This is an optimization exercise on Yosys and OpenROAD, whose aim is small area, a short achievable clock period and few clock cycles per item, not a production implementation.
Function was checked by simulation only, so behaviour that the tests miss may differ from the original.
The series may have gaps, and a smaller design here may also do less where the tests do not look.

==> run_1/flops_by_reg.png <==
Other sequential cells in the stronger gray, the rest of the logic in the fainter gray.
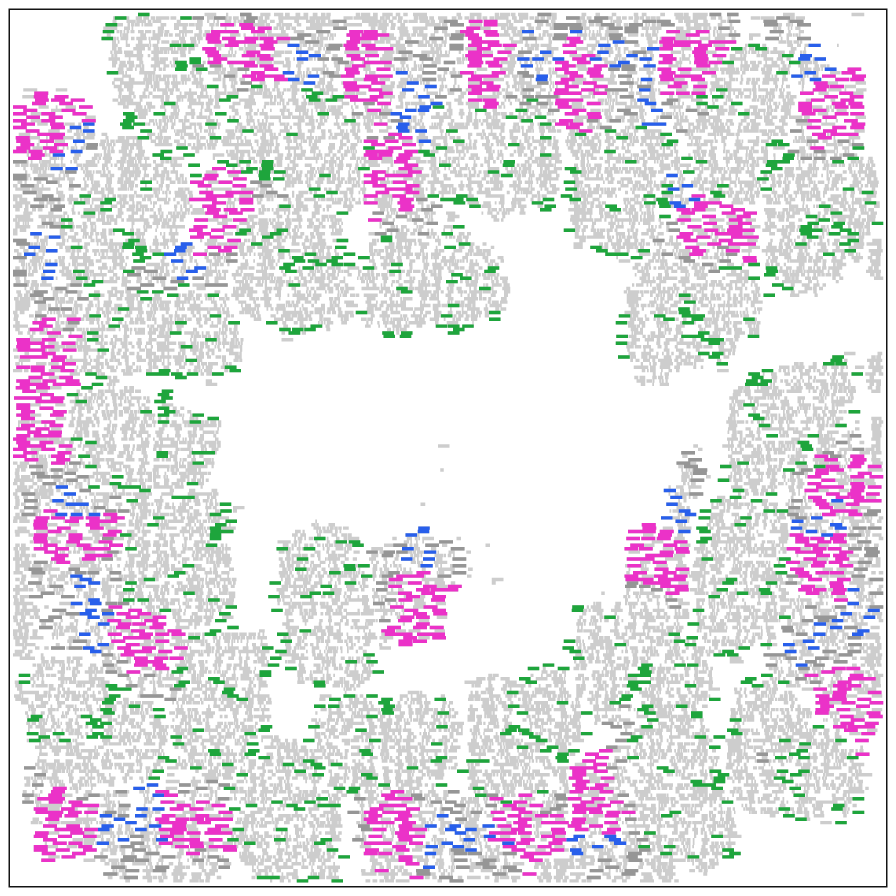
==> run_1/ir_drop.png <==
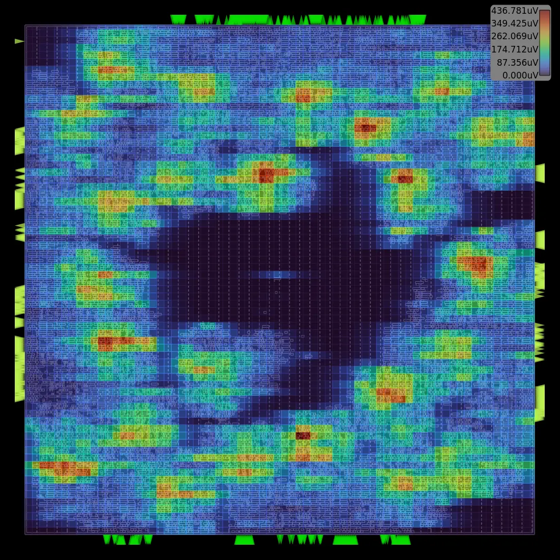
==> run_1/clk_routes.png <==
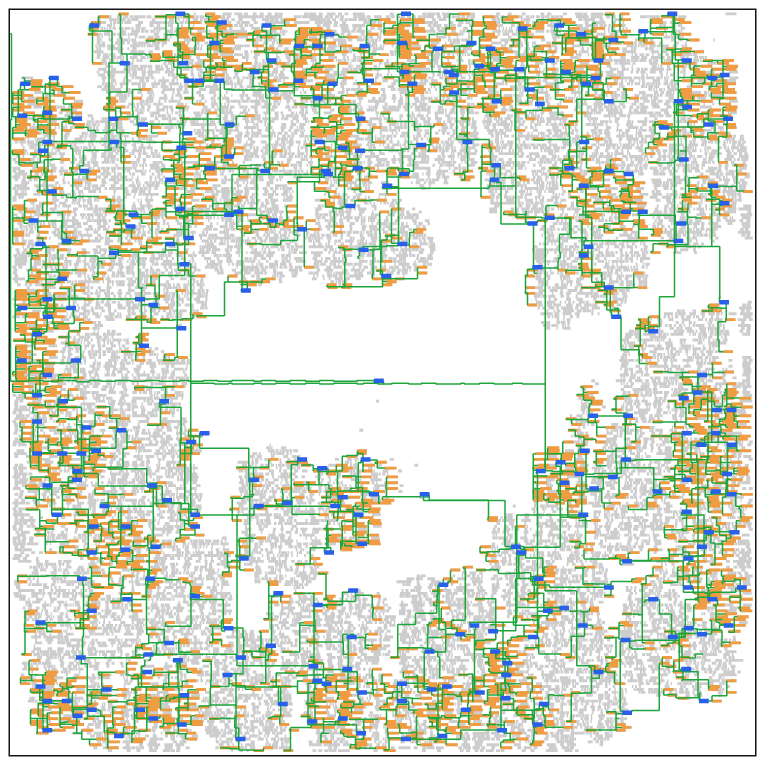
==> run_1/io_fan.png <==
Bar = 200 µm.
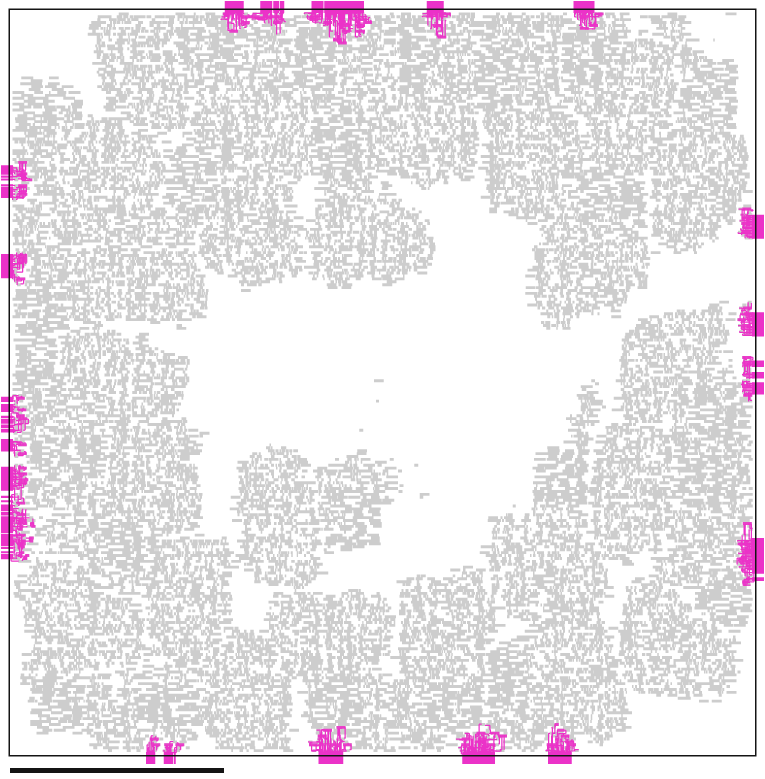
[flow/design.v]
module viterbi_16bit (
    input clk,reset,start,
	input [15:0]code_in,
	output [7:0] data_out,
	output reg done
);
	parameter START 	= 4'd0,
			  STATE_1   = 4'd1,
			  STATE_2	= 4'd2,
			  STATE_3   = 4'd3,
			  STATE_4	= 4'd4,
			  STATE_5   = 4'd5,
			  STATE_6	= 4'd6,
			  STATE_7   = 4'd7,
			  STATE_8	= 4'd8,
			  BACK		= 4'd9,
			  DONE      = 4'd10;
	parameter NODE_1    = 3'd0,
			  NODE_2	= 3'd1,
			  NODE_3	= 3'd2,
			  NODE_4	= 3'd3;
	wire [15:0] encode;
	reg [7:0]node[0:3];
	reg [7:0]node_temp[0:3];
	reg [7:0] state,next_state; 
	reg [1:0]value;
	reg [7:0]value_state[7:0];
	reg flag_1,flag_2,flag_3,flag_4;
	reg [7:0] index,index_next;
	reg [2:0] back_path [0:7][0:3];
	reg [2:0] bp_next [0:3];
	reg decode_bit;
	reg [2:0] min_track,min_track_temp;
	reg [7:0] data_decode;
	reg [7:0]counter,next_counter;
	assign data_out = data_decode;
	assign encode = code_in;
	always@(posedge clk or negedge reset)begin
		if(!reset)begin
			state 		<= 0; 
			index 		<= 0;
			node[0]		<= 0;
			node[3]		<= 0;
			node[2]		<= 0;
			node[1]		<= 0;
			counter     <= 7;
			min_track   <= 0;
			done        <= 0;
		end else begin
			index		<= index_next;
			state		<= next_state;
			counter     <= next_counter;
			node[0]		<= node_temp[0];
			node[1]		<= node_temp[1];
			node[2]		<= node_temp[2];
			node[3]		<= node_temp[3];
			min_track   <= min_track_temp;
			done        <= (state==DONE)?1:0;
		end
	end
	always @(posedge clk) begin
		if (state >= STATE_1 && state <= STATE_8) begin
			back_path[index[2:0]][0] <= bp_next[0];
			back_path[index[2:0]][1] <= bp_next[1];
			back_path[index[2:0]][2] <= bp_next[2];
			back_path[index[2:0]][3] <= bp_next[3];
		end
		if (state == BACK)
			data_decode[counter[2:0]] <= decode_bit;
	end
	always @(*)begin
		next_state 		= state;
		index_next 		= index;
		bp_next[0] = 0;
		bp_next[1] = 0;
		bp_next[2] = 0;
		bp_next[3] = 0;
		decode_bit = 0;
		value 			= encode[2*index +: 2];
		node_temp[0] = 0;
        node_temp[1] = 0;
        node_temp[2] = 0;
        node_temp[3] = 0;
		next_counter = counter;
		min_track_temp = min_track;
		case(state)
			START :begin
				if(start)begin
					next_state = STATE_1;
					index_next = 0;
					min_track_temp  = 0; 
				end
			end
			STATE_1:begin
				node_temp[0] = {7'd0,value[1]^0} + {7'd0,value[0]^0} + node[0];
				node_temp[1] = {7'd0,value[1]^1} + {7'd0,value[0]^1} + node[0] ;
				node_temp[2] = 0;
				node_temp[3] = 0;
				bp_next[0] = NODE_1;
				bp_next[1] = NODE_1;
				bp_next[2] = 0;
				bp_next[3] = 0;
				next_state   = STATE_2; 
				index_next   = index_next + 1; 
			end
			STATE_2:begin
				node_temp[0] = {7'd0,value[1]^0} + {7'd0,value[0]^0} + node[0];
				node_temp[1] = {7'd0,value[1]^1} + {7'd0,value[0]^1} + node[0];
				node_temp[2] = {7'd0,value[1]^0} + {7'd0,value[0]^1} + node[1];
				node_temp[3] = {7'd0,value[1]^1} + {7'd0,value[0]^0} + node[1];
				next_state   = STATE_3; 
				bp_next[0] = NODE_1;
				bp_next[1] = NODE_1;
				bp_next[2] = NODE_2;
				bp_next[3] = NODE_2;
				index_next   = index_next + 1; 
			end
			STATE_3:begin
				node_temp[0] = (({7'd0,value[1]^0} + {7'd0,value[0]^0} + node[0])<=({7'd0,value[1]^1} + {7'd0,value[0]^1} + node[2]))?({7'd0,value[1]^0} + {7'd0,value[0]^0} + node[0]):({7'd0,value[1]^1} + {7'd0,value[0]^1} + node[2]);
				node_temp[1] = (({7'd0,value[1]^1} + {7'd0,value[0]^1} + node[0])<=({7'd0,value[1]^0} + {7'd0,value[0]^0} + node[2]))?({7'd0,value[1]^1} + {7'd0,value[0]^1} + node[0]):({7'd0,value[1]^0} + {7'd0,value[0]^0} + node[2]);
				node_temp[2] = (({7'd0,value[1]^0} + {7'd0,value[0]^1} + node[1])<=({7'd0,value[1]^1} + {7'd0,value[0]^0} + node[3]))?({7'd0,value[1]^0} + {7'd0,value[0]^1} + node[1]):({7'd0,value[1]^1} + {7'd0,value[0]^0} + node[3]);
				node_temp[3] = (({7'd0,value[1]^1} + {7'd0,value[0]^0} + node[1])<=({7'd0,value[1]^0} + {7'd0,value[0]^1} + node[3]))?({7'd0,value[1]^1} + {7'd0,value[0]^0} + node[1]):({7'd0,value[1]^0} + {7'd0,value[0]^1} + node[3]);
				next_state   = STATE_4; 
				bp_next[0] = (({7'd0,value[1]^0} + {7'd0,value[0]^0} + node[0])<=({7'd0,value[1]^1} + {7'd0,value[0]^1} + node[2]))?NODE_1:NODE_3;
				bp_next[1] = (({7'd0,value[1]^1} + {7'd0,value[0]^1} + node[0])<=({7'd0,value[1]^0} + {7'd0,value[0]^0} + node[2]))?NODE_1:NODE_3;
				bp_next[2] = (({7'd0,value[1]^0} + {7'd0,value[0]^1} + node[1])<=({7'd0,value[1]^1} + {7'd0,value[0]^0} + node[3]))?NODE_2:NODE_4;
				bp_next[3] = (({7'd0,value[1]^1} + {7'd0,value[0]^0} + node[1])<=({7'd0,value[1]^0} + {7'd0,value[0]^1} + node[3]))?NODE_2:NODE_4;
				index_next   = index_next + 1; 
			end
			STATE_4:begin
				node_temp[0] = (({7'd0,value[1]^0} + {7'd0,value[0]^0} + node[0])<=({7'd0,value[1]^1} + {7'd0,value[0]^1} + node[2]))?({7'd0,value[1]^0} + {7'd0,value[0]^0} + node[0]):({7'd0,value[1]^1} + {7'd0,value[0]^1} + node[2]);
				node_temp[1] = (({7'd0,value[1]^1} + {7'd0,value[0]^1} + node[0])<=({7'd0,value[1]^0} + {7'd0,value[0]^0} + node[2]))?({7'd0,value[1]^1} + {7'd0,value[0]^1} + node[0]):({7'd0,value[1]^0} + {7'd0,value[0]^0} + node[2]);
				node_temp[2] = (({7'd0,value[1]^0} + {7'd0,value[0]^1} + node[1])<=({7'd0,value[1]^1} + {7'd0,value[0]^0} + node[3]))?({7'd0,value[1]^0} + {7'd0,value[0]^1} + node[1]):({7'd0,value[1]^1} + {7'd0,value[0]^0} + node[3]);
				node_temp[3] = (({7'd0,value[1]^1} + {7'd0,value[0]^0} + node[1])<=({7'd0,value[1]^0} + {7'd0,value[0]^1} + node[3]))?({7'd0,value[1]^1} + {7'd0,value[0]^0} + node[1]):({7'd0,value[1]^0} + {7'd0,value[0]^1} + node[3]);
				index_next   = index_next + 1; 
				bp_next[0] = (({7'd0,value[1]^0} + {7'd0,value[0]^0} + node[0])<=({7'd0,value[1]^1} + {7'd0,value[0]^1} + node[2]))?NODE_1:NODE_3;
				bp_next[1] = (({7'd0,value[1]^1} + {7'd0,value[0]^1} + node[0])<=({7'd0,value[1]^0} + {7'd0,value[0]^0} + node[2]))?NODE_1:NODE_3;
				bp_next[2] = (({7'd0,value[1]^0} + {7'd0,value[0]^1} + node[1])<=({7'd0,value[1]^1} + {7'd0,value[0]^0} + node[3]))?NODE_2:NODE_4;
				bp_next[3] = (({7'd0,value[1]^1} + {7'd0,value[0]^0} + node[1])<=({7'd0,value[1]^0} + {7'd0,value[0]^1} + node[3]))?NODE_2:NODE_4;
				next_state   = STATE_5;
			end
			STATE_5:begin
				node_temp[0] = (({7'd0,value[1]^0} + {7'd0,value[0]^0} + node[0])<=({7'd0,value[1]^1} + {7'd0,value[0]^1} + node[2]))?({7'd0,value[1]^0} + {7'd0,value[0]^0} + node[0]):({7'd0,value[1]^1} + {7'd0,value[0]^1} + node[2]);
				node_temp[1] = (({7'd0,value[1]^1} + {7'd0,value[0]^1} + node[0])<=({7'd0,value[1]^0} + {7'd0,value[0]^0} + node[2]))?({7'd0,value[1]^1} + {7'd0,value[0]^1} + node[0]):({7'd0,value[1]^0} + {7'd0,value[0]^0} + node[2]);
				node_temp[2] = (({7'd0,value[1]^0} + {7'd0,value[0]^1} + node[1])<=({7'd0,value[1]^1} + {7'd0,value[0]^0} + node[3]))?({7'd0,value[1]^0} + {7'd0,value[0]^1} + node[1]):({7'd0,value[1]^1} + {7'd0,value[0]^0} + node[3]);
				node_temp[3] = (({7'd0,value[1]^1} + {7'd0,value[0]^0} + node[1])<=({7'd0,value[1]^0} + {7'd0,value[0]^1} + node[3]))?({7'd0,value[1]^1} + {7'd0,value[0]^0} + node[1]):({7'd0,value[1]^0} + {7'd0,value[0]^1} + node[3]);
				index_next   = index_next + 1; 
				bp_next[0] = (({7'd0,value[1]^0} + {7'd0,value[0]^0} + node[0])<=({7'd0,value[1]^1} + {7'd0,value[0]^1} + node[2]))?NODE_1:NODE_3;
				bp_next[1] = (({7'd0,value[1]^1} + {7'd0,value[0]^1} + node[0])<=({7'd0,value[1]^0} + {7'd0,value[0]^0} + node[2]))?NODE_1:NODE_3;
				bp_next[2] = (({7'd0,value[1]^0} + {7'd0,value[0]^1} + node[1])<=({7'd0,value[1]^1} + {7'd0,value[0]^0} + node[3]))?NODE_2:NODE_4;
				bp_next[3] = (({7'd0,value[1]^1} + {7'd0,value[0]^0} + node[1])<=({7'd0,value[1]^0} + {7'd0,value[0]^1} + node[3]))?NODE_2:NODE_4;
				next_state   = STATE_6;
			end
			STATE_6:begin
				node_temp[0] = (({7'd0,value[1]^0} + {7'd0,value[0]^0} + node[0])<=({7'd0,value[1]^1} + {7'd0,value[0]^1} + node[2]))?({7'd0,value[1]^0} + {7'd0,value[0]^0} + node[0]):({7'd0,value[1]^1} + {7'd0,value[0]^1} + node[2]);
				node_temp[1] = (({7'd0,value[1]^1} + {7'd0,value[0]^1} + node[0])<=({7'd0,value[1]^0} + {7'd0,value[0]^0} + node[2]))?({7'd0,value[1]^1} + {7'd0,value[0]^1} + node[0]):({7'd0,value[1]^0} + {7'd0,value[0]^0} + node[2]);
				node_temp[2] = (({7'd0,value[1]^0} + {7'd0,value[0]^1} + node[1])<=({7'd0,value[1]^1} + {7'd0,value[0]^0} + node[3]))?({7'd0,value[1]^0} + {7'd0,value[0]^1} + node[1]):({7'd0,value[1]^1} + {7'd0,value[0]^0} + node[3]);
				node_temp[3] = (({7'd0,value[1]^1} + {7'd0,value[0]^0} + node[1])<=({7'd0,value[1]^0} + {7'd0,value[0]^1} + node[3]))?({7'd0,value[1]^1} + {7'd0,value[0]^0} + node[1]):({7'd0,value[1]^0} + {7'd0,value[0]^1} + node[3]);
				index_next   = index_next + 1; 
				bp_next[0] = (({7'd0,value[1]^0} + {7'd0,value[0]^0} + node[0])<=({7'd0,value[1]^1} + {7'd0,value[0]^1} + node[2]))?NODE_1:NODE_3;
				bp_next[1] = (({7'd0,value[1]^1} + {7'd0,value[0]^1} + node[0])<=({7'd0,value[1]^0} + {7'd0,value[0]^0} + node[2]))?NODE_1:NODE_3;
				bp_next[2] = (({7'd0,value[1]^0} + {7'd0,value[0]^1} + node[1])<=({7'd0,value[1]^1} + {7'd0,value[0]^0} + node[3]))?NODE_2:NODE_4;
				bp_next[3] = (({7'd0,value[1]^1} + {7'd0,value[0]^0} + node[1])<=({7'd0,value[1]^0} + {7'd0,value[0]^1} + node[3]))?NODE_2:NODE_4;
				next_state   = STATE_7;
			end
			STATE_7:begin
				node_temp[0] = (({7'd0,value[1]^0} + {7'd0,value[0]^0} + node[0])<=({7'd0,value[1]^1} + {7'd0,value[0]^1} + node[2]))?({7'd0,value[1]^0} + {7'd0,value[0]^0} + node[0]):({7'd0,value[1]^1} + {7'd0,value[0]^1} + node[2]);
				node_temp[1] = (({7'd0,value[1]^1} + {7'd0,value[0]^1} + node[0])<=({7'd0,value[1]^0} + {7'd0,value[0]^0} + node[2]))?({7'd0,value[1]^1} + {7'd0,value[0]^1} + node[0]):({7'd0,value[1]^0} + {7'd0,value[0]^0} + node[2]);
				node_temp[2] = (({7'd0,value[1]^0} + {7'd0,value[0]^1} + node[1])<=({7'd0,value[1]^1} + {7'd0,value[0]^0} + node[3]))?({7'd0,value[1]^0} + {7'd0,value[0]^1} + node[1]):({7'd0,value[1]^1} + {7'd0,value[0]^0} + node[3]);
				node_temp[3] = (({7'd0,value[1]^1} + {7'd0,value[0]^0} + node[1])<=({7'd0,value[1]^0} + {7'd0,value[0]^1} + node[3]))?({7'd0,value[1]^1} + {7'd0,value[0]^0} + node[1]):({7'd0,value[1]^0} + {7'd0,value[0]^1} + node[3]);
				index_next   = index_next + 1; 
				bp_next[0] = (({7'd0,value[1]^0} + {7'd0,value[0]^0} + node[0])<=({7'd0,value[1]^1} + {7'd0,value[0]^1} + node[2]))?NODE_1:NODE_3;
				bp_next[1] = (({7'd0,value[1]^1} + {7'd0,value[0]^1} + node[0])<=({7'd0,value[1]^0} + {7'd0,value[0]^0} + node[2]))?NODE_1:NODE_3;
				bp_next[2] = (({7'd0,value[1]^0} + {7'd0,value[0]^1} + node[1])<=({7'd0,value[1]^1} + {7'd0,value[0]^0} + node[3]))?NODE_2:NODE_4;
				bp_next[3] = (({7'd0,value[1]^1} + {7'd0,value[0]^0} + node[1])<=({7'd0,value[1]^0} + {7'd0,value[0]^1} + node[3]))?NODE_2:NODE_4;
				next_state   = STATE_8;
			end
			STATE_8:begin
				node_temp[0] = (({7'd0,value[1]^0} + {7'd0,value[0]^0} + node[0])<=({7'd0,value[1]^1} + {7'd0,value[0]^1} + node[2]))?({7'd0,value[1]^0} + {7'd0,value[0]^0} + node[0]):({7'd0,value[1]^1} + {7'd0,value[0]^1} + node[2]);
				node_temp[1] = (({7'd0,value[1]^1} + {7'd0,value[0]^1} + node[0])<=({7'd0,value[1]^0} + {7'd0,value[0]^0} + node[2]))?({7'd0,value[1]^1} + {7'd0,value[0]^1} + node[0]):({7'd0,value[1]^0} + {7'd0,value[0]^0} + node[2]);
				node_temp[2] = (({7'd0,value[1]^0} + {7'd0,value[0]^1} + node[1])<=({7'd0,value[1]^1} + {7'd0,value[0]^0} + node[3]))?({7'd0,value[1]^0} + {7'd0,value[0]^1} + node[1]):({7'd0,value[1]^1} + {7'd0,value[0]^0} + node[3]);
				node_temp[3] = (({7'd0,value[1]^1} + {7'd0,value[0]^0} + node[1])<=({7'd0,value[1]^0} + {7'd0,value[0]^1} + node[3]))?({7'd0,value[1]^1} + {7'd0,value[0]^0} + node[1]):({7'd0,value[1]^0} + {7'd0,value[0]^1} + node[3]);
				index_next   = index_next + 1; 
				bp_next[0] = (({7'd0,value[1]^0} + {7'd0,value[0]^0} + node[0])<=({7'd0,value[1]^1} + {7'd0,value[0]^1} + node[2]))?NODE_1:NODE_3;
				bp_next[1] = (({7'd0,value[1]^1} + {7'd0,value[0]^1} + node[0])<=({7'd0,value[1]^0} + {7'd0,value[0]^0} + node[2]))?NODE_1:NODE_3;
				bp_next[2] = (({7'd0,value[1]^0} + {7'd0,value[0]^1} + node[1])<=({7'd0,value[1]^1} + {7'd0,value[0]^0} + node[3]))?NODE_2:NODE_4;
				bp_next[3] = (({7'd0,value[1]^1} + {7'd0,value[0]^0} + node[1])<=({7'd0,value[1]^0} + {7'd0,value[0]^1} + node[3]))?NODE_2:NODE_4;
				next_state   = BACK ;
				min_track_temp = (node_temp[0] <= node_temp[1] && node_temp[0] <= node_temp[2] && node_temp[0] <= node_temp[3]) ? NODE_1 :
                            (node_temp[1] <= node_temp[2] && node_temp[1] <= node_temp[3]) ? NODE_2 :
                            (node_temp[2] <= node_temp[3]) ? NODE_3 : NODE_4;
			end
			BACK: begin 
                decode_bit = (min_track == NODE_1 || min_track == NODE_3) ? 1'b0 : 1'b1;
                min_track_temp = back_path[counter][min_track];
                if (counter == 0) begin
                    next_state   = DONE;
                    next_counter = 7;
                end else begin
                    next_counter = counter - 1;
                    next_state   = BACK;
                end
            end 
			DONE:begin
				index_next     = 0;
				next_state     = START;
			end
		endcase
	end
endmodule 
module viterbi_decoder(
	input clk,reset,start,
	input [383:0] code_in,
	output [191:0] data_out, 
	output done 
);
	wire [23:0]done_temp;
	assign done = done_temp[0];
	genvar i;
	generate
		for(i = 0; i < 24;i = i + 1)begin :decoder
			viterbi_16bit decoder(
				.clk(clk),
				.reset(reset),
				.start(start),
				.code_in(code_in[16*i +: 16]),
				.data_out(data_out[8*i +: 8]),
				.done(done_temp[i])
			);
		end
	endgenerate
endmodule
[flow/run.sh]
#!/bin/bash
# synth_recipe.tcl (not shown) runs the flow's synth.tcl, then flattens the netlist and writes it again
# the make line also repeats each setting of config.mk as NAME=value (left out here)
make -C /OpenROAD-flow-scripts/flow DESIGN_CONFIG=/design/flow/config.mk WORK_HOME=/design/flow/orfs CLKGATE_MAP_FILE= SYNTH_SCRIPT=/design/flow/synth_recipe.tcl finish
[flow/config.mk]
export PLATFORM = sky130hd
export DESIGN_NAME = viterbi_decoder
export DESIGN_NICKNAME = viterbi_decoder
export VERILOG_FILES = /design/flow/design.v
export SDC_FILE = /design/flow/constraint.sdc
export NUM_CORES = 4
export LEC_CHECK = 0
export CAP_MARGIN = 20
export CORE_MARGIN = 2
export CORE_UTILIZATION = 40
export SLEW_MARGIN = 20
[flow/constraint.sdc]
create_clock -name core_clock -period 10.0 [get_ports {clk}]
set_input_delay 2.0000 -clock core_clock [delete_from_list [all_inputs] [get_ports {clk}]]
set_output_delay 2.0000 -clock core_clock [all_outputs]
set_load 0.01 [all_outputs]
==> summary.txt, run 1 <==
Run status
  – Outcome: timing/DRC/antenna clean

Timing
  – Setup ws final: 1.290 ns
  – Rel. slew slack: a little under a quarter
  – Fmax: roughly 110 MHz
  – Slew @ Worst Pin: approximately 1.2 ns

Final layout
  – Commonest cells after routing, fill and taps aside: ha_1 (2179), nand2_1 (1791), inv_1 (1434)
  – Layout cells sized above 1: 7.916%
  – Nets: ~23k

Setup path
  – Worst endpoint required time: approximately 11 ns
  – Critical path's slowest cell: mux4_2
  – Worst R2R Setup Slack: around 1.8 ns
  – Stages on worst setup path: 37
  – Crit start category: input pin
  – Worst Setup End Kind: flip-flop
  – CP arrival: between 9 and 10 ns
  – Max incr delay on CP: between 0.4 and 0.5 ns

Clock network
  – Worst-skew pair later-pin latency: 0.95 ns
  – CTS H-Tree Depth: 5
  – CTS max path bufs: 4
  – Cts repair resizes: 0
  – Post-CTS setup buffers: 0
  – Sink Count: roughly 2.4k
  – Worst-path clk slew: about 0.060 ns
  – Clk root buf: clkbuf_16

Die
  – Die width: roughly 700 µm
  – Die Area: between 400000 and 500000 µm²
  – Initial core utilization: around 40%
  – # rows: around 250

Global route
  – Initial antenna violation count: 6
  – Vias in the first global route: between 100k and 150k
  – Global route overflow: 0
  – GRT Overall Usage: between 20% and 30%

Yosys
  – Ys Warns: 4
  – Post-synth EDFFs: 1152
  – Syn_nets: roughly 23k
  – Unique masters post-synth: about 110
  – Cells after synthesis: 20.31k
  – Syn Area/Cell: about 9.4 µm²

Detailed routing
  – DRC: 0
  – First DRT Iteration DRCs: a little over 10k
  – Via count: 151.7k
  – Drt first pass iters: 8
  – WL per Instance: roughly 19 µm

Hold path
  – Min-Delay Endpoint: decoder[11].decoder.counter[6]$_DFFE_PN0P_
  – Hold crit path type: reg -> reg

Placement
  – Dpl cell area: around 200000 µm²

Job
  – Max Cap Viol: 0
Testbench counts for the RTL of run 1, summed over its fixed seeds: cycles 6,912, items 384.
Notes on flops_by_reg.png above:
[blue] `decoder.decoder.counter` | flops: 192 | where: widely spread
[green] `decoder.decoder.node` | flops: 768 | where: widely spread
[magenta] `decoder.decoder.back_path` | flops: 960 | where: widely spread

Notes on ir_drop.png above:

Notes on clk_routes.png above:
[blue] clock drivers | count: 296
[green] clock wires | length: 38.8 mm
[orange] flip-flops | count: 2377
routed clock nets: 297
flops lie: widely spread

Notes on io_fan.png above:
[magenta] `code_in` | direction: input | edge: 112 top, 104 left, 94 bottom, 74 right | end cells: 121 | wire: 7110 µm
# port buffers: 579
io pins: 580

run 1: synth_stat cells (155+ instances only):
library cell | number | area (µm²)
a21oi_1 | 1022 | 5115
edfxtp_1 | 1152 | 34590
mux2_2 | 342 | 3851
o21ai_0 | 1379 | 6902
mux4_2 | 381 | 8581
nand3b_1 | 155 | 1164
inv_1 | 1434 | 5383
a21o_1 | 457 | 3431
nand2_1 | 1791 | 6723
and3_1 | 158 | 988.5
nand2b_1 | 334 | 2090
nand3_1 | 573 | 2868
o22ai_1 | 439 | 2746
xnor2_1 | 1011 | 8855
clkbuf_1 | 741 | 2781
mux2i_1 | 400 | 4004
dfrtp_1 | 1153 | 28850
xor2_1 | 742 | 6499
ha_1 | 2179 | 27260
nor2_1 | 1291 | 4846
nand4_1 | 323 | 2021
nor2b_1 | 480 | 3003
nor3_1 | 402 | 2012
run 1: layer usage:
layer / track usage, % / share of wire (%)
met4: 4.782 / 2.3
met3: 1.979 / 4.1
met1: 29.04 / 47
met2: 34.79 / 47
met5: 0 / 0.0021
run 1: flip-flops by register name, summed over array words and instances, names as in the netlist:
register and count:
decoder.decoder.counter 192, decoder.decoder.state 96, decoder.decoder.index 120, decoder.decoder.done 1, decoder.decoder.data_decode 192, decoder.decoder.min_track 48, decoder.decoder.node 768, decoder.decoder.back_path 960
run 1: cell families (layout without fill, tap and decap cells):
logic type | Yosys count | after routing | share of synthesized area [%]
XOR/XNOR | 1758 | 1758 | 8.080
AND/OR/NAND/NOR | 6201 | 6201 | 16.02
buffers and inverters | 2232 | 2860 | 4.391
AO/OA/AOI/OAI | 4307 | 4307 | 13.83
multiplexers | 1133 | 1133 | 8.645
adder cells (fa/ha/maj) | 2297 | 2297 | 14.91
other | 0 | 3 | 0
flip-flops | 2377 | 2377 | 34.13
run 1: through the flow:
step                      util, %  cells  hold WS, ns
after floorplan                 -  20310       0.4507
after global placement      42.85  26780       0.4753
after detailed placement    42.85  26780       0.4880
after CTS                   44.96  27330       0.4968
after global routing        44.97  27330       0.5281
final                       44.97  27340       0.4910
run 1: cell type report:
class,instances,area (µm²),share of cell area (%)
tap,6400,8008,3.728
antenna,3,7.507,0.003495
clock buffer,367,8026,3.737
multi-input combinational,15700,117900,54.88
clock inverter,181,2053,0.9559
sequential,2377,65340,30.42
timing repair buffer,865,8049,3.747
inverter,1447,5431,2.529
==> run 2: a larger rewrite; changed files in full <==
==> flow/design.v <==
module viterbi_16bit (input [15:0] code_in, output [7:0] data_out);
  wire new_n25, new_n26, new_n27, new_n28, new_n29, new_n30, new_n31,
    new_n32, new_n33, new_n34, new_n35, new_n36, new_n37, new_n38, new_n39,
    new_n40, new_n41, new_n42, new_n43, new_n44, new_n45, new_n46, new_n47,
    new_n48, new_n49, new_n50, new_n51, new_n52, new_n53, new_n54, new_n55,
    new_n56, new_n57, new_n58, new_n59, new_n60, new_n61, new_n62, new_n63,
    new_n64, new_n65, new_n66, new_n67, new_n68, new_n69, new_n70, new_n71,
    new_n72, new_n73, new_n74, new_n75, new_n76, new_n77, new_n78, new_n79,
    new_n80, new_n81, new_n82, new_n83, new_n84, new_n85, new_n86, new_n87,
    new_n88, new_n89, new_n90, new_n91, new_n92, new_n93, new_n94, new_n95,
    new_n96, new_n97, new_n98, new_n99, new_n100, new_n101, new_n102,
    new_n103, new_n104, new_n105, new_n106, new_n107, new_n108, new_n109,
    new_n110, new_n111, new_n112, new_n113, new_n114, new_n115, new_n116,
    new_n117, new_n118, new_n119, new_n120, new_n121, new_n122, new_n123,
    new_n124, new_n125, new_n126, new_n127, new_n128, new_n129, new_n130,
    new_n131, new_n132, new_n133, new_n134, new_n135, new_n136, new_n137,
    new_n138, new_n139, new_n140, new_n141, new_n142, new_n143, new_n144,
    new_n145, new_n146, new_n147, new_n148, new_n149, new_n150, new_n151,
    new_n152, new_n153, new_n154, new_n155, new_n156, new_n157, new_n158,
    new_n159, new_n160, new_n161, new_n162, new_n163, new_n164, new_n165,
    new_n166, new_n167, new_n168, new_n169, new_n170, new_n171, new_n172,
    new_n173, new_n175, new_n176, new_n177, new_n178, new_n179, new_n180,
    new_n182, new_n183, new_n184, new_n185, new_n186, new_n187, new_n188,
    new_n189, new_n190, new_n191, new_n192, new_n193, new_n195, new_n196,
    new_n197, new_n198, new_n199, new_n200, new_n201, new_n202, new_n203,
    new_n204, new_n205, new_n206, new_n207, new_n208, new_n209, new_n210,
    new_n211, new_n212, new_n213, new_n214, new_n215, new_n216, new_n217,
    new_n218, new_n219, new_n220, new_n221, new_n223, new_n224, new_n225,
    new_n226, new_n227, new_n228, new_n229, new_n230, new_n231, new_n232,
    new_n233, new_n234, new_n235, new_n236, new_n237, new_n238, new_n239,
    new_n240, new_n242, new_n243, new_n244, new_n245, new_n246, new_n247,
    new_n248, new_n250, new_n251, new_n253, new_n254;
  assign new_n25 = ~code_in[0] & ~code_in[1];
  assign new_n26 = code_in[2] & new_n25;
  assign new_n27 = code_in[0] & code_in[1];
  assign new_n28 = ~code_in[2] & new_n27;
  assign new_n29 = ~new_n26 & ~new_n28;
  assign new_n30 = ~code_in[4] & ~code_in[5];
  assign new_n31 = code_in[4] & code_in[5];
  assign new_n32 = ~new_n30 & ~new_n31;
  assign new_n33 = ~new_n29 & new_n32;
  assign new_n34 = ~code_in[2] & ~code_in[4];
  assign new_n35 = code_in[2] & code_in[4];
  assign new_n36 = ~new_n34 & ~new_n35;
  assign new_n37 = ~code_in[10] & ~code_in[11];
  assign new_n38 = code_in[10] & code_in[11];
  assign new_n39 = ~new_n37 & ~new_n38;
  assign new_n40 = ~new_n25 & ~new_n27;
  assign new_n41 = new_n32 & ~new_n40;
  assign new_n42 = new_n29 & ~new_n41;
  assign new_n43 = ~new_n33 & ~new_n42;
  assign new_n44 = ~new_n40 & ~new_n43;
  assign new_n45 = code_in[3] & ~new_n32;
  assign new_n46 = ~code_in[3] & new_n32;
  assign new_n47 = ~new_n45 & ~new_n46;
  assign new_n48 = ~new_n44 & ~new_n47;
  assign new_n49 = ~code_in[2] & ~code_in[7];
  assign new_n50 = code_in[2] & code_in[7];
  assign new_n51 = ~new_n49 & ~new_n50;
  assign new_n52 = code_in[5] & ~new_n51;
  assign new_n53 = ~code_in[5] & new_n51;
  assign new_n54 = ~new_n52 & ~new_n53;
  assign new_n55 = ~code_in[3] & ~code_in[6];
  assign new_n56 = code_in[3] & code_in[6];
  assign new_n57 = ~new_n55 & ~new_n56;
  assign new_n58 = ~new_n54 & ~new_n57;
  assign new_n59 = new_n54 & new_n57;
  assign new_n60 = ~new_n58 & ~new_n59;
  assign new_n61 = new_n40 & ~new_n60;
  assign new_n62 = new_n48 & ~new_n61;
  assign new_n63 = ~code_in[6] & ~code_in[7];
  assign new_n64 = code_in[6] & code_in[7];
  assign new_n65 = ~new_n63 & ~new_n64;
  assign new_n66 = new_n36 & ~new_n65;
  assign new_n67 = ~new_n36 & new_n65;
  assign new_n68 = ~new_n66 & ~new_n67;
  assign new_n69 = ~new_n60 & new_n68;
  assign new_n70 = code_in[1] & ~new_n51;
  assign new_n71 = ~code_in[1] & new_n51;
  assign new_n72 = ~new_n70 & ~new_n71;
  assign new_n73 = new_n69 & new_n72;
  assign new_n74 = code_in[3] & ~code_in[7];
  assign new_n75 = ~code_in[3] & code_in[7];
  assign new_n76 = ~new_n74 & ~new_n75;
  assign new_n77 = ~new_n69 & new_n76;
  assign new_n78 = ~new_n73 & ~new_n77;
  assign new_n79 = ~code_in[8] & ~code_in[9];
  assign new_n80 = code_in[8] & code_in[9];
  assign new_n81 = ~new_n79 & ~new_n80;
  assign new_n82 = ~new_n78 & ~new_n81;
  assign new_n83 = new_n78 & new_n81;
  assign new_n84 = ~new_n82 & ~new_n83;
  assign new_n85 = new_n44 & new_n47;
  assign new_n86 = new_n84 & new_n85;
  assign new_n87 = ~new_n62 & ~new_n86;
  assign new_n88 = ~code_in[12] & ~code_in[13];
  assign new_n89 = code_in[12] & code_in[13];
  assign new_n90 = ~new_n88 & ~new_n89;
  assign new_n91 = code_in[11] & ~new_n90;
  assign new_n92 = ~code_in[11] & new_n90;
  assign new_n93 = ~new_n91 & ~new_n92;
  assign new_n94 = new_n43 & new_n60;
  assign new_n95 = ~new_n36 & new_n43;
  assign new_n96 = new_n36 & ~new_n43;
  assign new_n97 = ~new_n95 & ~new_n96;
  assign new_n98 = ~new_n62 & new_n97;
  assign new_n99 = new_n57 & new_n62;
  assign new_n100 = ~new_n98 & ~new_n99;
  assign new_n101 = code_in[9] & ~new_n62;
  assign new_n102 = ~code_in[8] & new_n62;
  assign new_n103 = ~new_n101 & ~new_n102;
  assign new_n104 = new_n100 & ~new_n103;
  assign new_n105 = ~new_n100 & new_n103;
  assign new_n106 = ~new_n104 & ~new_n105;
  assign new_n107 = ~new_n39 & ~new_n106;
  assign new_n108 = new_n39 & new_n106;
  assign new_n109 = ~new_n107 & ~new_n108;
  assign new_n110 = ~new_n43 & ~new_n68;
  assign new_n111 = ~new_n94 & ~new_n110;
  assign new_n112 = ~new_n48 & new_n111;
  assign new_n113 = ~new_n62 & ~new_n112;
  assign new_n114 = ~new_n84 & ~new_n113;
  assign new_n115 = ~new_n68 & ~new_n84;
  assign new_n116 = ~new_n85 & new_n115;
  assign new_n117 = ~new_n43 & new_n113;
  assign new_n118 = ~new_n116 & new_n117;
  assign new_n119 = ~new_n114 & ~new_n118;
  assign new_n120 = ~new_n109 & ~new_n119;
  assign new_n121 = ~new_n94 & ~new_n120;
  assign new_n122 = ~new_n78 & new_n121;
  assign new_n123 = ~new_n81 & ~new_n121;
  assign new_n124 = ~new_n122 & ~new_n123;
  assign new_n125 = new_n93 & ~new_n124;
  assign new_n126 = ~new_n93 & new_n124;
  assign new_n127 = ~new_n125 & ~new_n126;
  assign new_n128 = ~new_n87 & new_n127;
  assign new_n129 = new_n109 & ~new_n112;
  assign new_n130 = ~new_n119 & new_n129;
  assign new_n131 = ~new_n128 & new_n130;
  assign new_n132 = ~new_n60 & new_n109;
  assign new_n133 = new_n60 & new_n68;
  assign new_n134 = ~new_n115 & ~new_n133;
  assign new_n135 = ~new_n132 & new_n134;
  assign new_n136 = new_n119 & ~new_n135;
  assign new_n137 = ~code_in[14] & ~code_in[15];
  assign new_n138 = code_in[14] & code_in[15];
  assign new_n139 = ~new_n137 & ~new_n138;
  assign new_n140 = new_n39 & new_n119;
  assign new_n141 = new_n106 & ~new_n119;
  assign new_n142 = ~new_n140 & ~new_n141;
  assign new_n143 = code_in[13] & new_n142;
  assign new_n144 = ~code_in[13] & ~new_n142;
  assign new_n145 = ~new_n143 & ~new_n144;
  assign new_n146 = ~new_n139 & ~new_n145;
  assign new_n147 = new_n139 & new_n145;
  assign new_n148 = ~new_n146 & ~new_n147;
  assign new_n149 = new_n85 & new_n109;
  assign new_n150 = new_n148 & new_n149;
  assign new_n151 = new_n136 & ~new_n150;
  assign new_n152 = ~new_n131 & ~new_n151;
  assign new_n153 = new_n113 & new_n148;
  assign new_n154 = new_n152 & ~new_n153;
  assign new_n155 = code_in[15] & ~new_n90;
  assign new_n156 = ~code_in[15] & new_n90;
  assign new_n157 = ~new_n155 & ~new_n156;
  assign new_n158 = ~new_n154 & new_n157;
  assign new_n159 = ~new_n120 & ~new_n136;
  assign new_n160 = new_n127 & ~new_n159;
  assign new_n161 = ~new_n158 & new_n160;
  assign new_n162 = ~new_n131 & new_n145;
  assign new_n163 = ~new_n120 & ~new_n162;
  assign new_n164 = ~new_n148 & ~new_n163;
  assign new_n165 = ~new_n157 & ~new_n164;
  assign new_n166 = new_n127 & new_n133;
  assign new_n167 = ~new_n165 & ~new_n166;
  assign new_n168 = new_n146 & new_n152;
  assign new_n169 = ~new_n167 & new_n168;
  assign new_n170 = ~new_n161 & ~new_n169;
  assign new_n171 = new_n120 & ~new_n127;
  assign new_n172 = ~new_n139 & ~new_n171;
  assign new_n173 = ~new_n160 & new_n162;
  assign data_out[6] = ~new_n172 & ~new_n173;
  assign new_n175 = ~code_in[13] & ~data_out[6];
  assign new_n176 = code_in[13] & data_out[6];
  assign new_n177 = ~new_n175 & ~new_n176;
  assign new_n178 = new_n170 & new_n177;
  assign new_n179 = ~new_n130 & ~new_n142;
  assign new_n180 = ~new_n170 & new_n179;
  assign data_out[4] = new_n178 | new_n180;
  assign new_n182 = ~new_n39 & data_out[4];
  assign new_n183 = new_n39 & ~data_out[4];
  assign new_n184 = ~new_n182 & ~new_n183;
  assign new_n185 = new_n111 & ~new_n132;
  assign new_n186 = ~new_n81 & ~new_n185;
  assign new_n187 = ~new_n78 & ~new_n113;
  assign new_n188 = ~new_n186 & ~new_n187;
  assign new_n189 = ~new_n184 & new_n188;
  assign new_n190 = ~new_n93 & ~new_n170;
  assign new_n191 = new_n93 & new_n170;
  assign new_n192 = ~new_n190 & ~new_n191;
  assign new_n193 = new_n184 & new_n192;
  assign data_out[3] = new_n189 | new_n193;
  assign new_n195 = new_n65 & new_n85;
  assign new_n196 = new_n54 & new_n195;
  assign new_n197 = new_n81 & ~new_n196;
  assign new_n198 = ~new_n44 & ~new_n65;
  assign new_n199 = new_n54 & ~new_n198;
  assign new_n200 = ~new_n58 & ~new_n199;
  assign new_n201 = new_n100 & ~new_n200;
  assign new_n202 = ~new_n197 & new_n201;
  assign new_n203 = ~code_in[9] & data_out[4];
  assign new_n204 = code_in[9] & ~data_out[4];
  assign new_n205 = ~new_n203 & ~new_n204;
  assign new_n206 = new_n197 & ~new_n205;
  assign new_n207 = ~new_n202 & ~new_n206;
  assign new_n208 = data_out[3] & new_n207;
  assign new_n209 = new_n98 & new_n114;
  assign new_n210 = ~new_n54 & ~new_n62;
  assign new_n211 = ~new_n57 & ~new_n210;
  assign new_n212 = ~new_n54 & new_n195;
  assign new_n213 = ~new_n81 & ~new_n212;
  assign new_n214 = ~new_n54 & new_n198;
  assign new_n215 = ~new_n98 & ~new_n214;
  assign new_n216 = ~new_n213 & new_n215;
  assign new_n217 = ~new_n211 & new_n216;
  assign new_n218 = ~new_n205 & new_n213;
  assign new_n219 = ~new_n217 & ~new_n218;
  assign new_n220 = ~data_out[3] & new_n219;
  assign new_n221 = ~new_n209 & ~new_n220;
  assign data_out[2] = ~new_n208 & new_n221;
  assign new_n223 = ~new_n36 & ~data_out[2];
  assign new_n224 = new_n36 & data_out[2];
  assign new_n225 = ~new_n223 & ~new_n224;
  assign new_n226 = ~code_in[7] & data_out[3];
  assign new_n227 = code_in[7] & ~data_out[3];
  assign new_n228 = ~new_n226 & ~new_n227;
  assign new_n229 = new_n68 & ~new_n228;
  assign new_n230 = ~new_n225 & ~new_n229;
  assign new_n231 = ~new_n68 & new_n228;
  assign new_n232 = ~code_in[3] & new_n68;
  assign new_n233 = ~new_n231 & ~new_n232;
  assign new_n234 = ~new_n230 & new_n233;
  assign new_n235 = new_n228 & new_n232;
  assign new_n236 = ~new_n32 & ~new_n60;
  assign new_n237 = new_n29 & ~new_n61;
  assign new_n238 = ~new_n236 & ~new_n237;
  assign new_n239 = ~new_n235 & new_n238;
  assign new_n240 = ~new_n225 & new_n239;
  assign data_out[1] = new_n234 | new_n240;
  assign new_n242 = ~new_n225 & ~data_out[1];
  assign new_n243 = new_n32 & new_n225;
  assign new_n244 = ~new_n44 & ~new_n243;
  assign new_n245 = ~new_n242 & new_n244;
  assign new_n246 = ~new_n33 & ~new_n245;
  assign new_n247 = code_in[2] & ~new_n246;
  assign new_n248 = ~code_in[2] & new_n246;
  assign data_out[0] = ~new_n247 & ~new_n248;
  assign new_n250 = ~new_n90 & ~new_n170;
  assign new_n251 = new_n90 & new_n170;
  assign data_out[5] = new_n250 | new_n251;
  assign new_n253 = new_n157 & ~new_n170;
  assign new_n254 = new_n165 & new_n170;
  assign data_out[7] = new_n253 | new_n254;
endmodule
module viterbi_decoder(
    input clk, reset, start,
    input [383:0] code_in,
    output reg [191:0] data_out,
    output reg done
);
    wire [191:0] dec;
    genvar i;
    generate
        for (i = 0; i < 24; i = i + 1) begin : decoder
            viterbi_16bit decoder (
                .code_in(code_in[16*i +: 16]),
                .data_out(dec[8*i +: 8])
            );
        end
    endgenerate
    always @(posedge clk or negedge reset)
        if (!reset) done <= 1'b0;
        else        done <= start;
    always @(posedge clk)
        data_out <= dec;
endmodule
==> flow/config.mk <==
export PLATFORM = sky130hd
export DESIGN_NAME = viterbi_decoder
export DESIGN_NICKNAME = viterbi_decoder
export VERILOG_FILES = /design/flow/design.v
export SDC_FILE = /design/flow/constraint.sdc
export NUM_CORES = 4
export LEC_CHECK = 0
export ABC_AREA = 1
export CAP_MARGIN = 20
export CORE_MARGIN = 2
export CORE_UTILIZATION = 60
export SLEW_MARGIN = 20
==> run_2/logic_types.png <==
Bar = 50 µm.
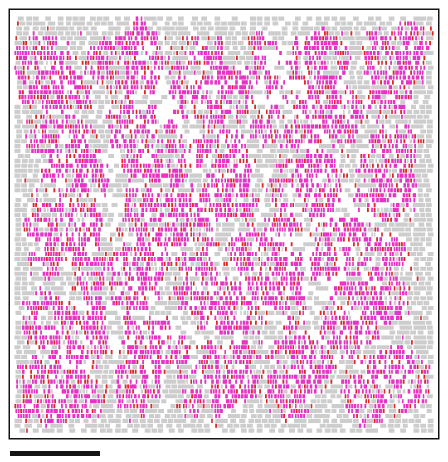
[magenta] nand cells | cells: 3646 | where: widely spread
[red] inv cells | cells: 1001 | where: widely spread

==> run 2 against run 1 <==
Against the previous run: maximum frequency increased by 31%; non-clock buffer count is 286 lower; die area is 88% lower; synthesized cell count is 70% lower; core utilization grew 29 points; final cell count fell by 73%.
==> summary.txt, run 2 <==
Clock network
  – Cts repair resizes: 0 (unchanged)
  – Worst-path clk slew: 0.07 ns (was 0.06 ns)
  – CTS H-Tree Depth: 4 (was 5)

Setup path
  – Max incr delay on CP: 0.55 ns (was 0.46 ns)
  – Worst Setup End Kind: flip-flop (unchanged)

Timing
  – Slew @ Worst Pin: 0.7250 ns (was 1.153 ns)
  – Rel. slew slack: 51.51% (was 22.62%)
  – Fmax: 150.3 MHz (was 114.8 MHz)

Yosys
  – Syn Area/Cell: 5.453 µm² (was 9.429 µm²)
  – Cells after synthesis: 5991 (was 20.31k)
  – Most frequent cells after synthesis: nand2_1 (2064), nand3_1 (1049), inv_1 (916) (was ha_1 (2179), nand2_1 (1791), inv_1 (1434))
  – Synth top area cells: nand2_1 (24%), nand3_1 (16%), dfxtp_1 (12%) (was edfxtp_1 (18%), dfrtp_1 (15%), ha_1 (14%))
  – Synth top area share: 23.71% (was 18.07%)
  – Unique masters post-synth: 41 (was 108)

Run status
  – Outcome: timing/DRC/antenna clean (unchanged)

Global route
  – GRT Overall Usage: 35.47% (was 20.81%)
  – Initial antenna violation count: 30 (was 6)
  – Global route overflow: 0 (unchanged)

Final layout
  – Number of flip-flops in the largest register: 192 (was 960)
  – Layout Utilization: 73.49% (was 44.97%)

Detailed routing
  – Via count: 39.20k (was 151.7k)

Placement
  – Inst Count DP: 7198 (was 26.78k)

Die
  – Die Area: 56340 µm² (was 484200 µm²)
Testbench counts for the RTL of run 2, summed over its fixed seeds: cycles 384, items 384.
==> run_2/io_fan.png <==
Bar = 50 µm.
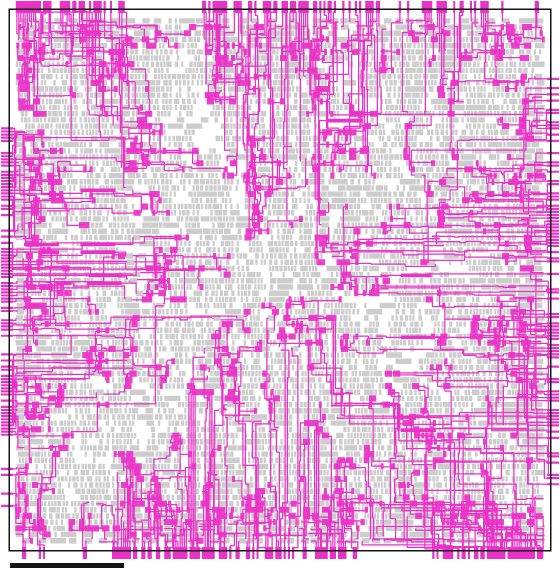

==> run 2: cell types whose count changed after synthesis, sizes merged, moves of 624 or more <==
cell,previous run,this run
ha,2179,72
dfrtp,1153,1
edfxtp,1152,0
o21ai,1405,265
nor2,1291,192
a21oi,1024,37
xnor2,1011,141
clkbuf,741,11
nand2,1791,2415
==> run 2: worst paths after layout <==
path                              from              endpoint  slack [ns]  cells past startpoint
max                        code_in[97]  data_out[48]$_DFF_P_        3.35                     36
min in group core_clock          start        done$_DFF_PN0_        1.92                      1
min                              reset        done$_DFF_PN0_        1.62                      1
max in group asynchronous        reset        done$_DFF_PN0_        8.28                      1
==> run 2: final cells by class <==
class	count	area [µm²]
clock inverters	10	108.9
flip-flops and latches	193	3869
multi-input cells	4729	24620
repair buffers	579	5796
fillers	4927	14260
diodes	21	52.55
well taps	696	870.8
clock buffers	22	474.2
inverters	1001	3757
==> run 2: cells by family (layout without fill, tap and decap cells) <==
group	after synthesis	in the layout	synth area share, %
AND/OR/NAND/NOR	3865	3865	53.93
buffers and inverters	1069	1612	12.80
AO/OA/AOI/OAI	402	402	8.081
XOR/XNOR	390	390	10.59
flip-flops	193	193	11.84
adder cells (fa/ha/maj)	72	72	2.757
other	0	21	0
==> run 2: stage by stage <==
| stage | hold WS, ns | setup WS, ns |
|---|---|---|
| after floorplan | 1.704 | 4.135 |
| after global placement | 2.150 | 3.015 |
| after detailed placement | 2.151 | 2.899 |
| after CTS | 1.595 | 3.390 |
| after global routing | 1.624 | 2.840 |
| final | 1.624 | 3.345 |
==> run 2: routing by layer <==
metal / vias up / GRT usage, % / wire [µm]
met4: 24 / 17.48 / 4973
met2: 1404 / 60.56 / 47470
li1: 20060 / - / -
met5: - / 0 / 146
met3: 286 / 8.199 / 8740
met1: 17430 / 41.74 / 41550
==> run 3, diff against run 2 <==
--- a/flow/config.mk
+++ b/flow/config.mk
@@ -5,7 +5,6 @@
 export SDC_FILE = /design/flow/constraint.sdc
 export NUM_CORES = 4
 export LEC_CHECK = 0
-export ABC_AREA = 1
 export CAP_MARGIN = 20
 export CORE_MARGIN = 2
 export CORE_UTILIZATION = 60
==> run_3/ir_drop.png <==
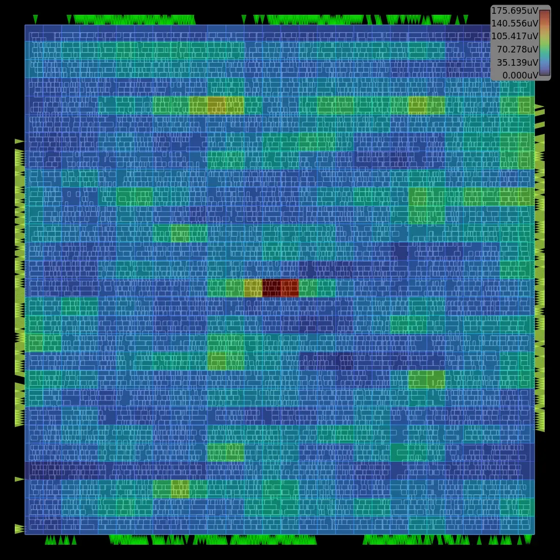

==> run 3 against run 2 <==
Against the previous run: maximum frequency shrank 24%; count of clock-buffer cells in the layout shrank 1; critical path depth decreased by 14; first-iteration DRC count grew 83%; setup slack worse by 2.1 ns; wire length grew 44%; die area grew 38%; synthesized area is 39% higher; via count rose by 34%; global-route usage up 0.41 points; critical path type unchanged; critical endpoint is now data_out[32]$_DFF_P_.
==> summary.txt, run 3 <==
Job
  – Max Cap Viol: 0 (unchanged)

Final layout
  – Nets: 7367 (was 6980)
  – Multi-input logic area: 39320 µm² (was 24620 µm²)
  – Fillers: 6492 (was 4927)

Setup path
  – CP arrival: 9.21 ns (was 7.06 ns)
  – Worst Setup SP: code_in[71] (was code_in[97])
  – Crit start category: input pin (unchanged)
  – Worst endpoint required time: 10.43 ns (was 10.41 ns)

Detailed routing
  – WL per Instance: 18.64 µm (was 14.19 µm)
  – Via count: 52.68k (was 39.20k)
  – First DRT Iteration DRCs: 5257 (was 2874)

Die
  – Initial core utilization: 60.80% (was 60.71%)
  – Io pins: 580 (unchanged)
  – # rows: 100 (was 85)

Clock network
  – Clk root buf: clkbuf_16 (unchanged)
  – Worst-path clk slew: 0.08 ns (was 0.07 ns)
  – CTS H-Tree Depth: 4 (unchanged)
  – CTS max path bufs: 2 (unchanged)

Yosys
  – Biggest area consumer among synthesized cells: xnor2_1 (was nand2_1)
  – Most frequent cells after synthesis: nand2_1 (600), nor2_1 (568), xnor2_1 (498) (was nand2_1 (2064), nand3_1 (1049), inv_1 (916))
  – Top-count cell post-synth: nand2_1 (unchanged)

Run status
  – Outcome: timing/DRC/antenna clean (unchanged)

Timing
  – Setup ws final: 1.229 ns (was 3.345 ns)

Global route
  – Vias in the first global route: 47.54k (was 35.38k)
  – Initial antenna violation count: 36 (was 30)
==> run_3/logic_types.png <==
Bar = 100 µm.
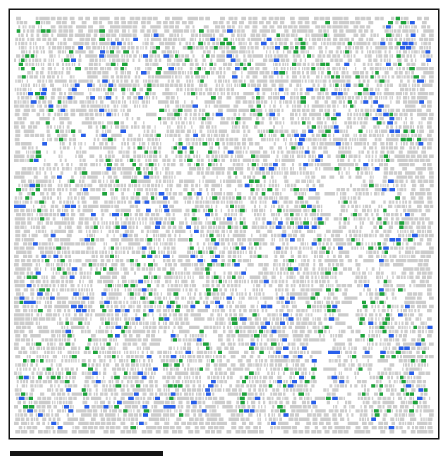
[green] non-inverting ao/oa cells | cells: 449 | where: widely spread
[blue] mux cells | cells: 294 | where: widely spread
multi-input logic portion of the cell area: 75.00%
commonest non-fill, non-tap cell in the layout: nand2_1
fin cells: 7921

==> run 3: cell count changes after synthesis, sizes merged, moves of 98 or more <==
| cell | delta |
|---|---|
| a21oi | +327 |
| clkbuf | +176 |
| o21ai | +138 |
| nor2b | +131 |
| nor3 | +207 |
| nand2 | -1815 |
| inv | -777 |
| a31oi | +121 |
| nand3 | -840 |
| mux2i | +211 |
| and3 | +98 |
| xnor2 | +362 |
| nor2 | +377 |
==> run 3: critical path, delay by kind of cell <==
family	cells	cell delay, ns
adders and majority gates	1	0.31
and+or+nand+nor	3	0.90
muxes	3	1.36
xor gates and xnor gates	3	1.02
AOI/OAI and AO/OA	11	2.90
buffers and inverters	1	0.70
==> run 3: layout make-up <==
type	instances	share of cell area, %
multi-input cells	5796	75.00
clock inverters	10	0.2363
flip-flops and latches	193	7.379
clock buffers	21	0.8782
well taps	969	2.312
diodes	32	0.1527
inverters	224	1.604
repair buffers	676	12.44
==> run 3: logic make-up after synthesis <==
| family | Yosys count | synth area share, % |
|---|---|---|
| flip-flops | 193 | 8.532 |
| adder cells (fa/ha/maj) | 72 | 1.987 |
| AND/OR/NAND/NOR | 2527 | 28.14 |
| multiplexers | 294 | 6.885 |
| XOR/XNOR | 763 | 16.25 |
| buffers and inverters | 544 | 4.741 |
| AO/OA/AOI/OAI | 2140 | 33.47 |
==> run 3: worst min-delay path by stage <==
stage	end	cells past startpoint
after detailed placement	done$_DFF_PN0_	1
after CTS	done$_DFF_PN0_	1
after floorplan	done$_DFF_PN0_	0
after global routing	done$_DFF_PN0_	1
final	done$_DFF_PN0_	1
after global placement	done$_DFF_PN0_	1
==> run 3: layer usage <==
layer	track usage [%]	share of wire, %	wire length [µm]	vias up
met4	17.67	4.6	6742	20
met1	45.36	42	61440	24440
li1	-	-	-	25470
met3	7.623	8.5	12620	404
met5	0	0.085	125	-
met2	57.77	45	66730	2345
==> run 3: per-stage QoR <==
stage	hold slack (ns)	area [µm²]
after global routing	1.608	52410
after CTS	1.602	52350
final	1.612	52430
after detailed placement	2.162	51760
after floorplan	1.704	45340
after global placement	2.165	51760
==> run 4, diff against run 3 <==
==> flow/flow/run.sh (new file) <==
#!/bin/bash
# The standard layout (standard.sh, unchanged synthesis), with the port
# buffers that buffer_ports inserts on every input and output made the
# minimum-size buffer instead of the delay buffer it picks by default.
set -uo pipefail
export BUFFER_PORTS_ARGS="-buffer_cell sky130_fd_sc_hd__buf_1"
bash standard.sh finish > standard_flow.log 2>&1
rc=$?
tail -n 40 standard_flow.log
exit $rc
==> flow/standard.sh (new file) <==
#!/bin/bash
# synth_recipe.tcl (not shown) runs the flow's synth.tcl, then flattens the netlist and writes it again
# the make line also repeats each setting of config.mk as NAME=value (left out here)
make -C /OpenROAD-flow-scripts/flow DESIGN_CONFIG=/design/flow/config.mk WORK_HOME=/design/flow/orfs CLKGATE_MAP_FILE= SYNTH_SCRIPT=/design/flow/synth_recipe.tcl "${@:-finish}"
--- a/flow/config.mk
+++ b/flow/config.mk
@@ -5,6 +5,7 @@
 export SDC_FILE = /design/flow/constraint.sdc
 export NUM_CORES = 4
 export LEC_CHECK = 0
+export ABC_AREA = 1
 export CAP_MARGIN = 20
 export CORE_MARGIN = 2
 export CORE_UTILIZATION = 60
removed: flow/run.sh
==> run_4/logic_types.png <==
Bar = 50 µm.
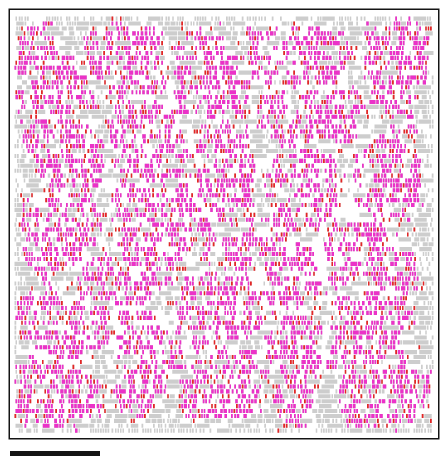
multi-input logic portion of the cell area: 68.54%
fin cells: 7251

==> run 4 against run 3 <==
Against the previous run: highest routed layer unchanged; sequential cell count unchanged; still clean on timing, DRC and antenna; setup slack improved by 2.5 ns; hold slack got worse by 0.38 ns; die area decreased by 28%; critical path type unchanged; sequential share of layout area increased by 3.4 points.
==> summary.txt, run 4 <==
Run status
  – Outcome: timing/DRC/antenna clean (unchanged)

Yosys
  – Synth top area cells: nand2_1 (24%), nand3_1 (16%), dfxtp_1 (12%) (was xnor2_1 (9.6%), dfxtp_1 (8.5%), nand2_1 (5.0%))
  – Post-synth EDFFs: 0 (unchanged)
  – Syn Area/Cell: 5.453 µm² (was 6.940 µm²)
  – Unique masters post-synth: 41 (was 118)
  – Most frequent cells after synthesis: nand2_1 (2064), nand3_1 (1049), inv_1 (916) (was nand2_1 (600), nor2_1 (568), xnor2_1 (498))
  – Synth top area share: 23.71% (was 9.620%)
  – Biggest area consumer among synthesized cells: nand2_1 (was xnor2_1)
  – Largest family of logic cells by synthesized area: simple AND/OR/NAND/NOR gates (was compound AO/OA/AOI/OAI gates)
  – Xor and xnor area share after synthesis: 10.59% (was 16.25%)
  – Ys Warns: 1 (unchanged)
  – Post-synthesis mux area share: 0% (was 6.885%)
  – Syn_nets: 6450 (was 6992)

Timing
  – Setup ws final: 3.722 ns (was 1.229 ns)

Detailed routing
  – First DRT Iteration DRCs: 2311 (was 5257)
  – Via count: 38.51k (was 52.68k)
  – Drt first pass iters: 8 (unchanged)
  – DRC: 0 (unchanged)

Global route
  – GRT Overall Usage: 34.21% (was 35.87%)
  – Initial antenna violation count: 36 (unchanged)

Hold path
  – Hold crit path type: in -> async (unchanged)

Die
  – Die Area: 56340 µm² (was 77780 µm²)
  – # rows: 85 (was 100)
  – Die width: 237.4 µm (was 278.9 µm)
  – Io pins: 580 (unchanged)

Final layout
  – Layout cells sized above 1: 8.602% (was 5.419%)
  – Layout Utilization: 66.75% (was 70.31%)
  – Commonest cells after routing, fill and taps aside: nand2_1 (2064), nand3_1 (1049), inv_1 (916) (was nand2_1 (600), clkdlybuf4s50_1 (579), nor2_1 (568))

Setup path
  – Critical path's slowest cell: ha_1 (was clkdlybuf4s50_1)
  – Max incr delay on CP: 0.31 ns (was 0.70 ns)
  – Worst endpoint required time: 10.42 ns (was 10.43 ns)

Clock network
  – Cts repair resizes: 0 (unchanged)
  – Post-CTS setup buffers: 0 (unchanged)
  – CTS max path bufs: 2 (unchanged)

Job
  – Max Cap Viol: 0 (unchanged)

Placement
  – # port buffers: 579 (unchanged)
==> run_4/layer_met2.png <==
Bar = 50 µm.
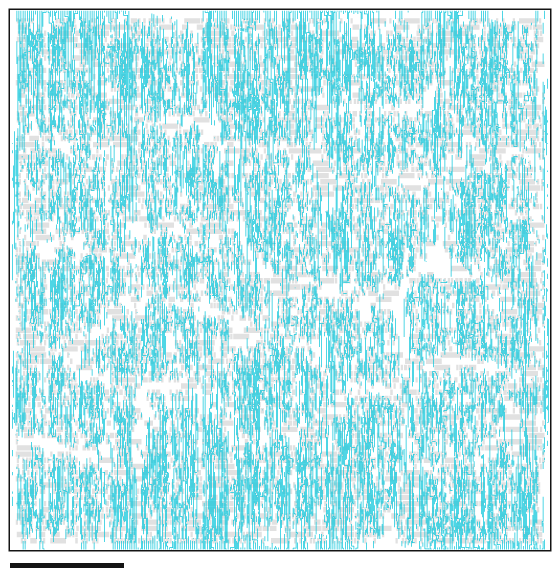
nets with wire on the layer: 5654
longest straight run: 66.1 µm
share of all routed wire: 45%

run 4: cell types whose count changed in the layout (fill, tap and decap cells not counted), sizes merged, moves of 211 or more:
cell	before	now
a21oi	364	37
buf	97	579
clkdlybuf4s50	579	0
inv	224	999
mux2i	211	0
nand2	600	2415
nand3	246	1086
nor2	569	192
xnor2	503	141
run 4: worst paths after layout:
kind                             start                    to  slack [ns]
setup / recovery           code_in[97]  data_out[48]$_DFF_P_        3.72
hold / removal                   reset        done$_DFF_PN0_        1.23
max in group asynchronous        reset        done$_DFF_PN0_        8.67
min in group core_clock          start        done$_DFF_PN0_        1.59
run 4: area by class of cell:
| type | instances | area [µm²] |
|---|---|---|
| Fill cell | 5558 | 17890 |
| Tap cell | 696 | 870.8 |
| Sequential cell | 193 | 3869 |
| Clock buffer | 23 | 498.0 |
| Clock inverter | 8 | 76.32 |
| Multi-Input combinational cell | 4729 | 24620 |
| Antenna cell | 22 | 55.05 |
| Timing Repair Buffer | 579 | 2173 |
| Inverter | 1001 | 3757 |
run 4: per-layer routing:
layer  vias to the layer above  routed length (µm)  track usage, %
met3                       257                7881           8.268
met1                     16950               41810           40.94
met2                      1224               44930           57.22
li1                      20040                   -               -
met5                         -                 225               0
met4                        34                4761           16.96
run 4: stage by stage:
| step | hold slack, ns | cell area, µm² |
|---|---|---|
| after global routing | 1.217 | 35900 |
| final | 1.231 | 35920 |
| after CTS | 1.206 | 35870 |
| after global placement | 1.764 | 35290 |
| after floorplan | 1.704 | 32670 |
| after detailed placement | 1.765 | 35290 |
run 4: logic make-up (layout without fill, tap and decap cells):
family / Yosys count / in the layout
AND/OR/NAND/NOR: 3865 / 3865
adder cells (fa/ha/maj): 72 / 72
XOR/XNOR: 390 / 390
flip-flops: 193 / 193
buffers and inverters: 1069 / 1611
other: 0 / 22
AO/OA/AOI/OAI: 402 / 402
--- run 5 (changed files replaced; the others as in run 4) ---
==> flow/design.v <==
module viterbi_16bit (input [15:0] code_in, output [7:0] data_out);
  wire new_n25, new_n26, new_n27, new_n28, new_n29, new_n30, new_n31,
    new_n32, new_n33, new_n34, new_n35, new_n36, new_n37, new_n38, new_n39,
    new_n40, new_n41, new_n42, new_n43, new_n44, new_n45, new_n46, new_n47,
    new_n48, new_n49, new_n50, new_n51, new_n52, new_n53, new_n54, new_n55,
    new_n56, new_n57, new_n58, new_n59, new_n60, new_n61, new_n62, new_n63,
    new_n64, new_n65, new_n66, new_n67, new_n68, new_n69, new_n70, new_n71,
    new_n72, new_n73, new_n74, new_n75, new_n76, new_n77, new_n78, new_n79,
    new_n80, new_n81, new_n82, new_n83, new_n84, new_n85, new_n86, new_n87,
    new_n88, new_n89, new_n90, new_n91, new_n92, new_n93, new_n94, new_n95,
    new_n96, new_n97, new_n98, new_n99, new_n100, new_n101, new_n102,
    new_n103, new_n104, new_n105, new_n106, new_n107, new_n108, new_n109,
    new_n110, new_n111, new_n112, new_n113, new_n114, new_n115, new_n116,
    new_n117, new_n118, new_n119, new_n120, new_n121, new_n122, new_n123,
    new_n124, new_n125, new_n126, new_n127, new_n128, new_n129, new_n130,
    new_n131, new_n132, new_n133, new_n134, new_n135, new_n136, new_n137,
    new_n138, new_n139, new_n140, new_n141, new_n142, new_n143, new_n144,
    new_n145, new_n146, new_n147, new_n148, new_n149, new_n150, new_n151,
    new_n152, new_n153, new_n154, new_n155, new_n156, new_n157, new_n158,
    new_n159, new_n160, new_n161, new_n162, new_n163, new_n164, new_n165,
    new_n166, new_n168, new_n169, new_n170, new_n171, new_n173, new_n174,
    new_n175, new_n176, new_n177, new_n178, new_n180, new_n181, new_n182,
    new_n183, new_n184, new_n185, new_n186, new_n187, new_n188, new_n189,
    new_n190, new_n191, new_n193, new_n194, new_n195, new_n196, new_n197,
    new_n198, new_n199, new_n200, new_n201, new_n202, new_n203, new_n204,
    new_n205, new_n206, new_n207, new_n209, new_n210, new_n211, new_n212,
    new_n213, new_n214, new_n215, new_n216, new_n217, new_n218, new_n219,
    new_n220, new_n221, new_n222, new_n223, new_n224, new_n225, new_n226,
    new_n227, new_n228, new_n229, new_n230, new_n231, new_n232, new_n233,
    new_n234, new_n235, new_n236, new_n237, new_n238, new_n239, new_n240,
    new_n242, new_n243, new_n244, new_n245, new_n246, new_n247, new_n248,
    new_n249, new_n250, new_n251, new_n252, new_n253, new_n254, new_n255,
    new_n257, new_n258, new_n259;
  assign new_n25 = code_in[0] & code_in[1];
  assign new_n26 = ~code_in[0] & ~code_in[1];
  assign new_n27 = ~new_n25 & ~new_n26;
  assign new_n28 = code_in[4] & ~code_in[5];
  assign new_n29 = ~code_in[4] & code_in[5];
  assign new_n30 = ~new_n28 & ~new_n29;
  assign new_n31 = code_in[2] & ~new_n26;
  assign new_n32 = ~code_in[2] & ~new_n25;
  assign new_n33 = ~new_n31 & ~new_n32;
  assign new_n34 = ~new_n27 & ~new_n33;
  assign new_n35 = ~new_n30 & ~new_n34;
  assign new_n36 = new_n30 & ~new_n33;
  assign new_n37 = ~new_n35 & ~new_n36;
  assign new_n38 = ~new_n27 & ~new_n37;
  assign new_n39 = code_in[2] & ~code_in[4];
  assign new_n40 = ~code_in[2] & code_in[4];
  assign new_n41 = ~new_n39 & ~new_n40;
  assign new_n42 = code_in[6] & ~code_in[7];
  assign new_n43 = ~code_in[6] & code_in[7];
  assign new_n44 = ~new_n42 & ~new_n43;
  assign new_n45 = ~new_n41 & new_n44;
  assign new_n46 = new_n41 & ~new_n44;
  assign new_n47 = ~new_n45 & ~new_n46;
  assign new_n48 = ~new_n27 & new_n47;
  assign new_n49 = code_in[3] & ~new_n48;
  assign new_n50 = new_n33 & new_n47;
  assign new_n51 = ~new_n49 & ~new_n50;
  assign new_n52 = ~code_in[7] & new_n51;
  assign new_n53 = code_in[7] & ~new_n51;
  assign new_n54 = ~new_n52 & ~new_n53;
  assign new_n55 = code_in[8] & ~code_in[9];
  assign new_n56 = ~code_in[8] & code_in[9];
  assign new_n57 = ~new_n55 & ~new_n56;
  assign new_n58 = new_n54 & new_n57;
  assign new_n59 = ~new_n54 & ~new_n57;
  assign new_n60 = ~new_n58 & ~new_n59;
  assign new_n61 = ~new_n37 & new_n41;
  assign new_n62 = new_n37 & ~new_n41;
  assign new_n63 = ~new_n61 & ~new_n62;
  assign new_n64 = code_in[3] & ~new_n30;
  assign new_n65 = ~code_in[3] & new_n30;
  assign new_n66 = ~new_n64 & ~new_n65;
  assign new_n67 = ~new_n38 & new_n66;
  assign new_n68 = ~new_n63 & ~new_n67;
  assign new_n69 = new_n38 & ~new_n66;
  assign new_n70 = new_n44 & ~new_n69;
  assign new_n71 = ~new_n68 & ~new_n70;
  assign new_n72 = ~new_n60 & ~new_n71;
  assign new_n73 = code_in[12] & ~code_in[13];
  assign new_n74 = ~code_in[12] & code_in[13];
  assign new_n75 = ~new_n73 & ~new_n74;
  assign new_n76 = ~code_in[11] & ~new_n75;
  assign new_n77 = code_in[11] & new_n75;
  assign new_n78 = ~new_n76 & ~new_n77;
  assign new_n79 = code_in[10] & ~code_in[11];
  assign new_n80 = ~code_in[10] & code_in[11];
  assign new_n81 = ~new_n79 & ~new_n80;
  assign new_n82 = new_n60 & new_n71;
  assign new_n83 = ~new_n60 & new_n63;
  assign new_n84 = ~new_n82 & ~new_n83;
  assign new_n85 = code_in[9] & new_n84;
  assign new_n86 = ~code_in[9] & ~new_n84;
  assign new_n87 = ~new_n85 & ~new_n86;
  assign new_n88 = ~new_n81 & new_n87;
  assign new_n89 = new_n81 & ~new_n87;
  assign new_n90 = ~new_n88 & ~new_n89;
  assign new_n91 = new_n47 & ~new_n66;
  assign new_n92 = ~new_n90 & ~new_n91;
  assign new_n93 = ~new_n37 & new_n91;
  assign new_n94 = ~new_n92 & ~new_n93;
  assign new_n95 = new_n54 & ~new_n94;
  assign new_n96 = ~new_n57 & new_n94;
  assign new_n97 = ~new_n95 & ~new_n96;
  assign new_n98 = new_n78 & new_n97;
  assign new_n99 = ~new_n78 & ~new_n97;
  assign new_n100 = ~new_n98 & ~new_n99;
  assign new_n101 = new_n37 & new_n91;
  assign new_n102 = ~new_n47 & new_n66;
  assign new_n103 = ~new_n91 & ~new_n102;
  assign new_n104 = ~new_n38 & ~new_n103;
  assign new_n105 = ~new_n37 & ~new_n104;
  assign new_n106 = ~new_n48 & new_n105;
  assign new_n107 = ~new_n60 & new_n106;
  assign new_n108 = ~new_n47 & new_n69;
  assign new_n109 = ~new_n67 & ~new_n108;
  assign new_n110 = new_n106 & new_n109;
  assign new_n111 = new_n60 & ~new_n110;
  assign new_n112 = ~new_n107 & ~new_n111;
  assign new_n113 = ~new_n101 & ~new_n112;
  assign new_n114 = new_n90 & new_n113;
  assign new_n115 = ~new_n100 & new_n114;
  assign new_n116 = code_in[15] & ~new_n75;
  assign new_n117 = ~code_in[15] & new_n75;
  assign new_n118 = ~new_n116 & ~new_n117;
  assign new_n119 = ~new_n90 & ~new_n104;
  assign new_n120 = ~new_n113 & ~new_n119;
  assign new_n121 = ~new_n91 & ~new_n106;
  assign new_n122 = new_n120 & new_n121;
  assign new_n123 = ~new_n90 & new_n113;
  assign new_n124 = ~new_n122 & ~new_n123;
  assign new_n125 = new_n100 & new_n124;
  assign new_n126 = code_in[13] & ~new_n81;
  assign new_n127 = ~code_in[13] & new_n81;
  assign new_n128 = ~new_n126 & ~new_n127;
  assign new_n129 = new_n123 & ~new_n128;
  assign new_n130 = ~new_n60 & new_n69;
  assign new_n131 = new_n106 & ~new_n130;
  assign new_n132 = ~new_n100 & ~new_n109;
  assign new_n133 = new_n123 & ~new_n132;
  assign new_n134 = ~new_n131 & new_n133;
  assign new_n135 = new_n128 & ~new_n134;
  assign new_n136 = ~new_n129 & ~new_n135;
  assign new_n137 = ~new_n125 & new_n136;
  assign new_n138 = ~new_n115 & ~new_n122;
  assign new_n139 = ~new_n134 & new_n138;
  assign new_n140 = code_in[14] & ~code_in[15];
  assign new_n141 = ~code_in[14] & code_in[15];
  assign new_n142 = ~new_n140 & ~new_n141;
  assign new_n143 = ~new_n139 & new_n142;
  assign new_n144 = ~new_n125 & ~new_n143;
  assign new_n145 = ~new_n137 & ~new_n144;
  assign new_n146 = new_n118 & new_n145;
  assign new_n147 = new_n90 & ~new_n106;
  assign new_n148 = code_in[13] & new_n142;
  assign new_n149 = ~code_in[13] & ~new_n142;
  assign new_n150 = ~new_n148 & ~new_n149;
  assign new_n151 = new_n87 & ~new_n150;
  assign new_n152 = ~new_n87 & new_n150;
  assign new_n153 = ~new_n151 & ~new_n152;
  assign new_n154 = ~new_n147 & new_n153;
  assign new_n155 = new_n100 & ~new_n154;
  assign new_n156 = ~new_n120 & new_n155;
  assign new_n157 = ~new_n92 & new_n156;
  assign new_n158 = new_n145 & new_n157;
  assign new_n159 = ~new_n146 & ~new_n158;
  assign new_n160 = ~new_n115 & ~new_n159;
  assign new_n161 = new_n87 & new_n113;
  assign new_n162 = new_n109 & new_n113;
  assign new_n163 = new_n81 & ~new_n162;
  assign new_n164 = ~new_n161 & ~new_n163;
  assign new_n165 = new_n160 & new_n164;
  assign new_n166 = ~new_n115 & new_n142;
  assign data_out[6] = ~new_n137 & ~new_n166;
  assign new_n168 = code_in[13] & data_out[6];
  assign new_n169 = ~code_in[13] & ~data_out[6];
  assign new_n170 = ~new_n168 & ~new_n169;
  assign new_n171 = ~new_n160 & new_n170;
  assign data_out[4] = new_n165 | new_n171;
  assign new_n173 = code_in[10] & ~data_out[4];
  assign new_n174 = ~code_in[10] & data_out[4];
  assign new_n175 = ~new_n173 & ~new_n174;
  assign new_n176 = ~code_in[11] & new_n175;
  assign new_n177 = new_n75 & new_n160;
  assign new_n178 = ~new_n75 & ~new_n160;
  assign data_out[5] = new_n177 | new_n178;
  assign new_n180 = new_n176 & data_out[5];
  assign new_n181 = code_in[11] & ~new_n175;
  assign new_n182 = ~data_out[5] & new_n181;
  assign new_n183 = ~new_n180 & ~new_n182;
  assign new_n184 = new_n90 & new_n103;
  assign new_n185 = ~new_n93 & ~new_n184;
  assign new_n186 = new_n57 & new_n185;
  assign new_n187 = ~new_n121 & new_n185;
  assign new_n188 = ~new_n54 & ~new_n187;
  assign new_n189 = ~new_n186 & ~new_n188;
  assign new_n190 = ~new_n181 & new_n189;
  assign new_n191 = ~new_n176 & new_n190;
  assign data_out[3] = ~new_n183 | new_n191;
  assign new_n193 = new_n57 & ~data_out[3];
  assign new_n194 = ~new_n57 & data_out[3];
  assign new_n195 = ~new_n193 & ~new_n194;
  assign new_n196 = ~new_n72 & new_n195;
  assign new_n197 = ~new_n60 & new_n196;
  assign new_n198 = new_n68 & new_n134;
  assign new_n199 = code_in[9] & data_out[4];
  assign new_n200 = ~code_in[9] & ~data_out[4];
  assign new_n201 = ~new_n199 & ~new_n200;
  assign new_n202 = ~new_n195 & new_n201;
  assign new_n203 = ~new_n198 & new_n202;
  assign new_n204 = ~new_n197 & ~new_n203;
  assign new_n205 = ~new_n91 & ~new_n196;
  assign new_n206 = new_n63 & ~new_n104;
  assign new_n207 = ~new_n205 & new_n206;
  assign data_out[2] = ~new_n204 | new_n207;
  assign new_n209 = ~code_in[6] & ~data_out[3];
  assign new_n210 = code_in[6] & data_out[3];
  assign new_n211 = ~new_n209 & ~new_n210;
  assign new_n212 = data_out[2] & ~new_n211;
  assign new_n213 = new_n44 & new_n211;
  assign new_n214 = ~new_n212 & ~new_n213;
  assign new_n215 = code_in[1] & ~code_in[5];
  assign new_n216 = ~code_in[2] & new_n215;
  assign new_n217 = ~code_in[1] & code_in[5];
  assign new_n218 = code_in[2] & new_n217;
  assign new_n219 = ~new_n216 & ~new_n218;
  assign new_n220 = ~new_n104 & ~new_n219;
  assign new_n221 = ~code_in[3] & new_n44;
  assign new_n222 = new_n30 & new_n63;
  assign new_n223 = ~code_in[4] & ~new_n25;
  assign new_n224 = code_in[4] & ~new_n26;
  assign new_n225 = ~new_n223 & ~new_n224;
  assign new_n226 = ~new_n222 & ~new_n225;
  assign new_n227 = ~new_n221 & new_n226;
  assign new_n228 = ~new_n220 & ~new_n227;
  assign new_n229 = ~new_n214 & ~new_n228;
  assign new_n230 = code_in[3] & ~new_n44;
  assign new_n231 = ~new_n213 & ~new_n230;
  assign new_n232 = ~new_n34 & ~new_n36;
  assign new_n233 = new_n41 & ~new_n232;
  assign new_n234 = ~new_n231 & ~new_n233;
  assign new_n235 = ~new_n221 & new_n225;
  assign new_n236 = new_n61 & new_n235;
  assign new_n237 = ~new_n234 & ~new_n236;
  assign new_n238 = data_out[2] & new_n211;
  assign new_n239 = ~new_n220 & new_n238;
  assign new_n240 = ~new_n237 & ~new_n239;
  assign data_out[1] = new_n229 | new_n240;
  assign new_n242 = ~new_n38 & data_out[1];
  assign new_n243 = ~code_in[5] & ~data_out[2];
  assign new_n244 = code_in[5] & data_out[2];
  assign new_n245 = ~new_n243 & ~new_n244;
  assign new_n246 = ~new_n30 & new_n245;
  assign new_n247 = ~code_in[2] & new_n30;
  assign new_n248 = ~new_n246 & ~new_n247;
  assign new_n249 = new_n242 & ~new_n248;
  assign new_n250 = new_n30 & ~new_n34;
  assign new_n251 = ~new_n25 & ~new_n31;
  assign new_n252 = ~new_n250 & new_n251;
  assign new_n253 = ~new_n245 & new_n250;
  assign new_n254 = ~new_n252 & ~new_n253;
  assign new_n255 = ~new_n242 & new_n254;
  assign data_out[0] = new_n249 | new_n255;
  assign new_n257 = new_n136 & ~new_n142;
  assign new_n258 = new_n118 & ~new_n257;
  assign new_n259 = ~new_n158 & ~new_n258;
  assign data_out[7] = ~new_n146 & ~new_n259;
endmodule
module viterbi_decoder(
    input clk, reset, start,
    input [383:0] code_in,
    output reg [191:0] data_out,
    output reg done
);
    wire [191:0] dec;
    genvar i;
    generate
        for (i = 0; i < 24; i = i + 1) begin : decoder
            viterbi_16bit decoder (
                .code_in(code_in[16*i +: 16]),
                .data_out(dec[8*i +: 8])
            );
        end
    endgenerate
    always @(posedge clk or negedge reset)
        if (!reset) done <= 1'b0;
        else        done <= start;
    always @(posedge clk)
        data_out <= dec;
endmodule
==> run_5/clk_routes.png <==
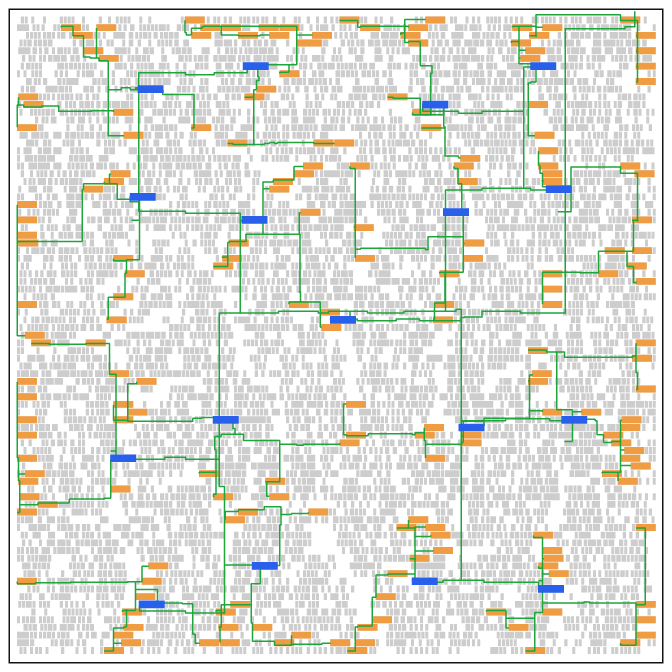
[orange] flip-flops | count: 193
[green] clock wires | length: 3510 µm
[blue] clock drivers | count: 17
flops lie: widely spread
routed clock nets: 18

==> run 5 against run 4 <==
Against the previous run: setup slack improved by 0.15 ns; cell area decreased by 4.0%; critical path type unchanged; still clean on timing, DRC and antenna; critical path depth increased by 8; synthesized cell count decreased by 7.0%; largest cell class unchanged; core utilization increased by 0.74 points; final cell count decreased by 4.9%.
==> summary.txt, run 5 <==
Setup path
  – Worst Setup End Kind: flip-flop (unchanged)
  – Critical path's slowest cell: ha_1 (unchanged)
  – Max incr delay on CP: 0.34 ns (was 0.31 ns)

Yosys
  – Syn Area/Cell: 5.531 µm² (was 5.453 µm²)
  – Top-count cell post-synth: nand2_1 (unchanged)
  – Synth top area share: 23.25% (was 23.71%)
  – Unique masters post-synth: 48 (was 41)
  – Cells after synthesis: 5573 (was 5991)
  – Most frequent cells after synthesis: nand2_1 (1909), nand3_1 (904), inv_1 (758) (was nand2_1 (2064), nand3_1 (1049), inv_1 (916))
  – Syn_nets: 6056 (was 6450)

Clock network
  – CTS H-Tree Depth: 4 (unchanged)
  – Sink Count: 193 (unchanged)
  – Clk root buf: clkbuf_16 (unchanged)
  – Cts repair resizes: 0 (unchanged)
  – CTS max path bufs: 2 (unchanged)
  – Post-CTS setup buffers: 0 (unchanged)

Global route
  – Met1 usage: 40.61% (was 40.94%)
  – Met3 Use GR: 8.720% (was 8.268%)

Final layout
  – Number of flip-flops in the largest register: 192 (unchanged)
  – Final Cell Area: 34480 µm² (was 35920 µm²)
  – Non-clk invs: 872 (was 1001)
  – Sequential Area: 3869 µm² (unchanged)
  – Seq area share: 11.22% (was 10.77%)
  – Fraction of cell area in non-clock buffers: 6.303% (was 6.050%)
  – Layout cells sized above 1: 11.15% (was 8.602%)
  – Commonest cells after routing, fill and taps aside: nand2_1 (1909), nand3_1 (904), inv_1 (758) (was nand2_1 (2064), nand3_1 (1049), inv_1 (916))

Detailed routing
  – First DRT Iteration DRCs: 2224 (was 2311)
  – Via count: 36.82k (was 38.51k)

Die
  – Tap Cells: 680 (was 696)
  – Die width: 230.7 µm (was 237.4 µm)

Placement
  – Dpl cell area: 33820 µm² (was 35290 µm²)

Run status
  – Outcome: timing/DRC/antenna clean (unchanged)

Hold path
  – Hold crit path type: in -> async (unchanged)

Timing
  – Slew @ Worst Pin: 0.6349 ns (was 0.5639 ns)
Testbench counts for the RTL of run 5, summed over its fixed seeds: cycles 384, items 384.
==> run_5/layer_met2.png <==
Bar = 50 µm.
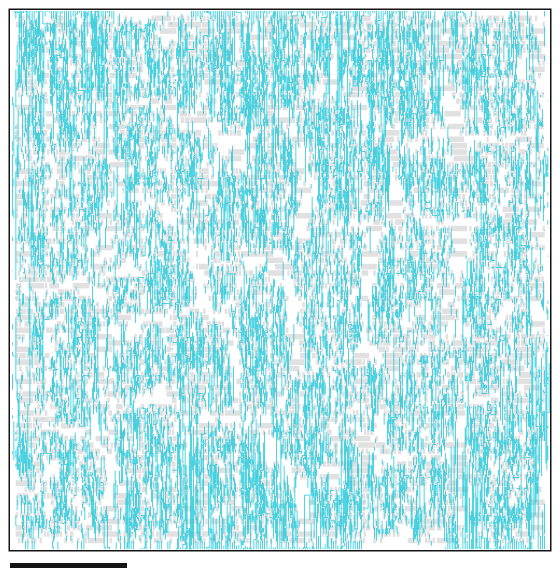
share of all routed wire: 44%
main direction: vertical
longest straight run: 54.9 µm
nets with wire on the layer: 5430

[run 5: cell types whose count changed in the layout (fill, tap and decap cells not counted), moves of 40 or more]
| cell | change |
|---|---|
| nand3_2 | +51 |
| a22oi_1 | -41 |
| o21ai_1 | -64 |
| o211ai_1 | +48 |
| o22ai_1 | +40 |
| nand3_1 | -145 |
| nand2_1 | -155 |
| a21oi_1 | +80 |
| xor2_1 | -121 |
| inv_1 | -158 |
| nand3b_1 | -92 |
[run 5: cells by family (layout without fill, tap and decap cells)]
family                   after synthesis  after routing  share of synthesized area [%]
buffers and inverters                877           1483                          10.73
flip-flops                           193            193                          12.55
adder cells (fa/ha/maj)               96             96                          3.897
AND/OR/NAND/NOR                     3605           3605                          53.85
AO/OA/AOI/OAI                        538            538                          11.20
XOR/XNOR                             264            264                          7.770
other                                  0             35                              0
[run 5: critical path, delay by kind of cell]
family | cells | cell delay (ns)
buffers and inverters | 6 | 0.57
adder cells (fa/ha/maj) | 2 | 0.62
AO/OA/AOI/OAI | 2 | 0.22
AND/OR/NAND/NOR | 34 | 3.15
[run 5: stage by stage]
step           hold WS (ns)  setup WS [ns]  cells  util, %
2_1_floorplan         1.704          4.101   5573        -
3_3_place_gp          1.765          3.459   6827    66.19
3_5_place_dp          1.767          3.388   6827    66.19
4_1_cts               1.203          3.904   6859    67.32
5_1_grt               1.218          3.261   6880    67.42
6_report              1.225          3.869   6894    67.49
[run 5: layer usage]
metal	vias up	share of wire (%)
met5	-	0.16
met4	22	4.8
met3	247	8.4
met2	1210	44
met1	16190	42
li1	19160	-
[run 5: final timing paths]
path	startpoint	to	slack [ns]
max in group asynchronous	reset	done$_DFF_PN0_	8.68
min in group core_clock	start	done$_DFF_PN0_	1.63
setup / recovery	code_in[145]	data_out[72]$_DFF_P_	3.87
hold / removal	reset	done$_DFF_PN0_	1.22
==> run 6, diff against run 5 <==
--- a/flow/config.mk
+++ b/flow/config.mk
@@ -8,5 +8,6 @@
 export ABC_AREA = 1
 export CAP_MARGIN = 20
 export CORE_MARGIN = 2
-export CORE_UTILIZATION = 60
+export CORE_UTILIZATION = 75
+export CTS_BUF_LIST = sky130_fd_sc_hd__clkbuf_4 sky130_fd_sc_hd__clkbuf_8
 export SLEW_MARGIN = 20
==> run_6/logic_types.png <==
Bar = 50 µm.
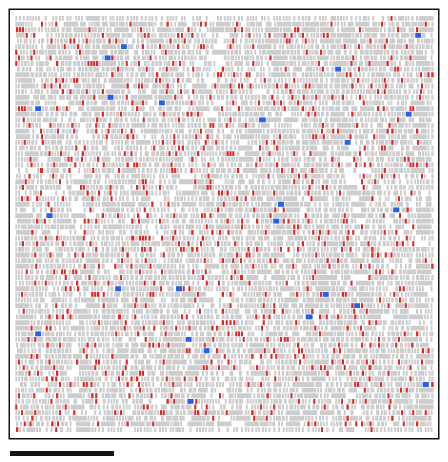
fin cells: 6750
multi-input logic portion of the cell area: 69.30%

==> run 6 against run 5 <==
Against the previous run: sequential share of layout area rose by 0.12 points; first-iteration DRC count is 85% higher; final cell count is 2.1% lower; core utilization increased by 16 points; die area down 20%; global-route usage rose by 10 points; largest cell class unchanged.
==> summary.txt, run 6 <==
Run status
  – Outcome: timing/DRC/antenna clean (unchanged)

Final layout
  – Commonest non-fill, non-tap cell in the layout: nand2_1 (unchanged)
  – Layout cells sized above 1: 11.15% (about the same)
  – Nets: 6649 (unchanged)
  – Layout Utilization: 83.76% (was 67.49%)
  – Fillers: 3077 (was 5052)

Setup path
  – Crit start category: input pin (unchanged)
  – Critical path's slowest cell: ha_1 (unchanged)
  – CP arrival: 6.79 ns (was 6.55 ns)

Clock network
  – Clk root buf: clkbuf_8 (was clkbuf_16)
  – Post-CTS setup buffers: 0 (unchanged)
  – Worst-path clk slew: 0.12 ns (was 0.08 ns)
  – CTS max path bufs: 2 (unchanged)
  – Sink Count: 193 (unchanged)

Global route
  – Vias in the first global route: 34.78k (was 32.46k)
  – GRT Overall Usage: 43.72% (was 33.49%)

Yosys
  – Top-count cell post-synth: nand2_1 (unchanged)
  – Unique masters post-synth: 48 (unchanged)
  – Biggest area consumer among synthesized cells: nand2_1 (unchanged)
  – Most frequent cells after synthesis: nand2_1 (1909), nand3_1 (904), inv_1 (758) (unchanged)
  – Synth top area share: 23.25% (unchanged)

Die
  – Die width: 206.7 µm (was 230.7 µm)
  – Io pins: 580 (unchanged)

Detailed routing
  – Via count: 39.09k (was 36.82k)

Timing
  – Slew @ Worst Pin: 0.6582 ns (was 0.6349 ns)
  – Fmax: 159.9 MHz (was 163.1 MHz)
  – Rel. slew slack: 55.80% (was 57.37%)

Placement
  – # port buffers: 579 (unchanged)

Job
  – Max Cap Viol: 0 (unchanged)
==> run_6/io_fan.png <==
Bar = 50 µm.
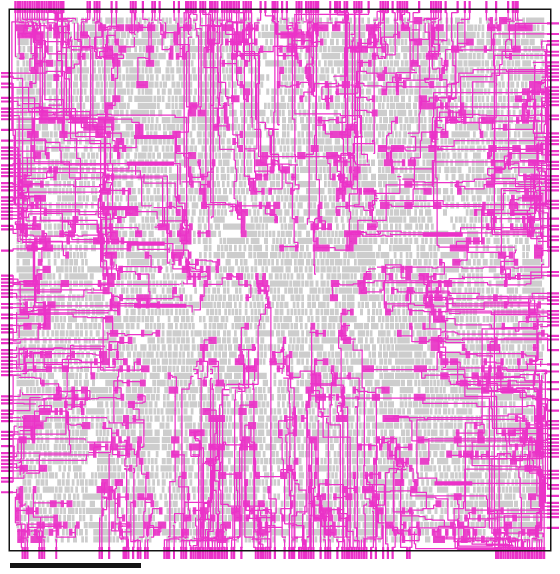

==> run 6: final cells by class <==
class                      instances  share of cell area, %
clock inverter                    12                 0.3887
inverter                         872                  9.615
multi-input combinational       4503                  69.30
clock buffer                      19                 0.7480
tap                              532                  1.951
timing repair buffer             579                  6.369
sequential                       193                  11.34
antenna                           40                 0.2934
==> run 6: critical path: cells and delay by family <==
kind	cells	cell delay [ns]
and+or+nand+nor	36	3.38
adders and majority gates	2	0.64
buffers and inverters	5	0.56
AOI/OAI and AO/OA	1	0.20
==> run 6: worst max-delay path by stage <==
stage            startpoint                    end  slack, ns  cells after the start
3_3_place_gp   code_in[144]   data_out[72]$_DFF_P_       3.45                     44
6_report       code_in[336]  data_out[168]$_DFF_P_       3.75                     44
5_1_grt        code_in[129]   data_out[64]$_DFF_P_       3.29                     45
3_5_place_dp   code_in[144]   data_out[72]$_DFF_P_       3.33                     44
4_1_cts         code_in[33]   data_out[16]$_DFF_P_       4.00                     46
2_1_floorplan  code_in[144]   data_out[72]$_DFF_P_       4.10                     42
==> run 6: through the flow <==
stage,area (µm²),worst slack [ns]
after global placement,33630,3.446
final,34120,3.746
after detailed placement,33630,3.334
after global routing,34090,3.286
after CTS,34020,3.999
after floorplan,30820,4.101
==> run 6: kinds of logic after synthesis <==
group           share of synthesized area (%)
flops                                   12.55
compound gates                          11.20
xor+xnor                                7.770
simple gates                            53.85
buf+inv                                 10.73
fa+ha+maj                               3.897
==> run 6: per-layer routing <==
layer  share of wire, %  global-route usage [%]  routed length [µm]
met4                6.8                   30.17                6620
met2                 45                   71.08               43730
met5               0.10                       0                 101
met3                 11                   14.98               10870
met1                 37                   48.11               36210
## Run 7: files that changed since run 6, shown whole
==> flow/design.v <==
module viterbi_16bit (input [15:0] code_in, output [7:0] data_out);
  wire new_n25, new_n26, new_n27, new_n28, new_n29, new_n30, new_n31,
    new_n32, new_n33, new_n34, new_n35, new_n36, new_n37, new_n38, new_n39,
    new_n40, new_n41, new_n42, new_n43, new_n44, new_n45, new_n46, new_n47,
    new_n48, new_n49, new_n50, new_n51, new_n52, new_n53, new_n54, new_n55,
    new_n56, new_n57, new_n58, new_n59, new_n60, new_n61, new_n62, new_n63,
    new_n64, new_n65, new_n66, new_n67, new_n68, new_n69, new_n70, new_n71,
    new_n72, new_n73, new_n74, new_n75, new_n76, new_n77, new_n78, new_n79,
    new_n80, new_n81, new_n82, new_n83, new_n84, new_n85, new_n86, new_n87,
    new_n88, new_n89, new_n90, new_n91, new_n92, new_n93, new_n94, new_n95,
    new_n96, new_n97, new_n98, new_n99, new_n100, new_n101, new_n102,
    new_n103, new_n104, new_n105, new_n106, new_n107, new_n108, new_n109,
    new_n110, new_n111, new_n112, new_n113, new_n114, new_n115, new_n116,
    new_n117, new_n118, new_n119, new_n120, new_n121, new_n122, new_n123,
    new_n124, new_n125, new_n126, new_n127, new_n128, new_n129, new_n130,
    new_n131, new_n132, new_n133, new_n134, new_n135, new_n136, new_n137,
    new_n138, new_n139, new_n140, new_n141, new_n142, new_n143, new_n144,
    new_n145, new_n146, new_n147, new_n148, new_n149, new_n150, new_n151,
    new_n152, new_n153, new_n154, new_n155, new_n156, new_n157, new_n158,
    new_n159, new_n160, new_n161, new_n162, new_n163, new_n164, new_n165,
    new_n166, new_n167, new_n168, new_n169, new_n170, new_n171, new_n172,
    new_n173, new_n174, new_n175, new_n176, new_n177, new_n178, new_n179,
    new_n181, new_n182, new_n183, new_n184, new_n186, new_n187, new_n188,
    new_n189, new_n190, new_n191, new_n192, new_n193, new_n194, new_n195,
    new_n197, new_n198, new_n199, new_n200, new_n201, new_n202, new_n203,
    new_n204, new_n205, new_n206, new_n207, new_n208, new_n209, new_n210,
    new_n211, new_n212, new_n213, new_n214, new_n215, new_n216, new_n217,
    new_n219, new_n220, new_n221, new_n222, new_n223, new_n224, new_n225,
    new_n226, new_n227, new_n228, new_n229, new_n230, new_n231, new_n232,
    new_n233, new_n234, new_n235, new_n236, new_n237, new_n238, new_n239,
    new_n240, new_n241, new_n242, new_n243, new_n244, new_n245, new_n246,
    new_n247, new_n248, new_n249, new_n250, new_n251, new_n253, new_n254,
    new_n255, new_n256, new_n257, new_n258, new_n259, new_n260, new_n261,
    new_n262, new_n263, new_n264, new_n266, new_n267, new_n269, new_n270,
    new_n271, new_n272, new_n273, new_n274;
  assign new_n25 = ~code_in[4] & ~code_in[5];
  assign new_n26 = code_in[4] & code_in[5];
  assign new_n27 = ~new_n25 & ~new_n26;
  assign new_n28 = ~code_in[2] & ~code_in[4];
  assign new_n29 = code_in[2] & code_in[4];
  assign new_n30 = ~new_n28 & ~new_n29;
  assign new_n31 = ~code_in[8] & ~code_in[9];
  assign new_n32 = code_in[8] & code_in[9];
  assign new_n33 = ~new_n31 & ~new_n32;
  assign new_n34 = ~code_in[10] & ~code_in[11];
  assign new_n35 = code_in[10] & code_in[11];
  assign new_n36 = ~new_n34 & ~new_n35;
  assign new_n37 = ~code_in[6] & ~code_in[7];
  assign new_n38 = code_in[6] & code_in[7];
  assign new_n39 = ~new_n37 & ~new_n38;
  assign new_n40 = ~code_in[0] & ~code_in[1];
  assign new_n41 = code_in[0] & code_in[1];
  assign new_n42 = ~code_in[2] & ~code_in[3];
  assign new_n43 = code_in[2] & code_in[3];
  assign new_n44 = ~new_n42 & ~new_n43;
  assign new_n45 = ~new_n41 & ~new_n44;
  assign new_n46 = ~new_n40 & ~new_n45;
  assign new_n47 = code_in[5] & ~new_n46;
  assign new_n48 = ~code_in[5] & new_n46;
  assign new_n49 = ~new_n47 & ~new_n48;
  assign new_n50 = new_n39 & ~new_n49;
  assign new_n51 = ~new_n39 & new_n49;
  assign new_n52 = new_n30 & ~new_n51;
  assign new_n53 = ~new_n50 & ~new_n52;
  assign new_n54 = code_in[9] & ~new_n53;
  assign new_n55 = ~code_in[9] & new_n53;
  assign new_n56 = ~new_n54 & ~new_n55;
  assign new_n57 = ~new_n36 & ~new_n56;
  assign new_n58 = new_n36 & new_n56;
  assign new_n59 = ~new_n57 & ~new_n58;
  assign new_n60 = ~new_n50 & ~new_n51;
  assign new_n61 = code_in[3] & ~code_in[6];
  assign new_n62 = ~code_in[3] & code_in[6];
  assign new_n63 = ~new_n61 & ~new_n62;
  assign new_n64 = new_n30 & new_n63;
  assign new_n65 = ~new_n30 & ~new_n63;
  assign new_n66 = ~new_n64 & ~new_n65;
  assign new_n67 = new_n33 & new_n66;
  assign new_n68 = ~new_n33 & ~new_n66;
  assign new_n69 = ~new_n67 & ~new_n68;
  assign new_n70 = code_in[3] & ~new_n27;
  assign new_n71 = ~code_in[3] & new_n27;
  assign new_n72 = ~new_n70 & ~new_n71;
  assign new_n73 = ~new_n30 & new_n39;
  assign new_n74 = new_n30 & ~new_n39;
  assign new_n75 = ~new_n73 & ~new_n74;
  assign new_n76 = new_n72 & new_n75;
  assign new_n77 = new_n69 & ~new_n76;
  assign new_n78 = ~new_n60 & new_n77;
  assign new_n79 = ~new_n59 & ~new_n78;
  assign new_n80 = ~new_n69 & new_n76;
  assign new_n81 = ~new_n77 & ~new_n80;
  assign new_n82 = ~new_n60 & new_n81;
  assign new_n83 = new_n60 & new_n77;
  assign new_n84 = ~new_n82 & ~new_n83;
  assign new_n85 = ~new_n40 & ~new_n41;
  assign new_n86 = ~new_n72 & new_n85;
  assign new_n87 = ~new_n41 & new_n44;
  assign new_n88 = ~new_n40 & ~new_n44;
  assign new_n89 = ~new_n87 & ~new_n88;
  assign new_n90 = ~new_n86 & ~new_n89;
  assign new_n91 = ~new_n76 & ~new_n90;
  assign new_n92 = new_n84 & ~new_n91;
  assign new_n93 = new_n59 & new_n92;
  assign new_n94 = ~new_n79 & ~new_n93;
  assign new_n95 = new_n60 & new_n90;
  assign new_n96 = ~new_n69 & ~new_n90;
  assign new_n97 = new_n75 & new_n89;
  assign new_n98 = new_n96 & ~new_n97;
  assign new_n99 = new_n84 & ~new_n98;
  assign new_n100 = ~new_n95 & new_n99;
  assign new_n101 = new_n33 & ~new_n100;
  assign new_n102 = ~new_n66 & new_n76;
  assign new_n103 = ~new_n60 & new_n102;
  assign new_n104 = ~new_n101 & ~new_n103;
  assign new_n105 = ~code_in[12] & ~code_in[13];
  assign new_n106 = code_in[12] & code_in[13];
  assign new_n107 = ~new_n105 & ~new_n106;
  assign new_n108 = code_in[11] & ~new_n107;
  assign new_n109 = ~code_in[11] & new_n107;
  assign new_n110 = ~new_n108 & ~new_n109;
  assign new_n111 = ~new_n104 & ~new_n110;
  assign new_n112 = new_n104 & new_n110;
  assign new_n113 = ~new_n111 & ~new_n112;
  assign new_n114 = ~new_n60 & ~new_n90;
  assign new_n115 = ~new_n33 & ~new_n95;
  assign new_n116 = ~new_n114 & new_n115;
  assign new_n117 = ~new_n69 & new_n97;
  assign new_n118 = new_n59 & ~new_n117;
  assign new_n119 = ~new_n59 & new_n117;
  assign new_n120 = ~new_n118 & ~new_n119;
  assign new_n121 = ~new_n76 & ~new_n120;
  assign new_n122 = new_n116 & new_n121;
  assign new_n123 = ~new_n113 & ~new_n122;
  assign new_n124 = new_n113 & new_n122;
  assign new_n125 = ~new_n123 & ~new_n124;
  assign new_n126 = ~new_n94 & ~new_n125;
  assign new_n127 = code_in[13] & ~new_n36;
  assign new_n128 = ~code_in[13] & new_n36;
  assign new_n129 = ~new_n127 & ~new_n128;
  assign new_n130 = ~new_n99 & ~new_n129;
  assign new_n131 = new_n99 & new_n129;
  assign new_n132 = ~new_n130 & ~new_n131;
  assign new_n133 = code_in[14] & ~code_in[15];
  assign new_n134 = ~code_in[14] & code_in[15];
  assign new_n135 = ~new_n133 & ~new_n134;
  assign new_n136 = new_n132 & new_n135;
  assign new_n137 = new_n94 & ~new_n136;
  assign new_n138 = new_n129 & new_n135;
  assign new_n139 = ~new_n129 & ~new_n135;
  assign new_n140 = ~new_n138 & ~new_n139;
  assign new_n141 = new_n59 & ~new_n140;
  assign new_n142 = new_n99 & ~new_n141;
  assign new_n143 = ~new_n97 & ~new_n140;
  assign new_n144 = ~new_n82 & new_n143;
  assign new_n145 = ~new_n142 & ~new_n144;
  assign new_n146 = ~new_n121 & new_n145;
  assign new_n147 = new_n113 & new_n146;
  assign new_n148 = new_n69 & ~new_n75;
  assign new_n149 = new_n90 & ~new_n148;
  assign new_n150 = ~new_n90 & new_n148;
  assign new_n151 = ~new_n149 & ~new_n150;
  assign new_n152 = ~new_n60 & ~new_n151;
  assign new_n153 = ~new_n97 & ~new_n152;
  assign new_n154 = ~new_n66 & new_n110;
  assign new_n155 = new_n66 & ~new_n110;
  assign new_n156 = ~new_n154 & ~new_n155;
  assign new_n157 = ~new_n153 & ~new_n156;
  assign new_n158 = new_n60 & new_n151;
  assign new_n159 = new_n156 & ~new_n158;
  assign new_n160 = ~new_n157 & ~new_n159;
  assign new_n161 = new_n121 & new_n160;
  assign new_n162 = ~code_in[15] & ~new_n107;
  assign new_n163 = code_in[15] & new_n107;
  assign new_n164 = ~new_n162 & ~new_n163;
  assign new_n165 = ~new_n161 & new_n164;
  assign new_n166 = ~new_n147 & ~new_n165;
  assign new_n167 = ~new_n137 & ~new_n166;
  assign new_n168 = ~new_n126 & new_n167;
  assign new_n169 = new_n82 & ~new_n91;
  assign new_n170 = ~new_n36 & ~new_n169;
  assign new_n171 = ~new_n56 & ~new_n99;
  assign new_n172 = ~new_n170 & ~new_n171;
  assign new_n173 = new_n168 & new_n172;
  assign new_n174 = new_n126 & new_n130;
  assign new_n175 = new_n126 & new_n129;
  assign new_n176 = new_n94 & ~new_n132;
  assign new_n177 = ~new_n161 & new_n176;
  assign new_n178 = ~new_n135 & ~new_n177;
  assign new_n179 = ~new_n175 & new_n178;
  assign data_out[6] = new_n174 | new_n179;
  assign new_n181 = ~code_in[13] & ~data_out[6];
  assign new_n182 = code_in[13] & data_out[6];
  assign new_n183 = ~new_n168 & ~new_n182;
  assign new_n184 = ~new_n181 & new_n183;
  assign data_out[4] = new_n173 | new_n184;
  assign new_n186 = ~new_n36 & data_out[4];
  assign new_n187 = new_n36 & ~data_out[4];
  assign new_n188 = ~new_n186 & ~new_n187;
  assign new_n189 = new_n116 & new_n120;
  assign new_n190 = new_n104 & ~new_n189;
  assign new_n191 = ~new_n188 & new_n190;
  assign new_n192 = ~new_n110 & ~new_n168;
  assign new_n193 = new_n110 & new_n168;
  assign new_n194 = ~new_n192 & ~new_n193;
  assign new_n195 = new_n188 & new_n194;
  assign data_out[3] = ~new_n191 & ~new_n195;
  assign new_n197 = ~new_n33 & data_out[3];
  assign new_n198 = new_n33 & ~data_out[3];
  assign new_n199 = ~new_n60 & new_n97;
  assign new_n200 = ~new_n198 & ~new_n199;
  assign new_n201 = ~new_n197 & new_n200;
  assign new_n202 = ~new_n39 & ~new_n89;
  assign new_n203 = ~new_n96 & ~new_n202;
  assign new_n204 = new_n30 & ~new_n69;
  assign new_n205 = ~new_n203 & ~new_n204;
  assign new_n206 = new_n49 & ~new_n86;
  assign new_n207 = ~new_n96 & new_n206;
  assign new_n208 = ~new_n51 & ~new_n207;
  assign new_n209 = ~new_n205 & new_n208;
  assign new_n210 = ~new_n201 & new_n209;
  assign new_n211 = code_in[9] & data_out[4];
  assign new_n212 = new_n49 & ~new_n151;
  assign new_n213 = ~new_n99 & new_n212;
  assign new_n214 = ~code_in[9] & ~data_out[4];
  assign new_n215 = ~new_n213 & ~new_n214;
  assign new_n216 = ~new_n211 & new_n215;
  assign new_n217 = new_n201 & new_n216;
  assign data_out[2] = new_n210 | new_n217;
  assign new_n219 = ~new_n30 & data_out[2];
  assign new_n220 = new_n30 & ~data_out[2];
  assign new_n221 = ~new_n219 & ~new_n220;
  assign new_n222 = new_n27 & ~new_n221;
  assign new_n223 = new_n60 & new_n85;
  assign new_n224 = code_in[2] & new_n40;
  assign new_n225 = ~code_in[2] & new_n41;
  assign new_n226 = ~new_n224 & ~new_n225;
  assign new_n227 = ~new_n223 & new_n226;
  assign new_n228 = new_n30 & new_n227;
  assign new_n229 = new_n27 & new_n30;
  assign new_n230 = ~code_in[3] & ~new_n39;
  assign new_n231 = ~new_n229 & new_n230;
  assign new_n232 = ~new_n228 & ~new_n231;
  assign new_n233 = data_out[2] & new_n232;
  assign new_n234 = ~new_n30 & new_n227;
  assign new_n235 = new_n27 & ~new_n30;
  assign new_n236 = ~code_in[3] & new_n39;
  assign new_n237 = ~new_n235 & new_n236;
  assign new_n238 = ~new_n234 & ~new_n237;
  assign new_n239 = new_n39 & new_n238;
  assign new_n240 = ~new_n233 & ~new_n239;
  assign new_n241 = ~code_in[6] & ~data_out[3];
  assign new_n242 = code_in[6] & data_out[3];
  assign new_n243 = ~new_n241 & ~new_n242;
  assign new_n244 = ~new_n240 & ~new_n243;
  assign new_n245 = ~new_n39 & new_n243;
  assign new_n246 = new_n76 & new_n238;
  assign new_n247 = ~new_n245 & ~new_n246;
  assign new_n248 = new_n232 & ~new_n247;
  assign new_n249 = new_n238 & new_n243;
  assign new_n250 = ~data_out[2] & new_n249;
  assign new_n251 = ~new_n248 & ~new_n250;
  assign data_out[1] = new_n244 | ~new_n251;
  assign new_n253 = new_n221 & ~data_out[1];
  assign new_n254 = ~new_n222 & ~new_n253;
  assign new_n255 = ~new_n27 & new_n40;
  assign new_n256 = ~code_in[2] & ~new_n255;
  assign new_n257 = ~new_n27 & new_n41;
  assign new_n258 = ~new_n256 & ~new_n257;
  assign new_n259 = new_n254 & new_n258;
  assign new_n260 = new_n27 & new_n40;
  assign new_n261 = code_in[2] & ~new_n260;
  assign new_n262 = new_n27 & new_n41;
  assign new_n263 = ~new_n261 & ~new_n262;
  assign new_n264 = ~new_n254 & new_n263;
  assign data_out[0] = ~new_n259 & ~new_n264;
  assign new_n266 = ~new_n107 & ~new_n168;
  assign new_n267 = new_n107 & new_n168;
  assign data_out[5] = ~new_n266 & ~new_n267;
  assign new_n269 = ~code_in[14] & ~data_out[5];
  assign new_n270 = code_in[14] & data_out[5];
  assign new_n271 = ~new_n269 & ~new_n270;
  assign new_n272 = new_n179 & ~new_n271;
  assign new_n273 = new_n135 & ~new_n174;
  assign new_n274 = new_n271 & new_n273;
  assign data_out[7] = new_n272 | new_n274;
endmodule
module viterbi_decoder(
    input clk, reset, start,
    input [383:0] code_in,
    output reg [191:0] data_out,
    output reg done
);
    wire [191:0] dec;
    genvar i;
    generate
        for (i = 0; i < 24; i = i + 1) begin : decoder
            viterbi_16bit decoder (
                .code_in(code_in[16*i +: 16]),
                .data_out(dec[8*i +: 8])
            );
        end
    endgenerate
    always @(posedge clk or negedge reset)
        if (!reset) done <= 1'b0;
        else        done <= start;
    always @(posedge clk)
        data_out <= dec;
endmodule
==> flow/config.mk <==
export PLATFORM = sky130hd
export DESIGN_NAME = viterbi_decoder
export DESIGN_NICKNAME = viterbi_decoder
export VERILOG_FILES = /design/flow/design.v
export SDC_FILE = /design/flow/constraint.sdc
export NUM_CORES = 4
export LEC_CHECK = 0
export ABC_AREA = 1
export CAP_MARGIN = 20
export CORE_MARGIN = 2
export CORE_UTILIZATION = 60
export SLEW_MARGIN = 20
==> run_7/ir_drop.png <==
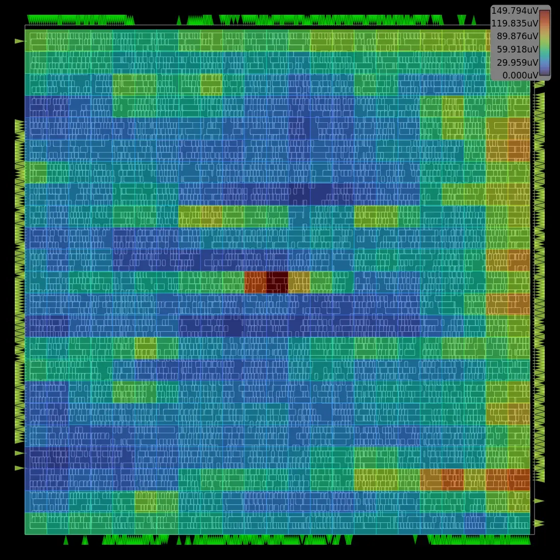

==> run 7 against run 6 <==
Against the previous run: final cell count up 2.6%; setup slack better by 0.44 ns; first-iteration DRC count shrank 41%; via count fell by 5.3%; sequential share of layout area down 0.21 points; sequential cell count did not move; non-clock buffer count unchanged; maximum frequency rose by 7.6%; highest routed layer unchanged.
==> summary.txt, run 7 <==
Clock network
  – CTS max path bufs: 2 (unchanged)
  – Post-CTS setup buffers: 0 (unchanged)
  – CTS H-Tree Depth: 4 (unchanged)
  – Worst-path clk slew: 0.07 ns (was 0.12 ns)

Global route
  – Global route overflow: 0 (unchanged)
  – Vias in the first global route: 32.58k (was 34.78k)
  – GRT Overall Usage: 33.49% (was 43.72%)

Setup path
  – Worst endpoint required time: 10.41 ns (was 10.54 ns)
  – Critical path's slowest cell: xor2_1 (was ha_1)
  – Worst Setup SP: code_in[82] (was code_in[336])
  – Crit start category: input pin (unchanged)
  – CP arrival: 6.22 ns (was 6.79 ns)
  – CP top delay family: simple AND/OR/NAND/NOR gates (unchanged)
  – Max incr delay on CP: 0.45 ns (was 0.34 ns)

Yosys
  – Cells after synthesis: 5636 (was 5573)
  – Most frequent cells after synthesis: nand2_1 (1963), inv_1 (860), nand3_1 (831) (was nand2_1 (1909), nand3_1 (904), inv_1 (758))
  – Synth top area cells: nand2_1 (24%), nand3_1 (13%), dfxtp_1 (12%) (was nand2_1 (23%), nand3_1 (15%), dfxtp_1 (12%))
  – Syn Area/Cell: 5.540 µm² (was 5.531 µm²)
  – Unique masters post-synth: 43 (was 48)
  – Synth top area share: 23.60% (was 23.25%)
  – Top-count cell post-synth: nand2_1 (unchanged)
  – Post-synth EDFFs: 0 (unchanged)

Final layout
  – Layout Utilization: 67.66% (was 83.76%)
  – Commonest non-fill, non-tap cell in the layout: nand2_1 (unchanged)
  – Layout cells sized above 1: 5.587% (was 11.15%)

Die
  – Initial core utilization: 60.74% (was 75.66%)
  – Die Area: 53880 µm² (was 42730 µm²)
  – # rows: 83 (was 74)
  – Io pins: 580 (unchanged)

Detailed routing
  – First DRT Iteration DRCs: 2440 (was 4123)
  – WL per Instance: 13.57 µm (was 14.45 µm)
  – DRC: 0 (unchanged)

Timing
  – Fmax: 172.0 MHz (was 159.9 MHz)

Placement
  – # port buffers: 579 (unchanged)

Run status
  – Outcome: timing/DRC/antenna clean (unchanged)

Hold path
  – Hold crit path type: in -> async (unchanged)
Testbench counts for the RTL of run 7, summed over its fixed seeds: cycles 384, items 384.
==> run_7/layer_met2.png <==
Bar = 50 µm.
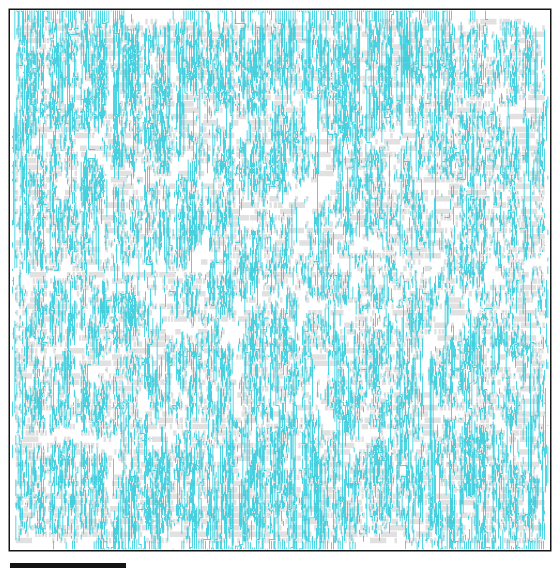
DRT Wirelength: 93980 µm
met2 usage: 55.61%
via count: 37.01k

==> run 7: cells by family (layout without fill, tap and decap cells) <==
group | after synthesis | in the layout | share of synthesized area (%)
buf+inv | 906 | 1499 | 11.01
compound gates | 495 | 495 | 9.209
flops | 193 | 193 | 12.39
other cells | 0 | 18 | 0
xor+xnor | 430 | 430 | 12.95
fa+ha+maj | 120 | 120 | 4.809
simple gates | 3492 | 3492 | 49.63
==> run 7: final cells by class <==
type / count / area, µm²
clock buffers: 22 / 454.2
multi-input cells: 4537 / 23920
fillers: 5152 / 16630
clock inverters: 9 / 133.9
flip-flops and latches: 193 / 3869
diodes: 18 / 45.04
well taps: 680 / 850.8
repair buffers: 579 / 2173
inverters: 889 / 3338
==> run 7: path summary, 6_finish.rpt <==
kind / to / slack [ns] / depth (start not counted)
max: data_out[40]$_DFF_P_ / 4.19 / 31
min: done$_DFF_PN0_ / 1.27 / 1
max in group asynchronous: done$_DFF_PN0_ / 8.58 / 1
min in group core_clock: done$_DFF_PN0_ / 1.59 / 1
==> run 7: layer usage <==
metal / share of wire, % / vias up / GRT usage [%]
met1: 43 / 16390 / 41.10
li1: - / 19210 / -
met4: 4.2 / 18 / 16.11
met2: 45 / 1169 / 55.61
met3: 7.6 / 224 / 7.060
met5: 0.13 / - / 0
==> run 7: metrics by stage <==
step	std cells	setup slack (ns)	area, µm²	hold slack, ns
5_1_grt	6919	3.604	34760	1.256
3_5_place_dp	6878	3.769	34150	1.807
3_3_place_gp	6878	3.821	34150	1.816
6_report	6927	4.187	34780	1.273
2_1_floorplan	5636	4.540	31220	1.704
4_1_cts	6909	4.283	34730	1.255
==> run 8, diff against run 7 <==
--- a/flow/config.mk
+++ b/flow/config.mk
@@ -9,4 +9,5 @@
 export CAP_MARGIN = 20
 export CORE_MARGIN = 2
 export CORE_UTILIZATION = 60
+export SETUP_SLACK_MARGIN = 4.5
 export SLEW_MARGIN = 20
==> run_8/layer_met2.png <==
Bar = 50 µm.
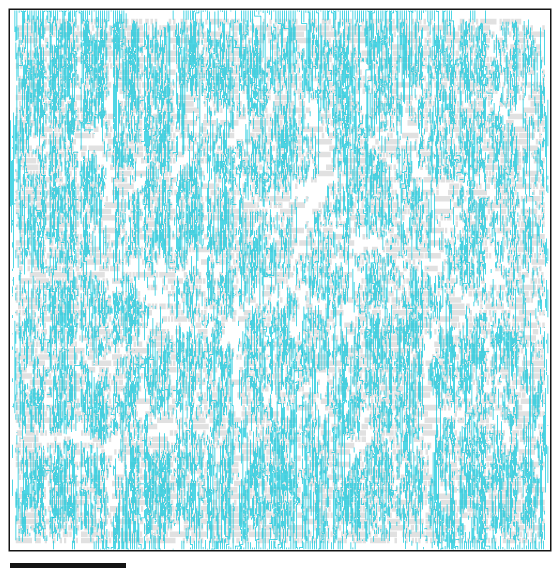
DRT Wirelength: 102200 µm
met2 usage: 55.98%
via count: 38.58k

==> run 8 against run 7 <==
Against the previous run: still clean on timing, DRC and antenna; maximum frequency grew 9.3%; synthesized area unchanged; die area unchanged; setup slack better by 0.50 ns; count of clock-buffer cells in the layout unchanged; global-route usage rose by 0.11 points; hold slack got worse by 0.0051 ns; via count rose by 4.2%; core utilization rose by 7.8 points; cell area increased by 12%; sequential share of layout area decreased by 1.2 points; largest cell class unchanged.
==> summary.txt, run 8 <==
Run status
  – Outcome: timing/DRC/antenna clean (unchanged)

Yosys
  – Most frequent cells after synthesis: nand2_1 (1963), inv_1 (860), nand3_1 (831) (unchanged)
  – Syn_nets: 6143 (unchanged)
  – Unique masters post-synth: 43 (unchanged)
  – Post-synth EDFFs: 0 (unchanged)
  – Synth top area share: 23.60% (unchanged)
  – Cells after synthesis: 5636 (unchanged)
  – Top-count cell post-synth: nand2_1 (unchanged)
  – Ys Warns: 1 (unchanged)

Die
  – Die Area: 53880 µm² (unchanged)
  – Initial core utilization: 60.74% (unchanged)
  – # rows: 83 (unchanged)
  – Die width: 232.1 µm (unchanged)

Setup path
  – Worst Setup End Kind: flip-flop (unchanged)
  – CP arrival: 5.74 ns (was 6.22 ns)

Placement
  – # port buffers: 579 (unchanged)

Job
  – Max Cap Viol: 0 (unchanged)

Detailed routing
  – First DRT Iteration DRCs: 2855 (was 2440)
  – Metal-1 WL: 41040 µm (was 39980 µm)
  – Met3 Wirelength: 7948 µm (was 7159 µm)
  – Highest metal used: met5 (unchanged)
  – DRC: 0 (unchanged)
  – Met2 WL post-DR: 48020 µm (was 42740 µm)
  – WL per Instance: 14.46 µm (was 13.57 µm)

Final layout
  – Nets: 6861 (was 6724)
  – Commonest non-fill, non-tap cell in the layout: nand2_1 (unchanged)
  – Commonest cells after routing, fill and taps aside: nand2_1 (1785), inv_1 (817), nand3_1 (764) (was nand2_1 (1963), inv_1 (860), nand3_1 (831))
  – Layout cells sized above 1: 16.02% (was 5.587%)

Global route
  – GRT Overall Usage: 33.60% (was 33.49%)
  – Met1 usage: 41.24% (was 41.10%)
  – Vias in the first global route: 32.62k (was 32.58k)
  – Grt peak-use layer: met2 (unchanged)

Timing
  – Slew @ Worst Pin: 0.6062 ns (was 0.6121 ns)
  – Rel. slew slack: 59.45% (was 59.06%)
  – Setup ws final: 4.683 ns (was 4.187 ns)

Clock network
  – CTS max path bufs: 2 (unchanged)
  – Clk root buf: clkbuf_16 (unchanged)
==> run_8/clk_routes.png <==
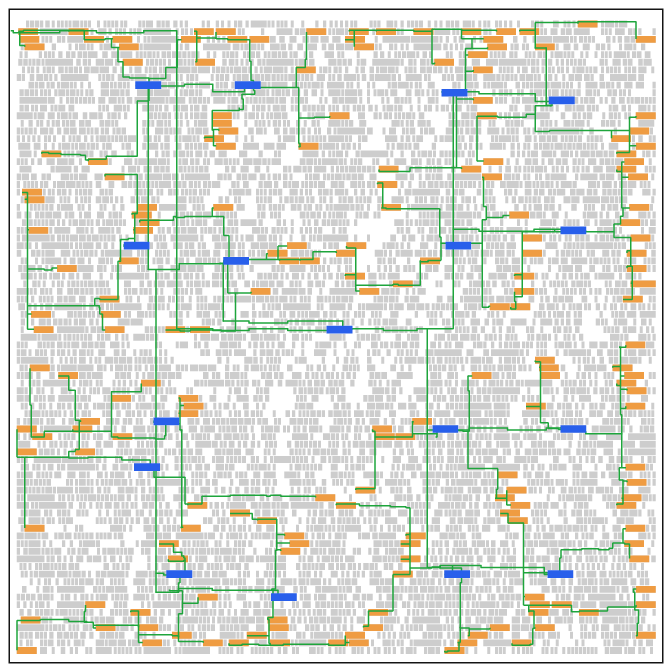
[orange] flip-flops | count: 193
[green] clock wires | length: 3770 µm
[blue] clock drivers | count: 17
flops lie: widely spread

==> run 8: cell counts after synthesis <==
Identical to the previous run, type by type.
==> run 8: timing repair <==
| action | CTS | global route |
|---|---|---|
| pin swaps | 10 | 122 |
| gates resized for setup | 25 | 722 |
| endpoints found under the setup margin | 18 | 70 |
| hold buffers | 0 | 0 |
| buffers inserted | 9 | 128 |
==> run 8: cell type report <==
cell class              count  area [µm²]
multi-input cells        4537       26670
fillers                  4443       12610
flip-flops and latches    193        3869
repair buffers            716        3426
inverters                 889        3338
well taps                 680       850.8
clock buffers              22       454.2
clock inverters             9       133.9
diodes                     19       47.55
==> run 8: kinds of logic (layout without fill, tap and decap cells) <==
group           Yosys count  after routing  synth area share, %
compound gates          495            495                9.209
xor+xnor                430            430                12.95
fa+ha+maj               120            120                4.809
buf+inv                 906           1636                11.01
flops                   193            193                12.39
other cells               0             19                    0
simple gates           3492           3492                49.63
==> run 8: worst max-delay path by stage <==
| stage | startpoint | end | slack [ns] | depth (start not counted) |
|---|---|---|---|---|
| final | code_in[212] | data_out[104]$_DFF_P_ | 4.68 | 32 |
| after detailed placement | code_in[82] | data_out[40]$_DFF_P_ | 3.77 | 31 |
| after global placement | code_in[242] | data_out[120]$_DFF_P_ | 3.82 | 34 |
| after global routing | code_in[212] | data_out[104]$_DFF_P_ | 4.31 | 35 |
| after floorplan | code_in[338] | data_out[168]$_DFF_P_ | 4.54 | 32 |
| after CTS | code_in[84] | data_out[40]$_DFF_P_ | 4.47 | 31 |
==> run 8: worst max-delay path, delay by kind of cell <==
family / cells / cell delay (ns)
AO/OA/AOI/OAI: 2 / 0.25
buffers and inverters: 4 / 0.35
XOR/XNOR: 2 / 0.44
AND/OR/NAND/NOR: 22 / 2.05
adder cells (fa/ha/maj): 2 / 0.62
==> run 8: per-stage QoR <==
stage	hold WS, ns	area [µm²]	instances
floorplan	1.704	31220	5636
global placement	1.816	34150	6878
detailed placement	1.807	34150	6878
CTS	1.255	34920	6918
global route	1.258	38770	7056
finish	1.268	38790	7065
==> run 9, diff against run 8 <==
--- a/flow/config.mk
+++ b/flow/config.mk
@@ -8,6 +8,5 @@
 export ABC_AREA = 1
 export CAP_MARGIN = 20
 export CORE_MARGIN = 2
-export CORE_UTILIZATION = 60
-export SETUP_SLACK_MARGIN = 4.5
+export CORE_UTILIZATION = 75
 export SLEW_MARGIN = 20
==> run_9/ir_drop.png <==
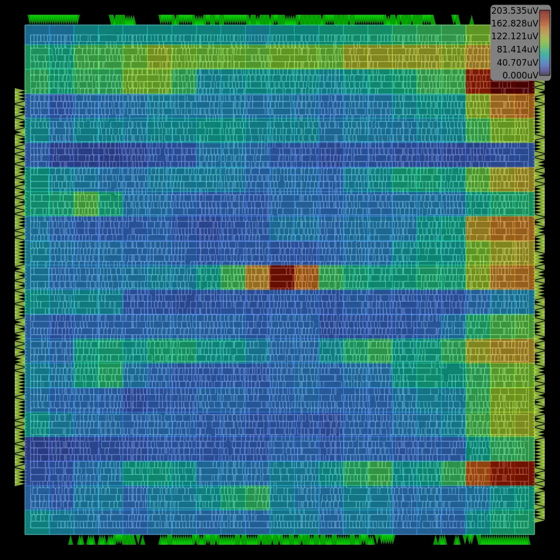

==> run 9 against run 8 <==
Against the previous run: die area is 20% lower; hold slack worse by 0.050 ns; setup slack worse by 0.51 ns; critical path depth is 3 higher; sequential share of layout area is 1.2 points higher; maximum frequency is 8.7% lower; sequential cell count stayed put; largest cell class unchanged; count of clock-buffer cells in the layout is 3 lower; global-route usage is 10 points higher; still clean; synthesized area stayed put.
==> summary.txt, run 9 <==
Run status
  – Outcome: timing/DRC/antenna clean (unchanged)

Die
  – # rows: 74 (was 83)
  – Die Area: 43280 µm² (was 53880 µm²)
  – Die width: 208.0 µm (was 232.1 µm)
  – Initial core utilization: 76.29% (was 60.74%)

Placement
  – # port buffers: 579 (unchanged)

Hold path
  – Hold crit path type: in -> async (unchanged)

Clock network
  – Clk root buf: clkbuf_16 (unchanged)
  – CTS H-Tree Depth: 4 (unchanged)
  – Worst-path clk slew: 0.08 ns (about the same)

Final layout
  – Commonest non-fill, non-tap cell in the layout: nand2_1 (unchanged)
  – Sequential Area: 3869 µm² (unchanged)
  – Number of flip-flops in the largest register: 192 (unchanged)
  – Fillers: 2967 (was 4443)

Yosys
  – Adder-Cell Fraction of Synth Area: 4.809% (unchanged)
  – Biggest area consumer among synthesized cells: nand2_1 (unchanged)
  – Synth top area share: 23.60% (unchanged)
  – Synth top area cells: nand2_1 (24%), nand3_1 (13%), dfxtp_1 (12%) (unchanged)
  – Top-count cell post-synth: nand2_1 (unchanged)
  – Synth Area in Compound Gates: 9.209% (unchanged)

Setup path
  – Max incr delay on CP: 0.50 ns (was 0.32 ns)
  – Crit start category: input pin (unchanged)
  – Worst Setup End Kind: flip-flop (unchanged)
  – CP top delay family: simple AND/OR/NAND/NOR gates (unchanged)

Global route
  – Vias in the first global route: 35.91k (was 32.62k)
  – GRT Overall Usage: 43.96% (was 33.60%)

Timing
  – Fmax: 171.8 MHz (was 188.1 MHz)

Detailed routing
  – Drt first pass iters: 14 (was 9)
==> run_9/io_fan.png <==
Bar = 50 µm.
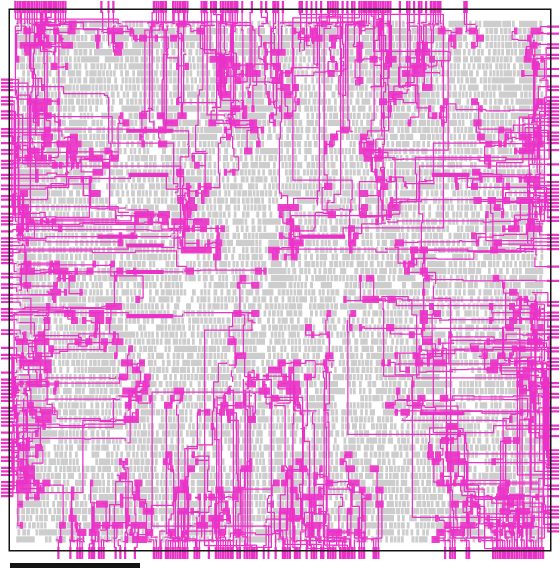
[magenta] `code_in` | direction: input | edge: 110 bottom, 103 top, 87 right, 84 left | end cells: 876 | wire: 21.0 mm

## run 9: area by class of cell
class | count | share of cell area (%)
Tap cell | 532 | 1.920
Antenna cell | 29 | 0.2094
Clock inverter | 13 | 0.5018
Sequential cell | 193 | 11.16
Multi-Input combinational cell | 4537 | 69.00
Inverter | 889 | 9.631
Timing Repair Buffer | 579 | 6.270
Clock buffer | 19 | 1.307
## run 9: final timing paths
kind | to | slack [ns]
worst max-delay path | data_out[88]$_DFF_P_ | 4.18
min in group core_clock | done$_DFF_PN0_ | 1.57
worst min-delay path | done$_DFF_PN0_ | 1.22
max in group asynchronous | done$_DFF_PN0_ | 8.68
## run 9: cell families (layout without fill, tap and decap cells)
kind of cell,Yosys count,in the layout
simple gates,3492,3492
flops,193,193
compound gates,495,495
other cells,0,29
xor+xnor,430,430
fa+ha+maj,120,120
buf+inv,906,1500
## run 9: through the flow
step	hold slack, ns	utilization [%]	setup slack [ns]	area, µm²
after floorplan	1.704	-	4.540	31220
after global placement	1.763	82.99	3.960	33960
after detailed placement	1.772	82.99	3.755	33960
after CTS	1.209	84.52	4.304	34590
after global routing	1.209	84.63	3.641	34640
final	1.218	84.69	4.178	34660
## run 9: per-layer routing
metal	track usage, %	wire length, µm	up-vias
li1	-	-	19230
met1	47.58	36180	17070
met2	72.31	44320	2053
met3	15.32	10840	533
met4	29.98	6853	18
met5	0	130	-

static timing again, ports no longer ideal:
Ports are ideal in the flow. The routed layouts listed here were re-timed in OpenROAD.
Step 1 assumes that a clkbuf_16 drives the clock port and a buf_2 every other input.
Step 2 times the ports against the registers' clock, not the clock port: input delays grow and output delays shrink by t, the midpoint of the rising clock arrivals with the driver on.
a / b / c = no drivers / after step 1 / after step 2; a / b = the first two.
run | t, ns | setup WS [ns] | worst setup path after step 2 | slew at the worst register clock pin (ns)
run 1 | 1.031 | 1.290 / 1.373 / 0.342 | input to register | 0.07 / 0.07
run 2 | 0.582 | 3.345 / 3.379 / 2.797 | input to register | 0.08 / 0.08
run 3 | 0.593 | 1.229 / 1.208 / 0.615 | input to register | 0.09 / 0.09
run 4 | 0.587 | 3.722 / 3.738 / 3.150 | input to register | 0.08 / 0.08
run 5 | 0.579 | 3.869 / 3.877 / 3.298 | input to register | 0.08 / 0.08
run 6 | 0.698 | 3.746 / 3.782 / 3.084 | input to register | 0.13 / 0.13
run 7 | 0.575 | 4.187 / 4.158 / 3.583 | input to register | 0.08 / 0.08
run 8 | 0.581 | 4.683 / 4.657 / 4.076 | input to register | 0.08 / 0.08
run 9 | 0.595 | 4.178 / 4.205 / 3.609 | input to register | 0.10 / 0.10
After both steps setup and hold are still met in every run listed. The setup slack of run 1, which loses most, moves by +0.083 ns with the drivers and by -0.948 ns with both steps.
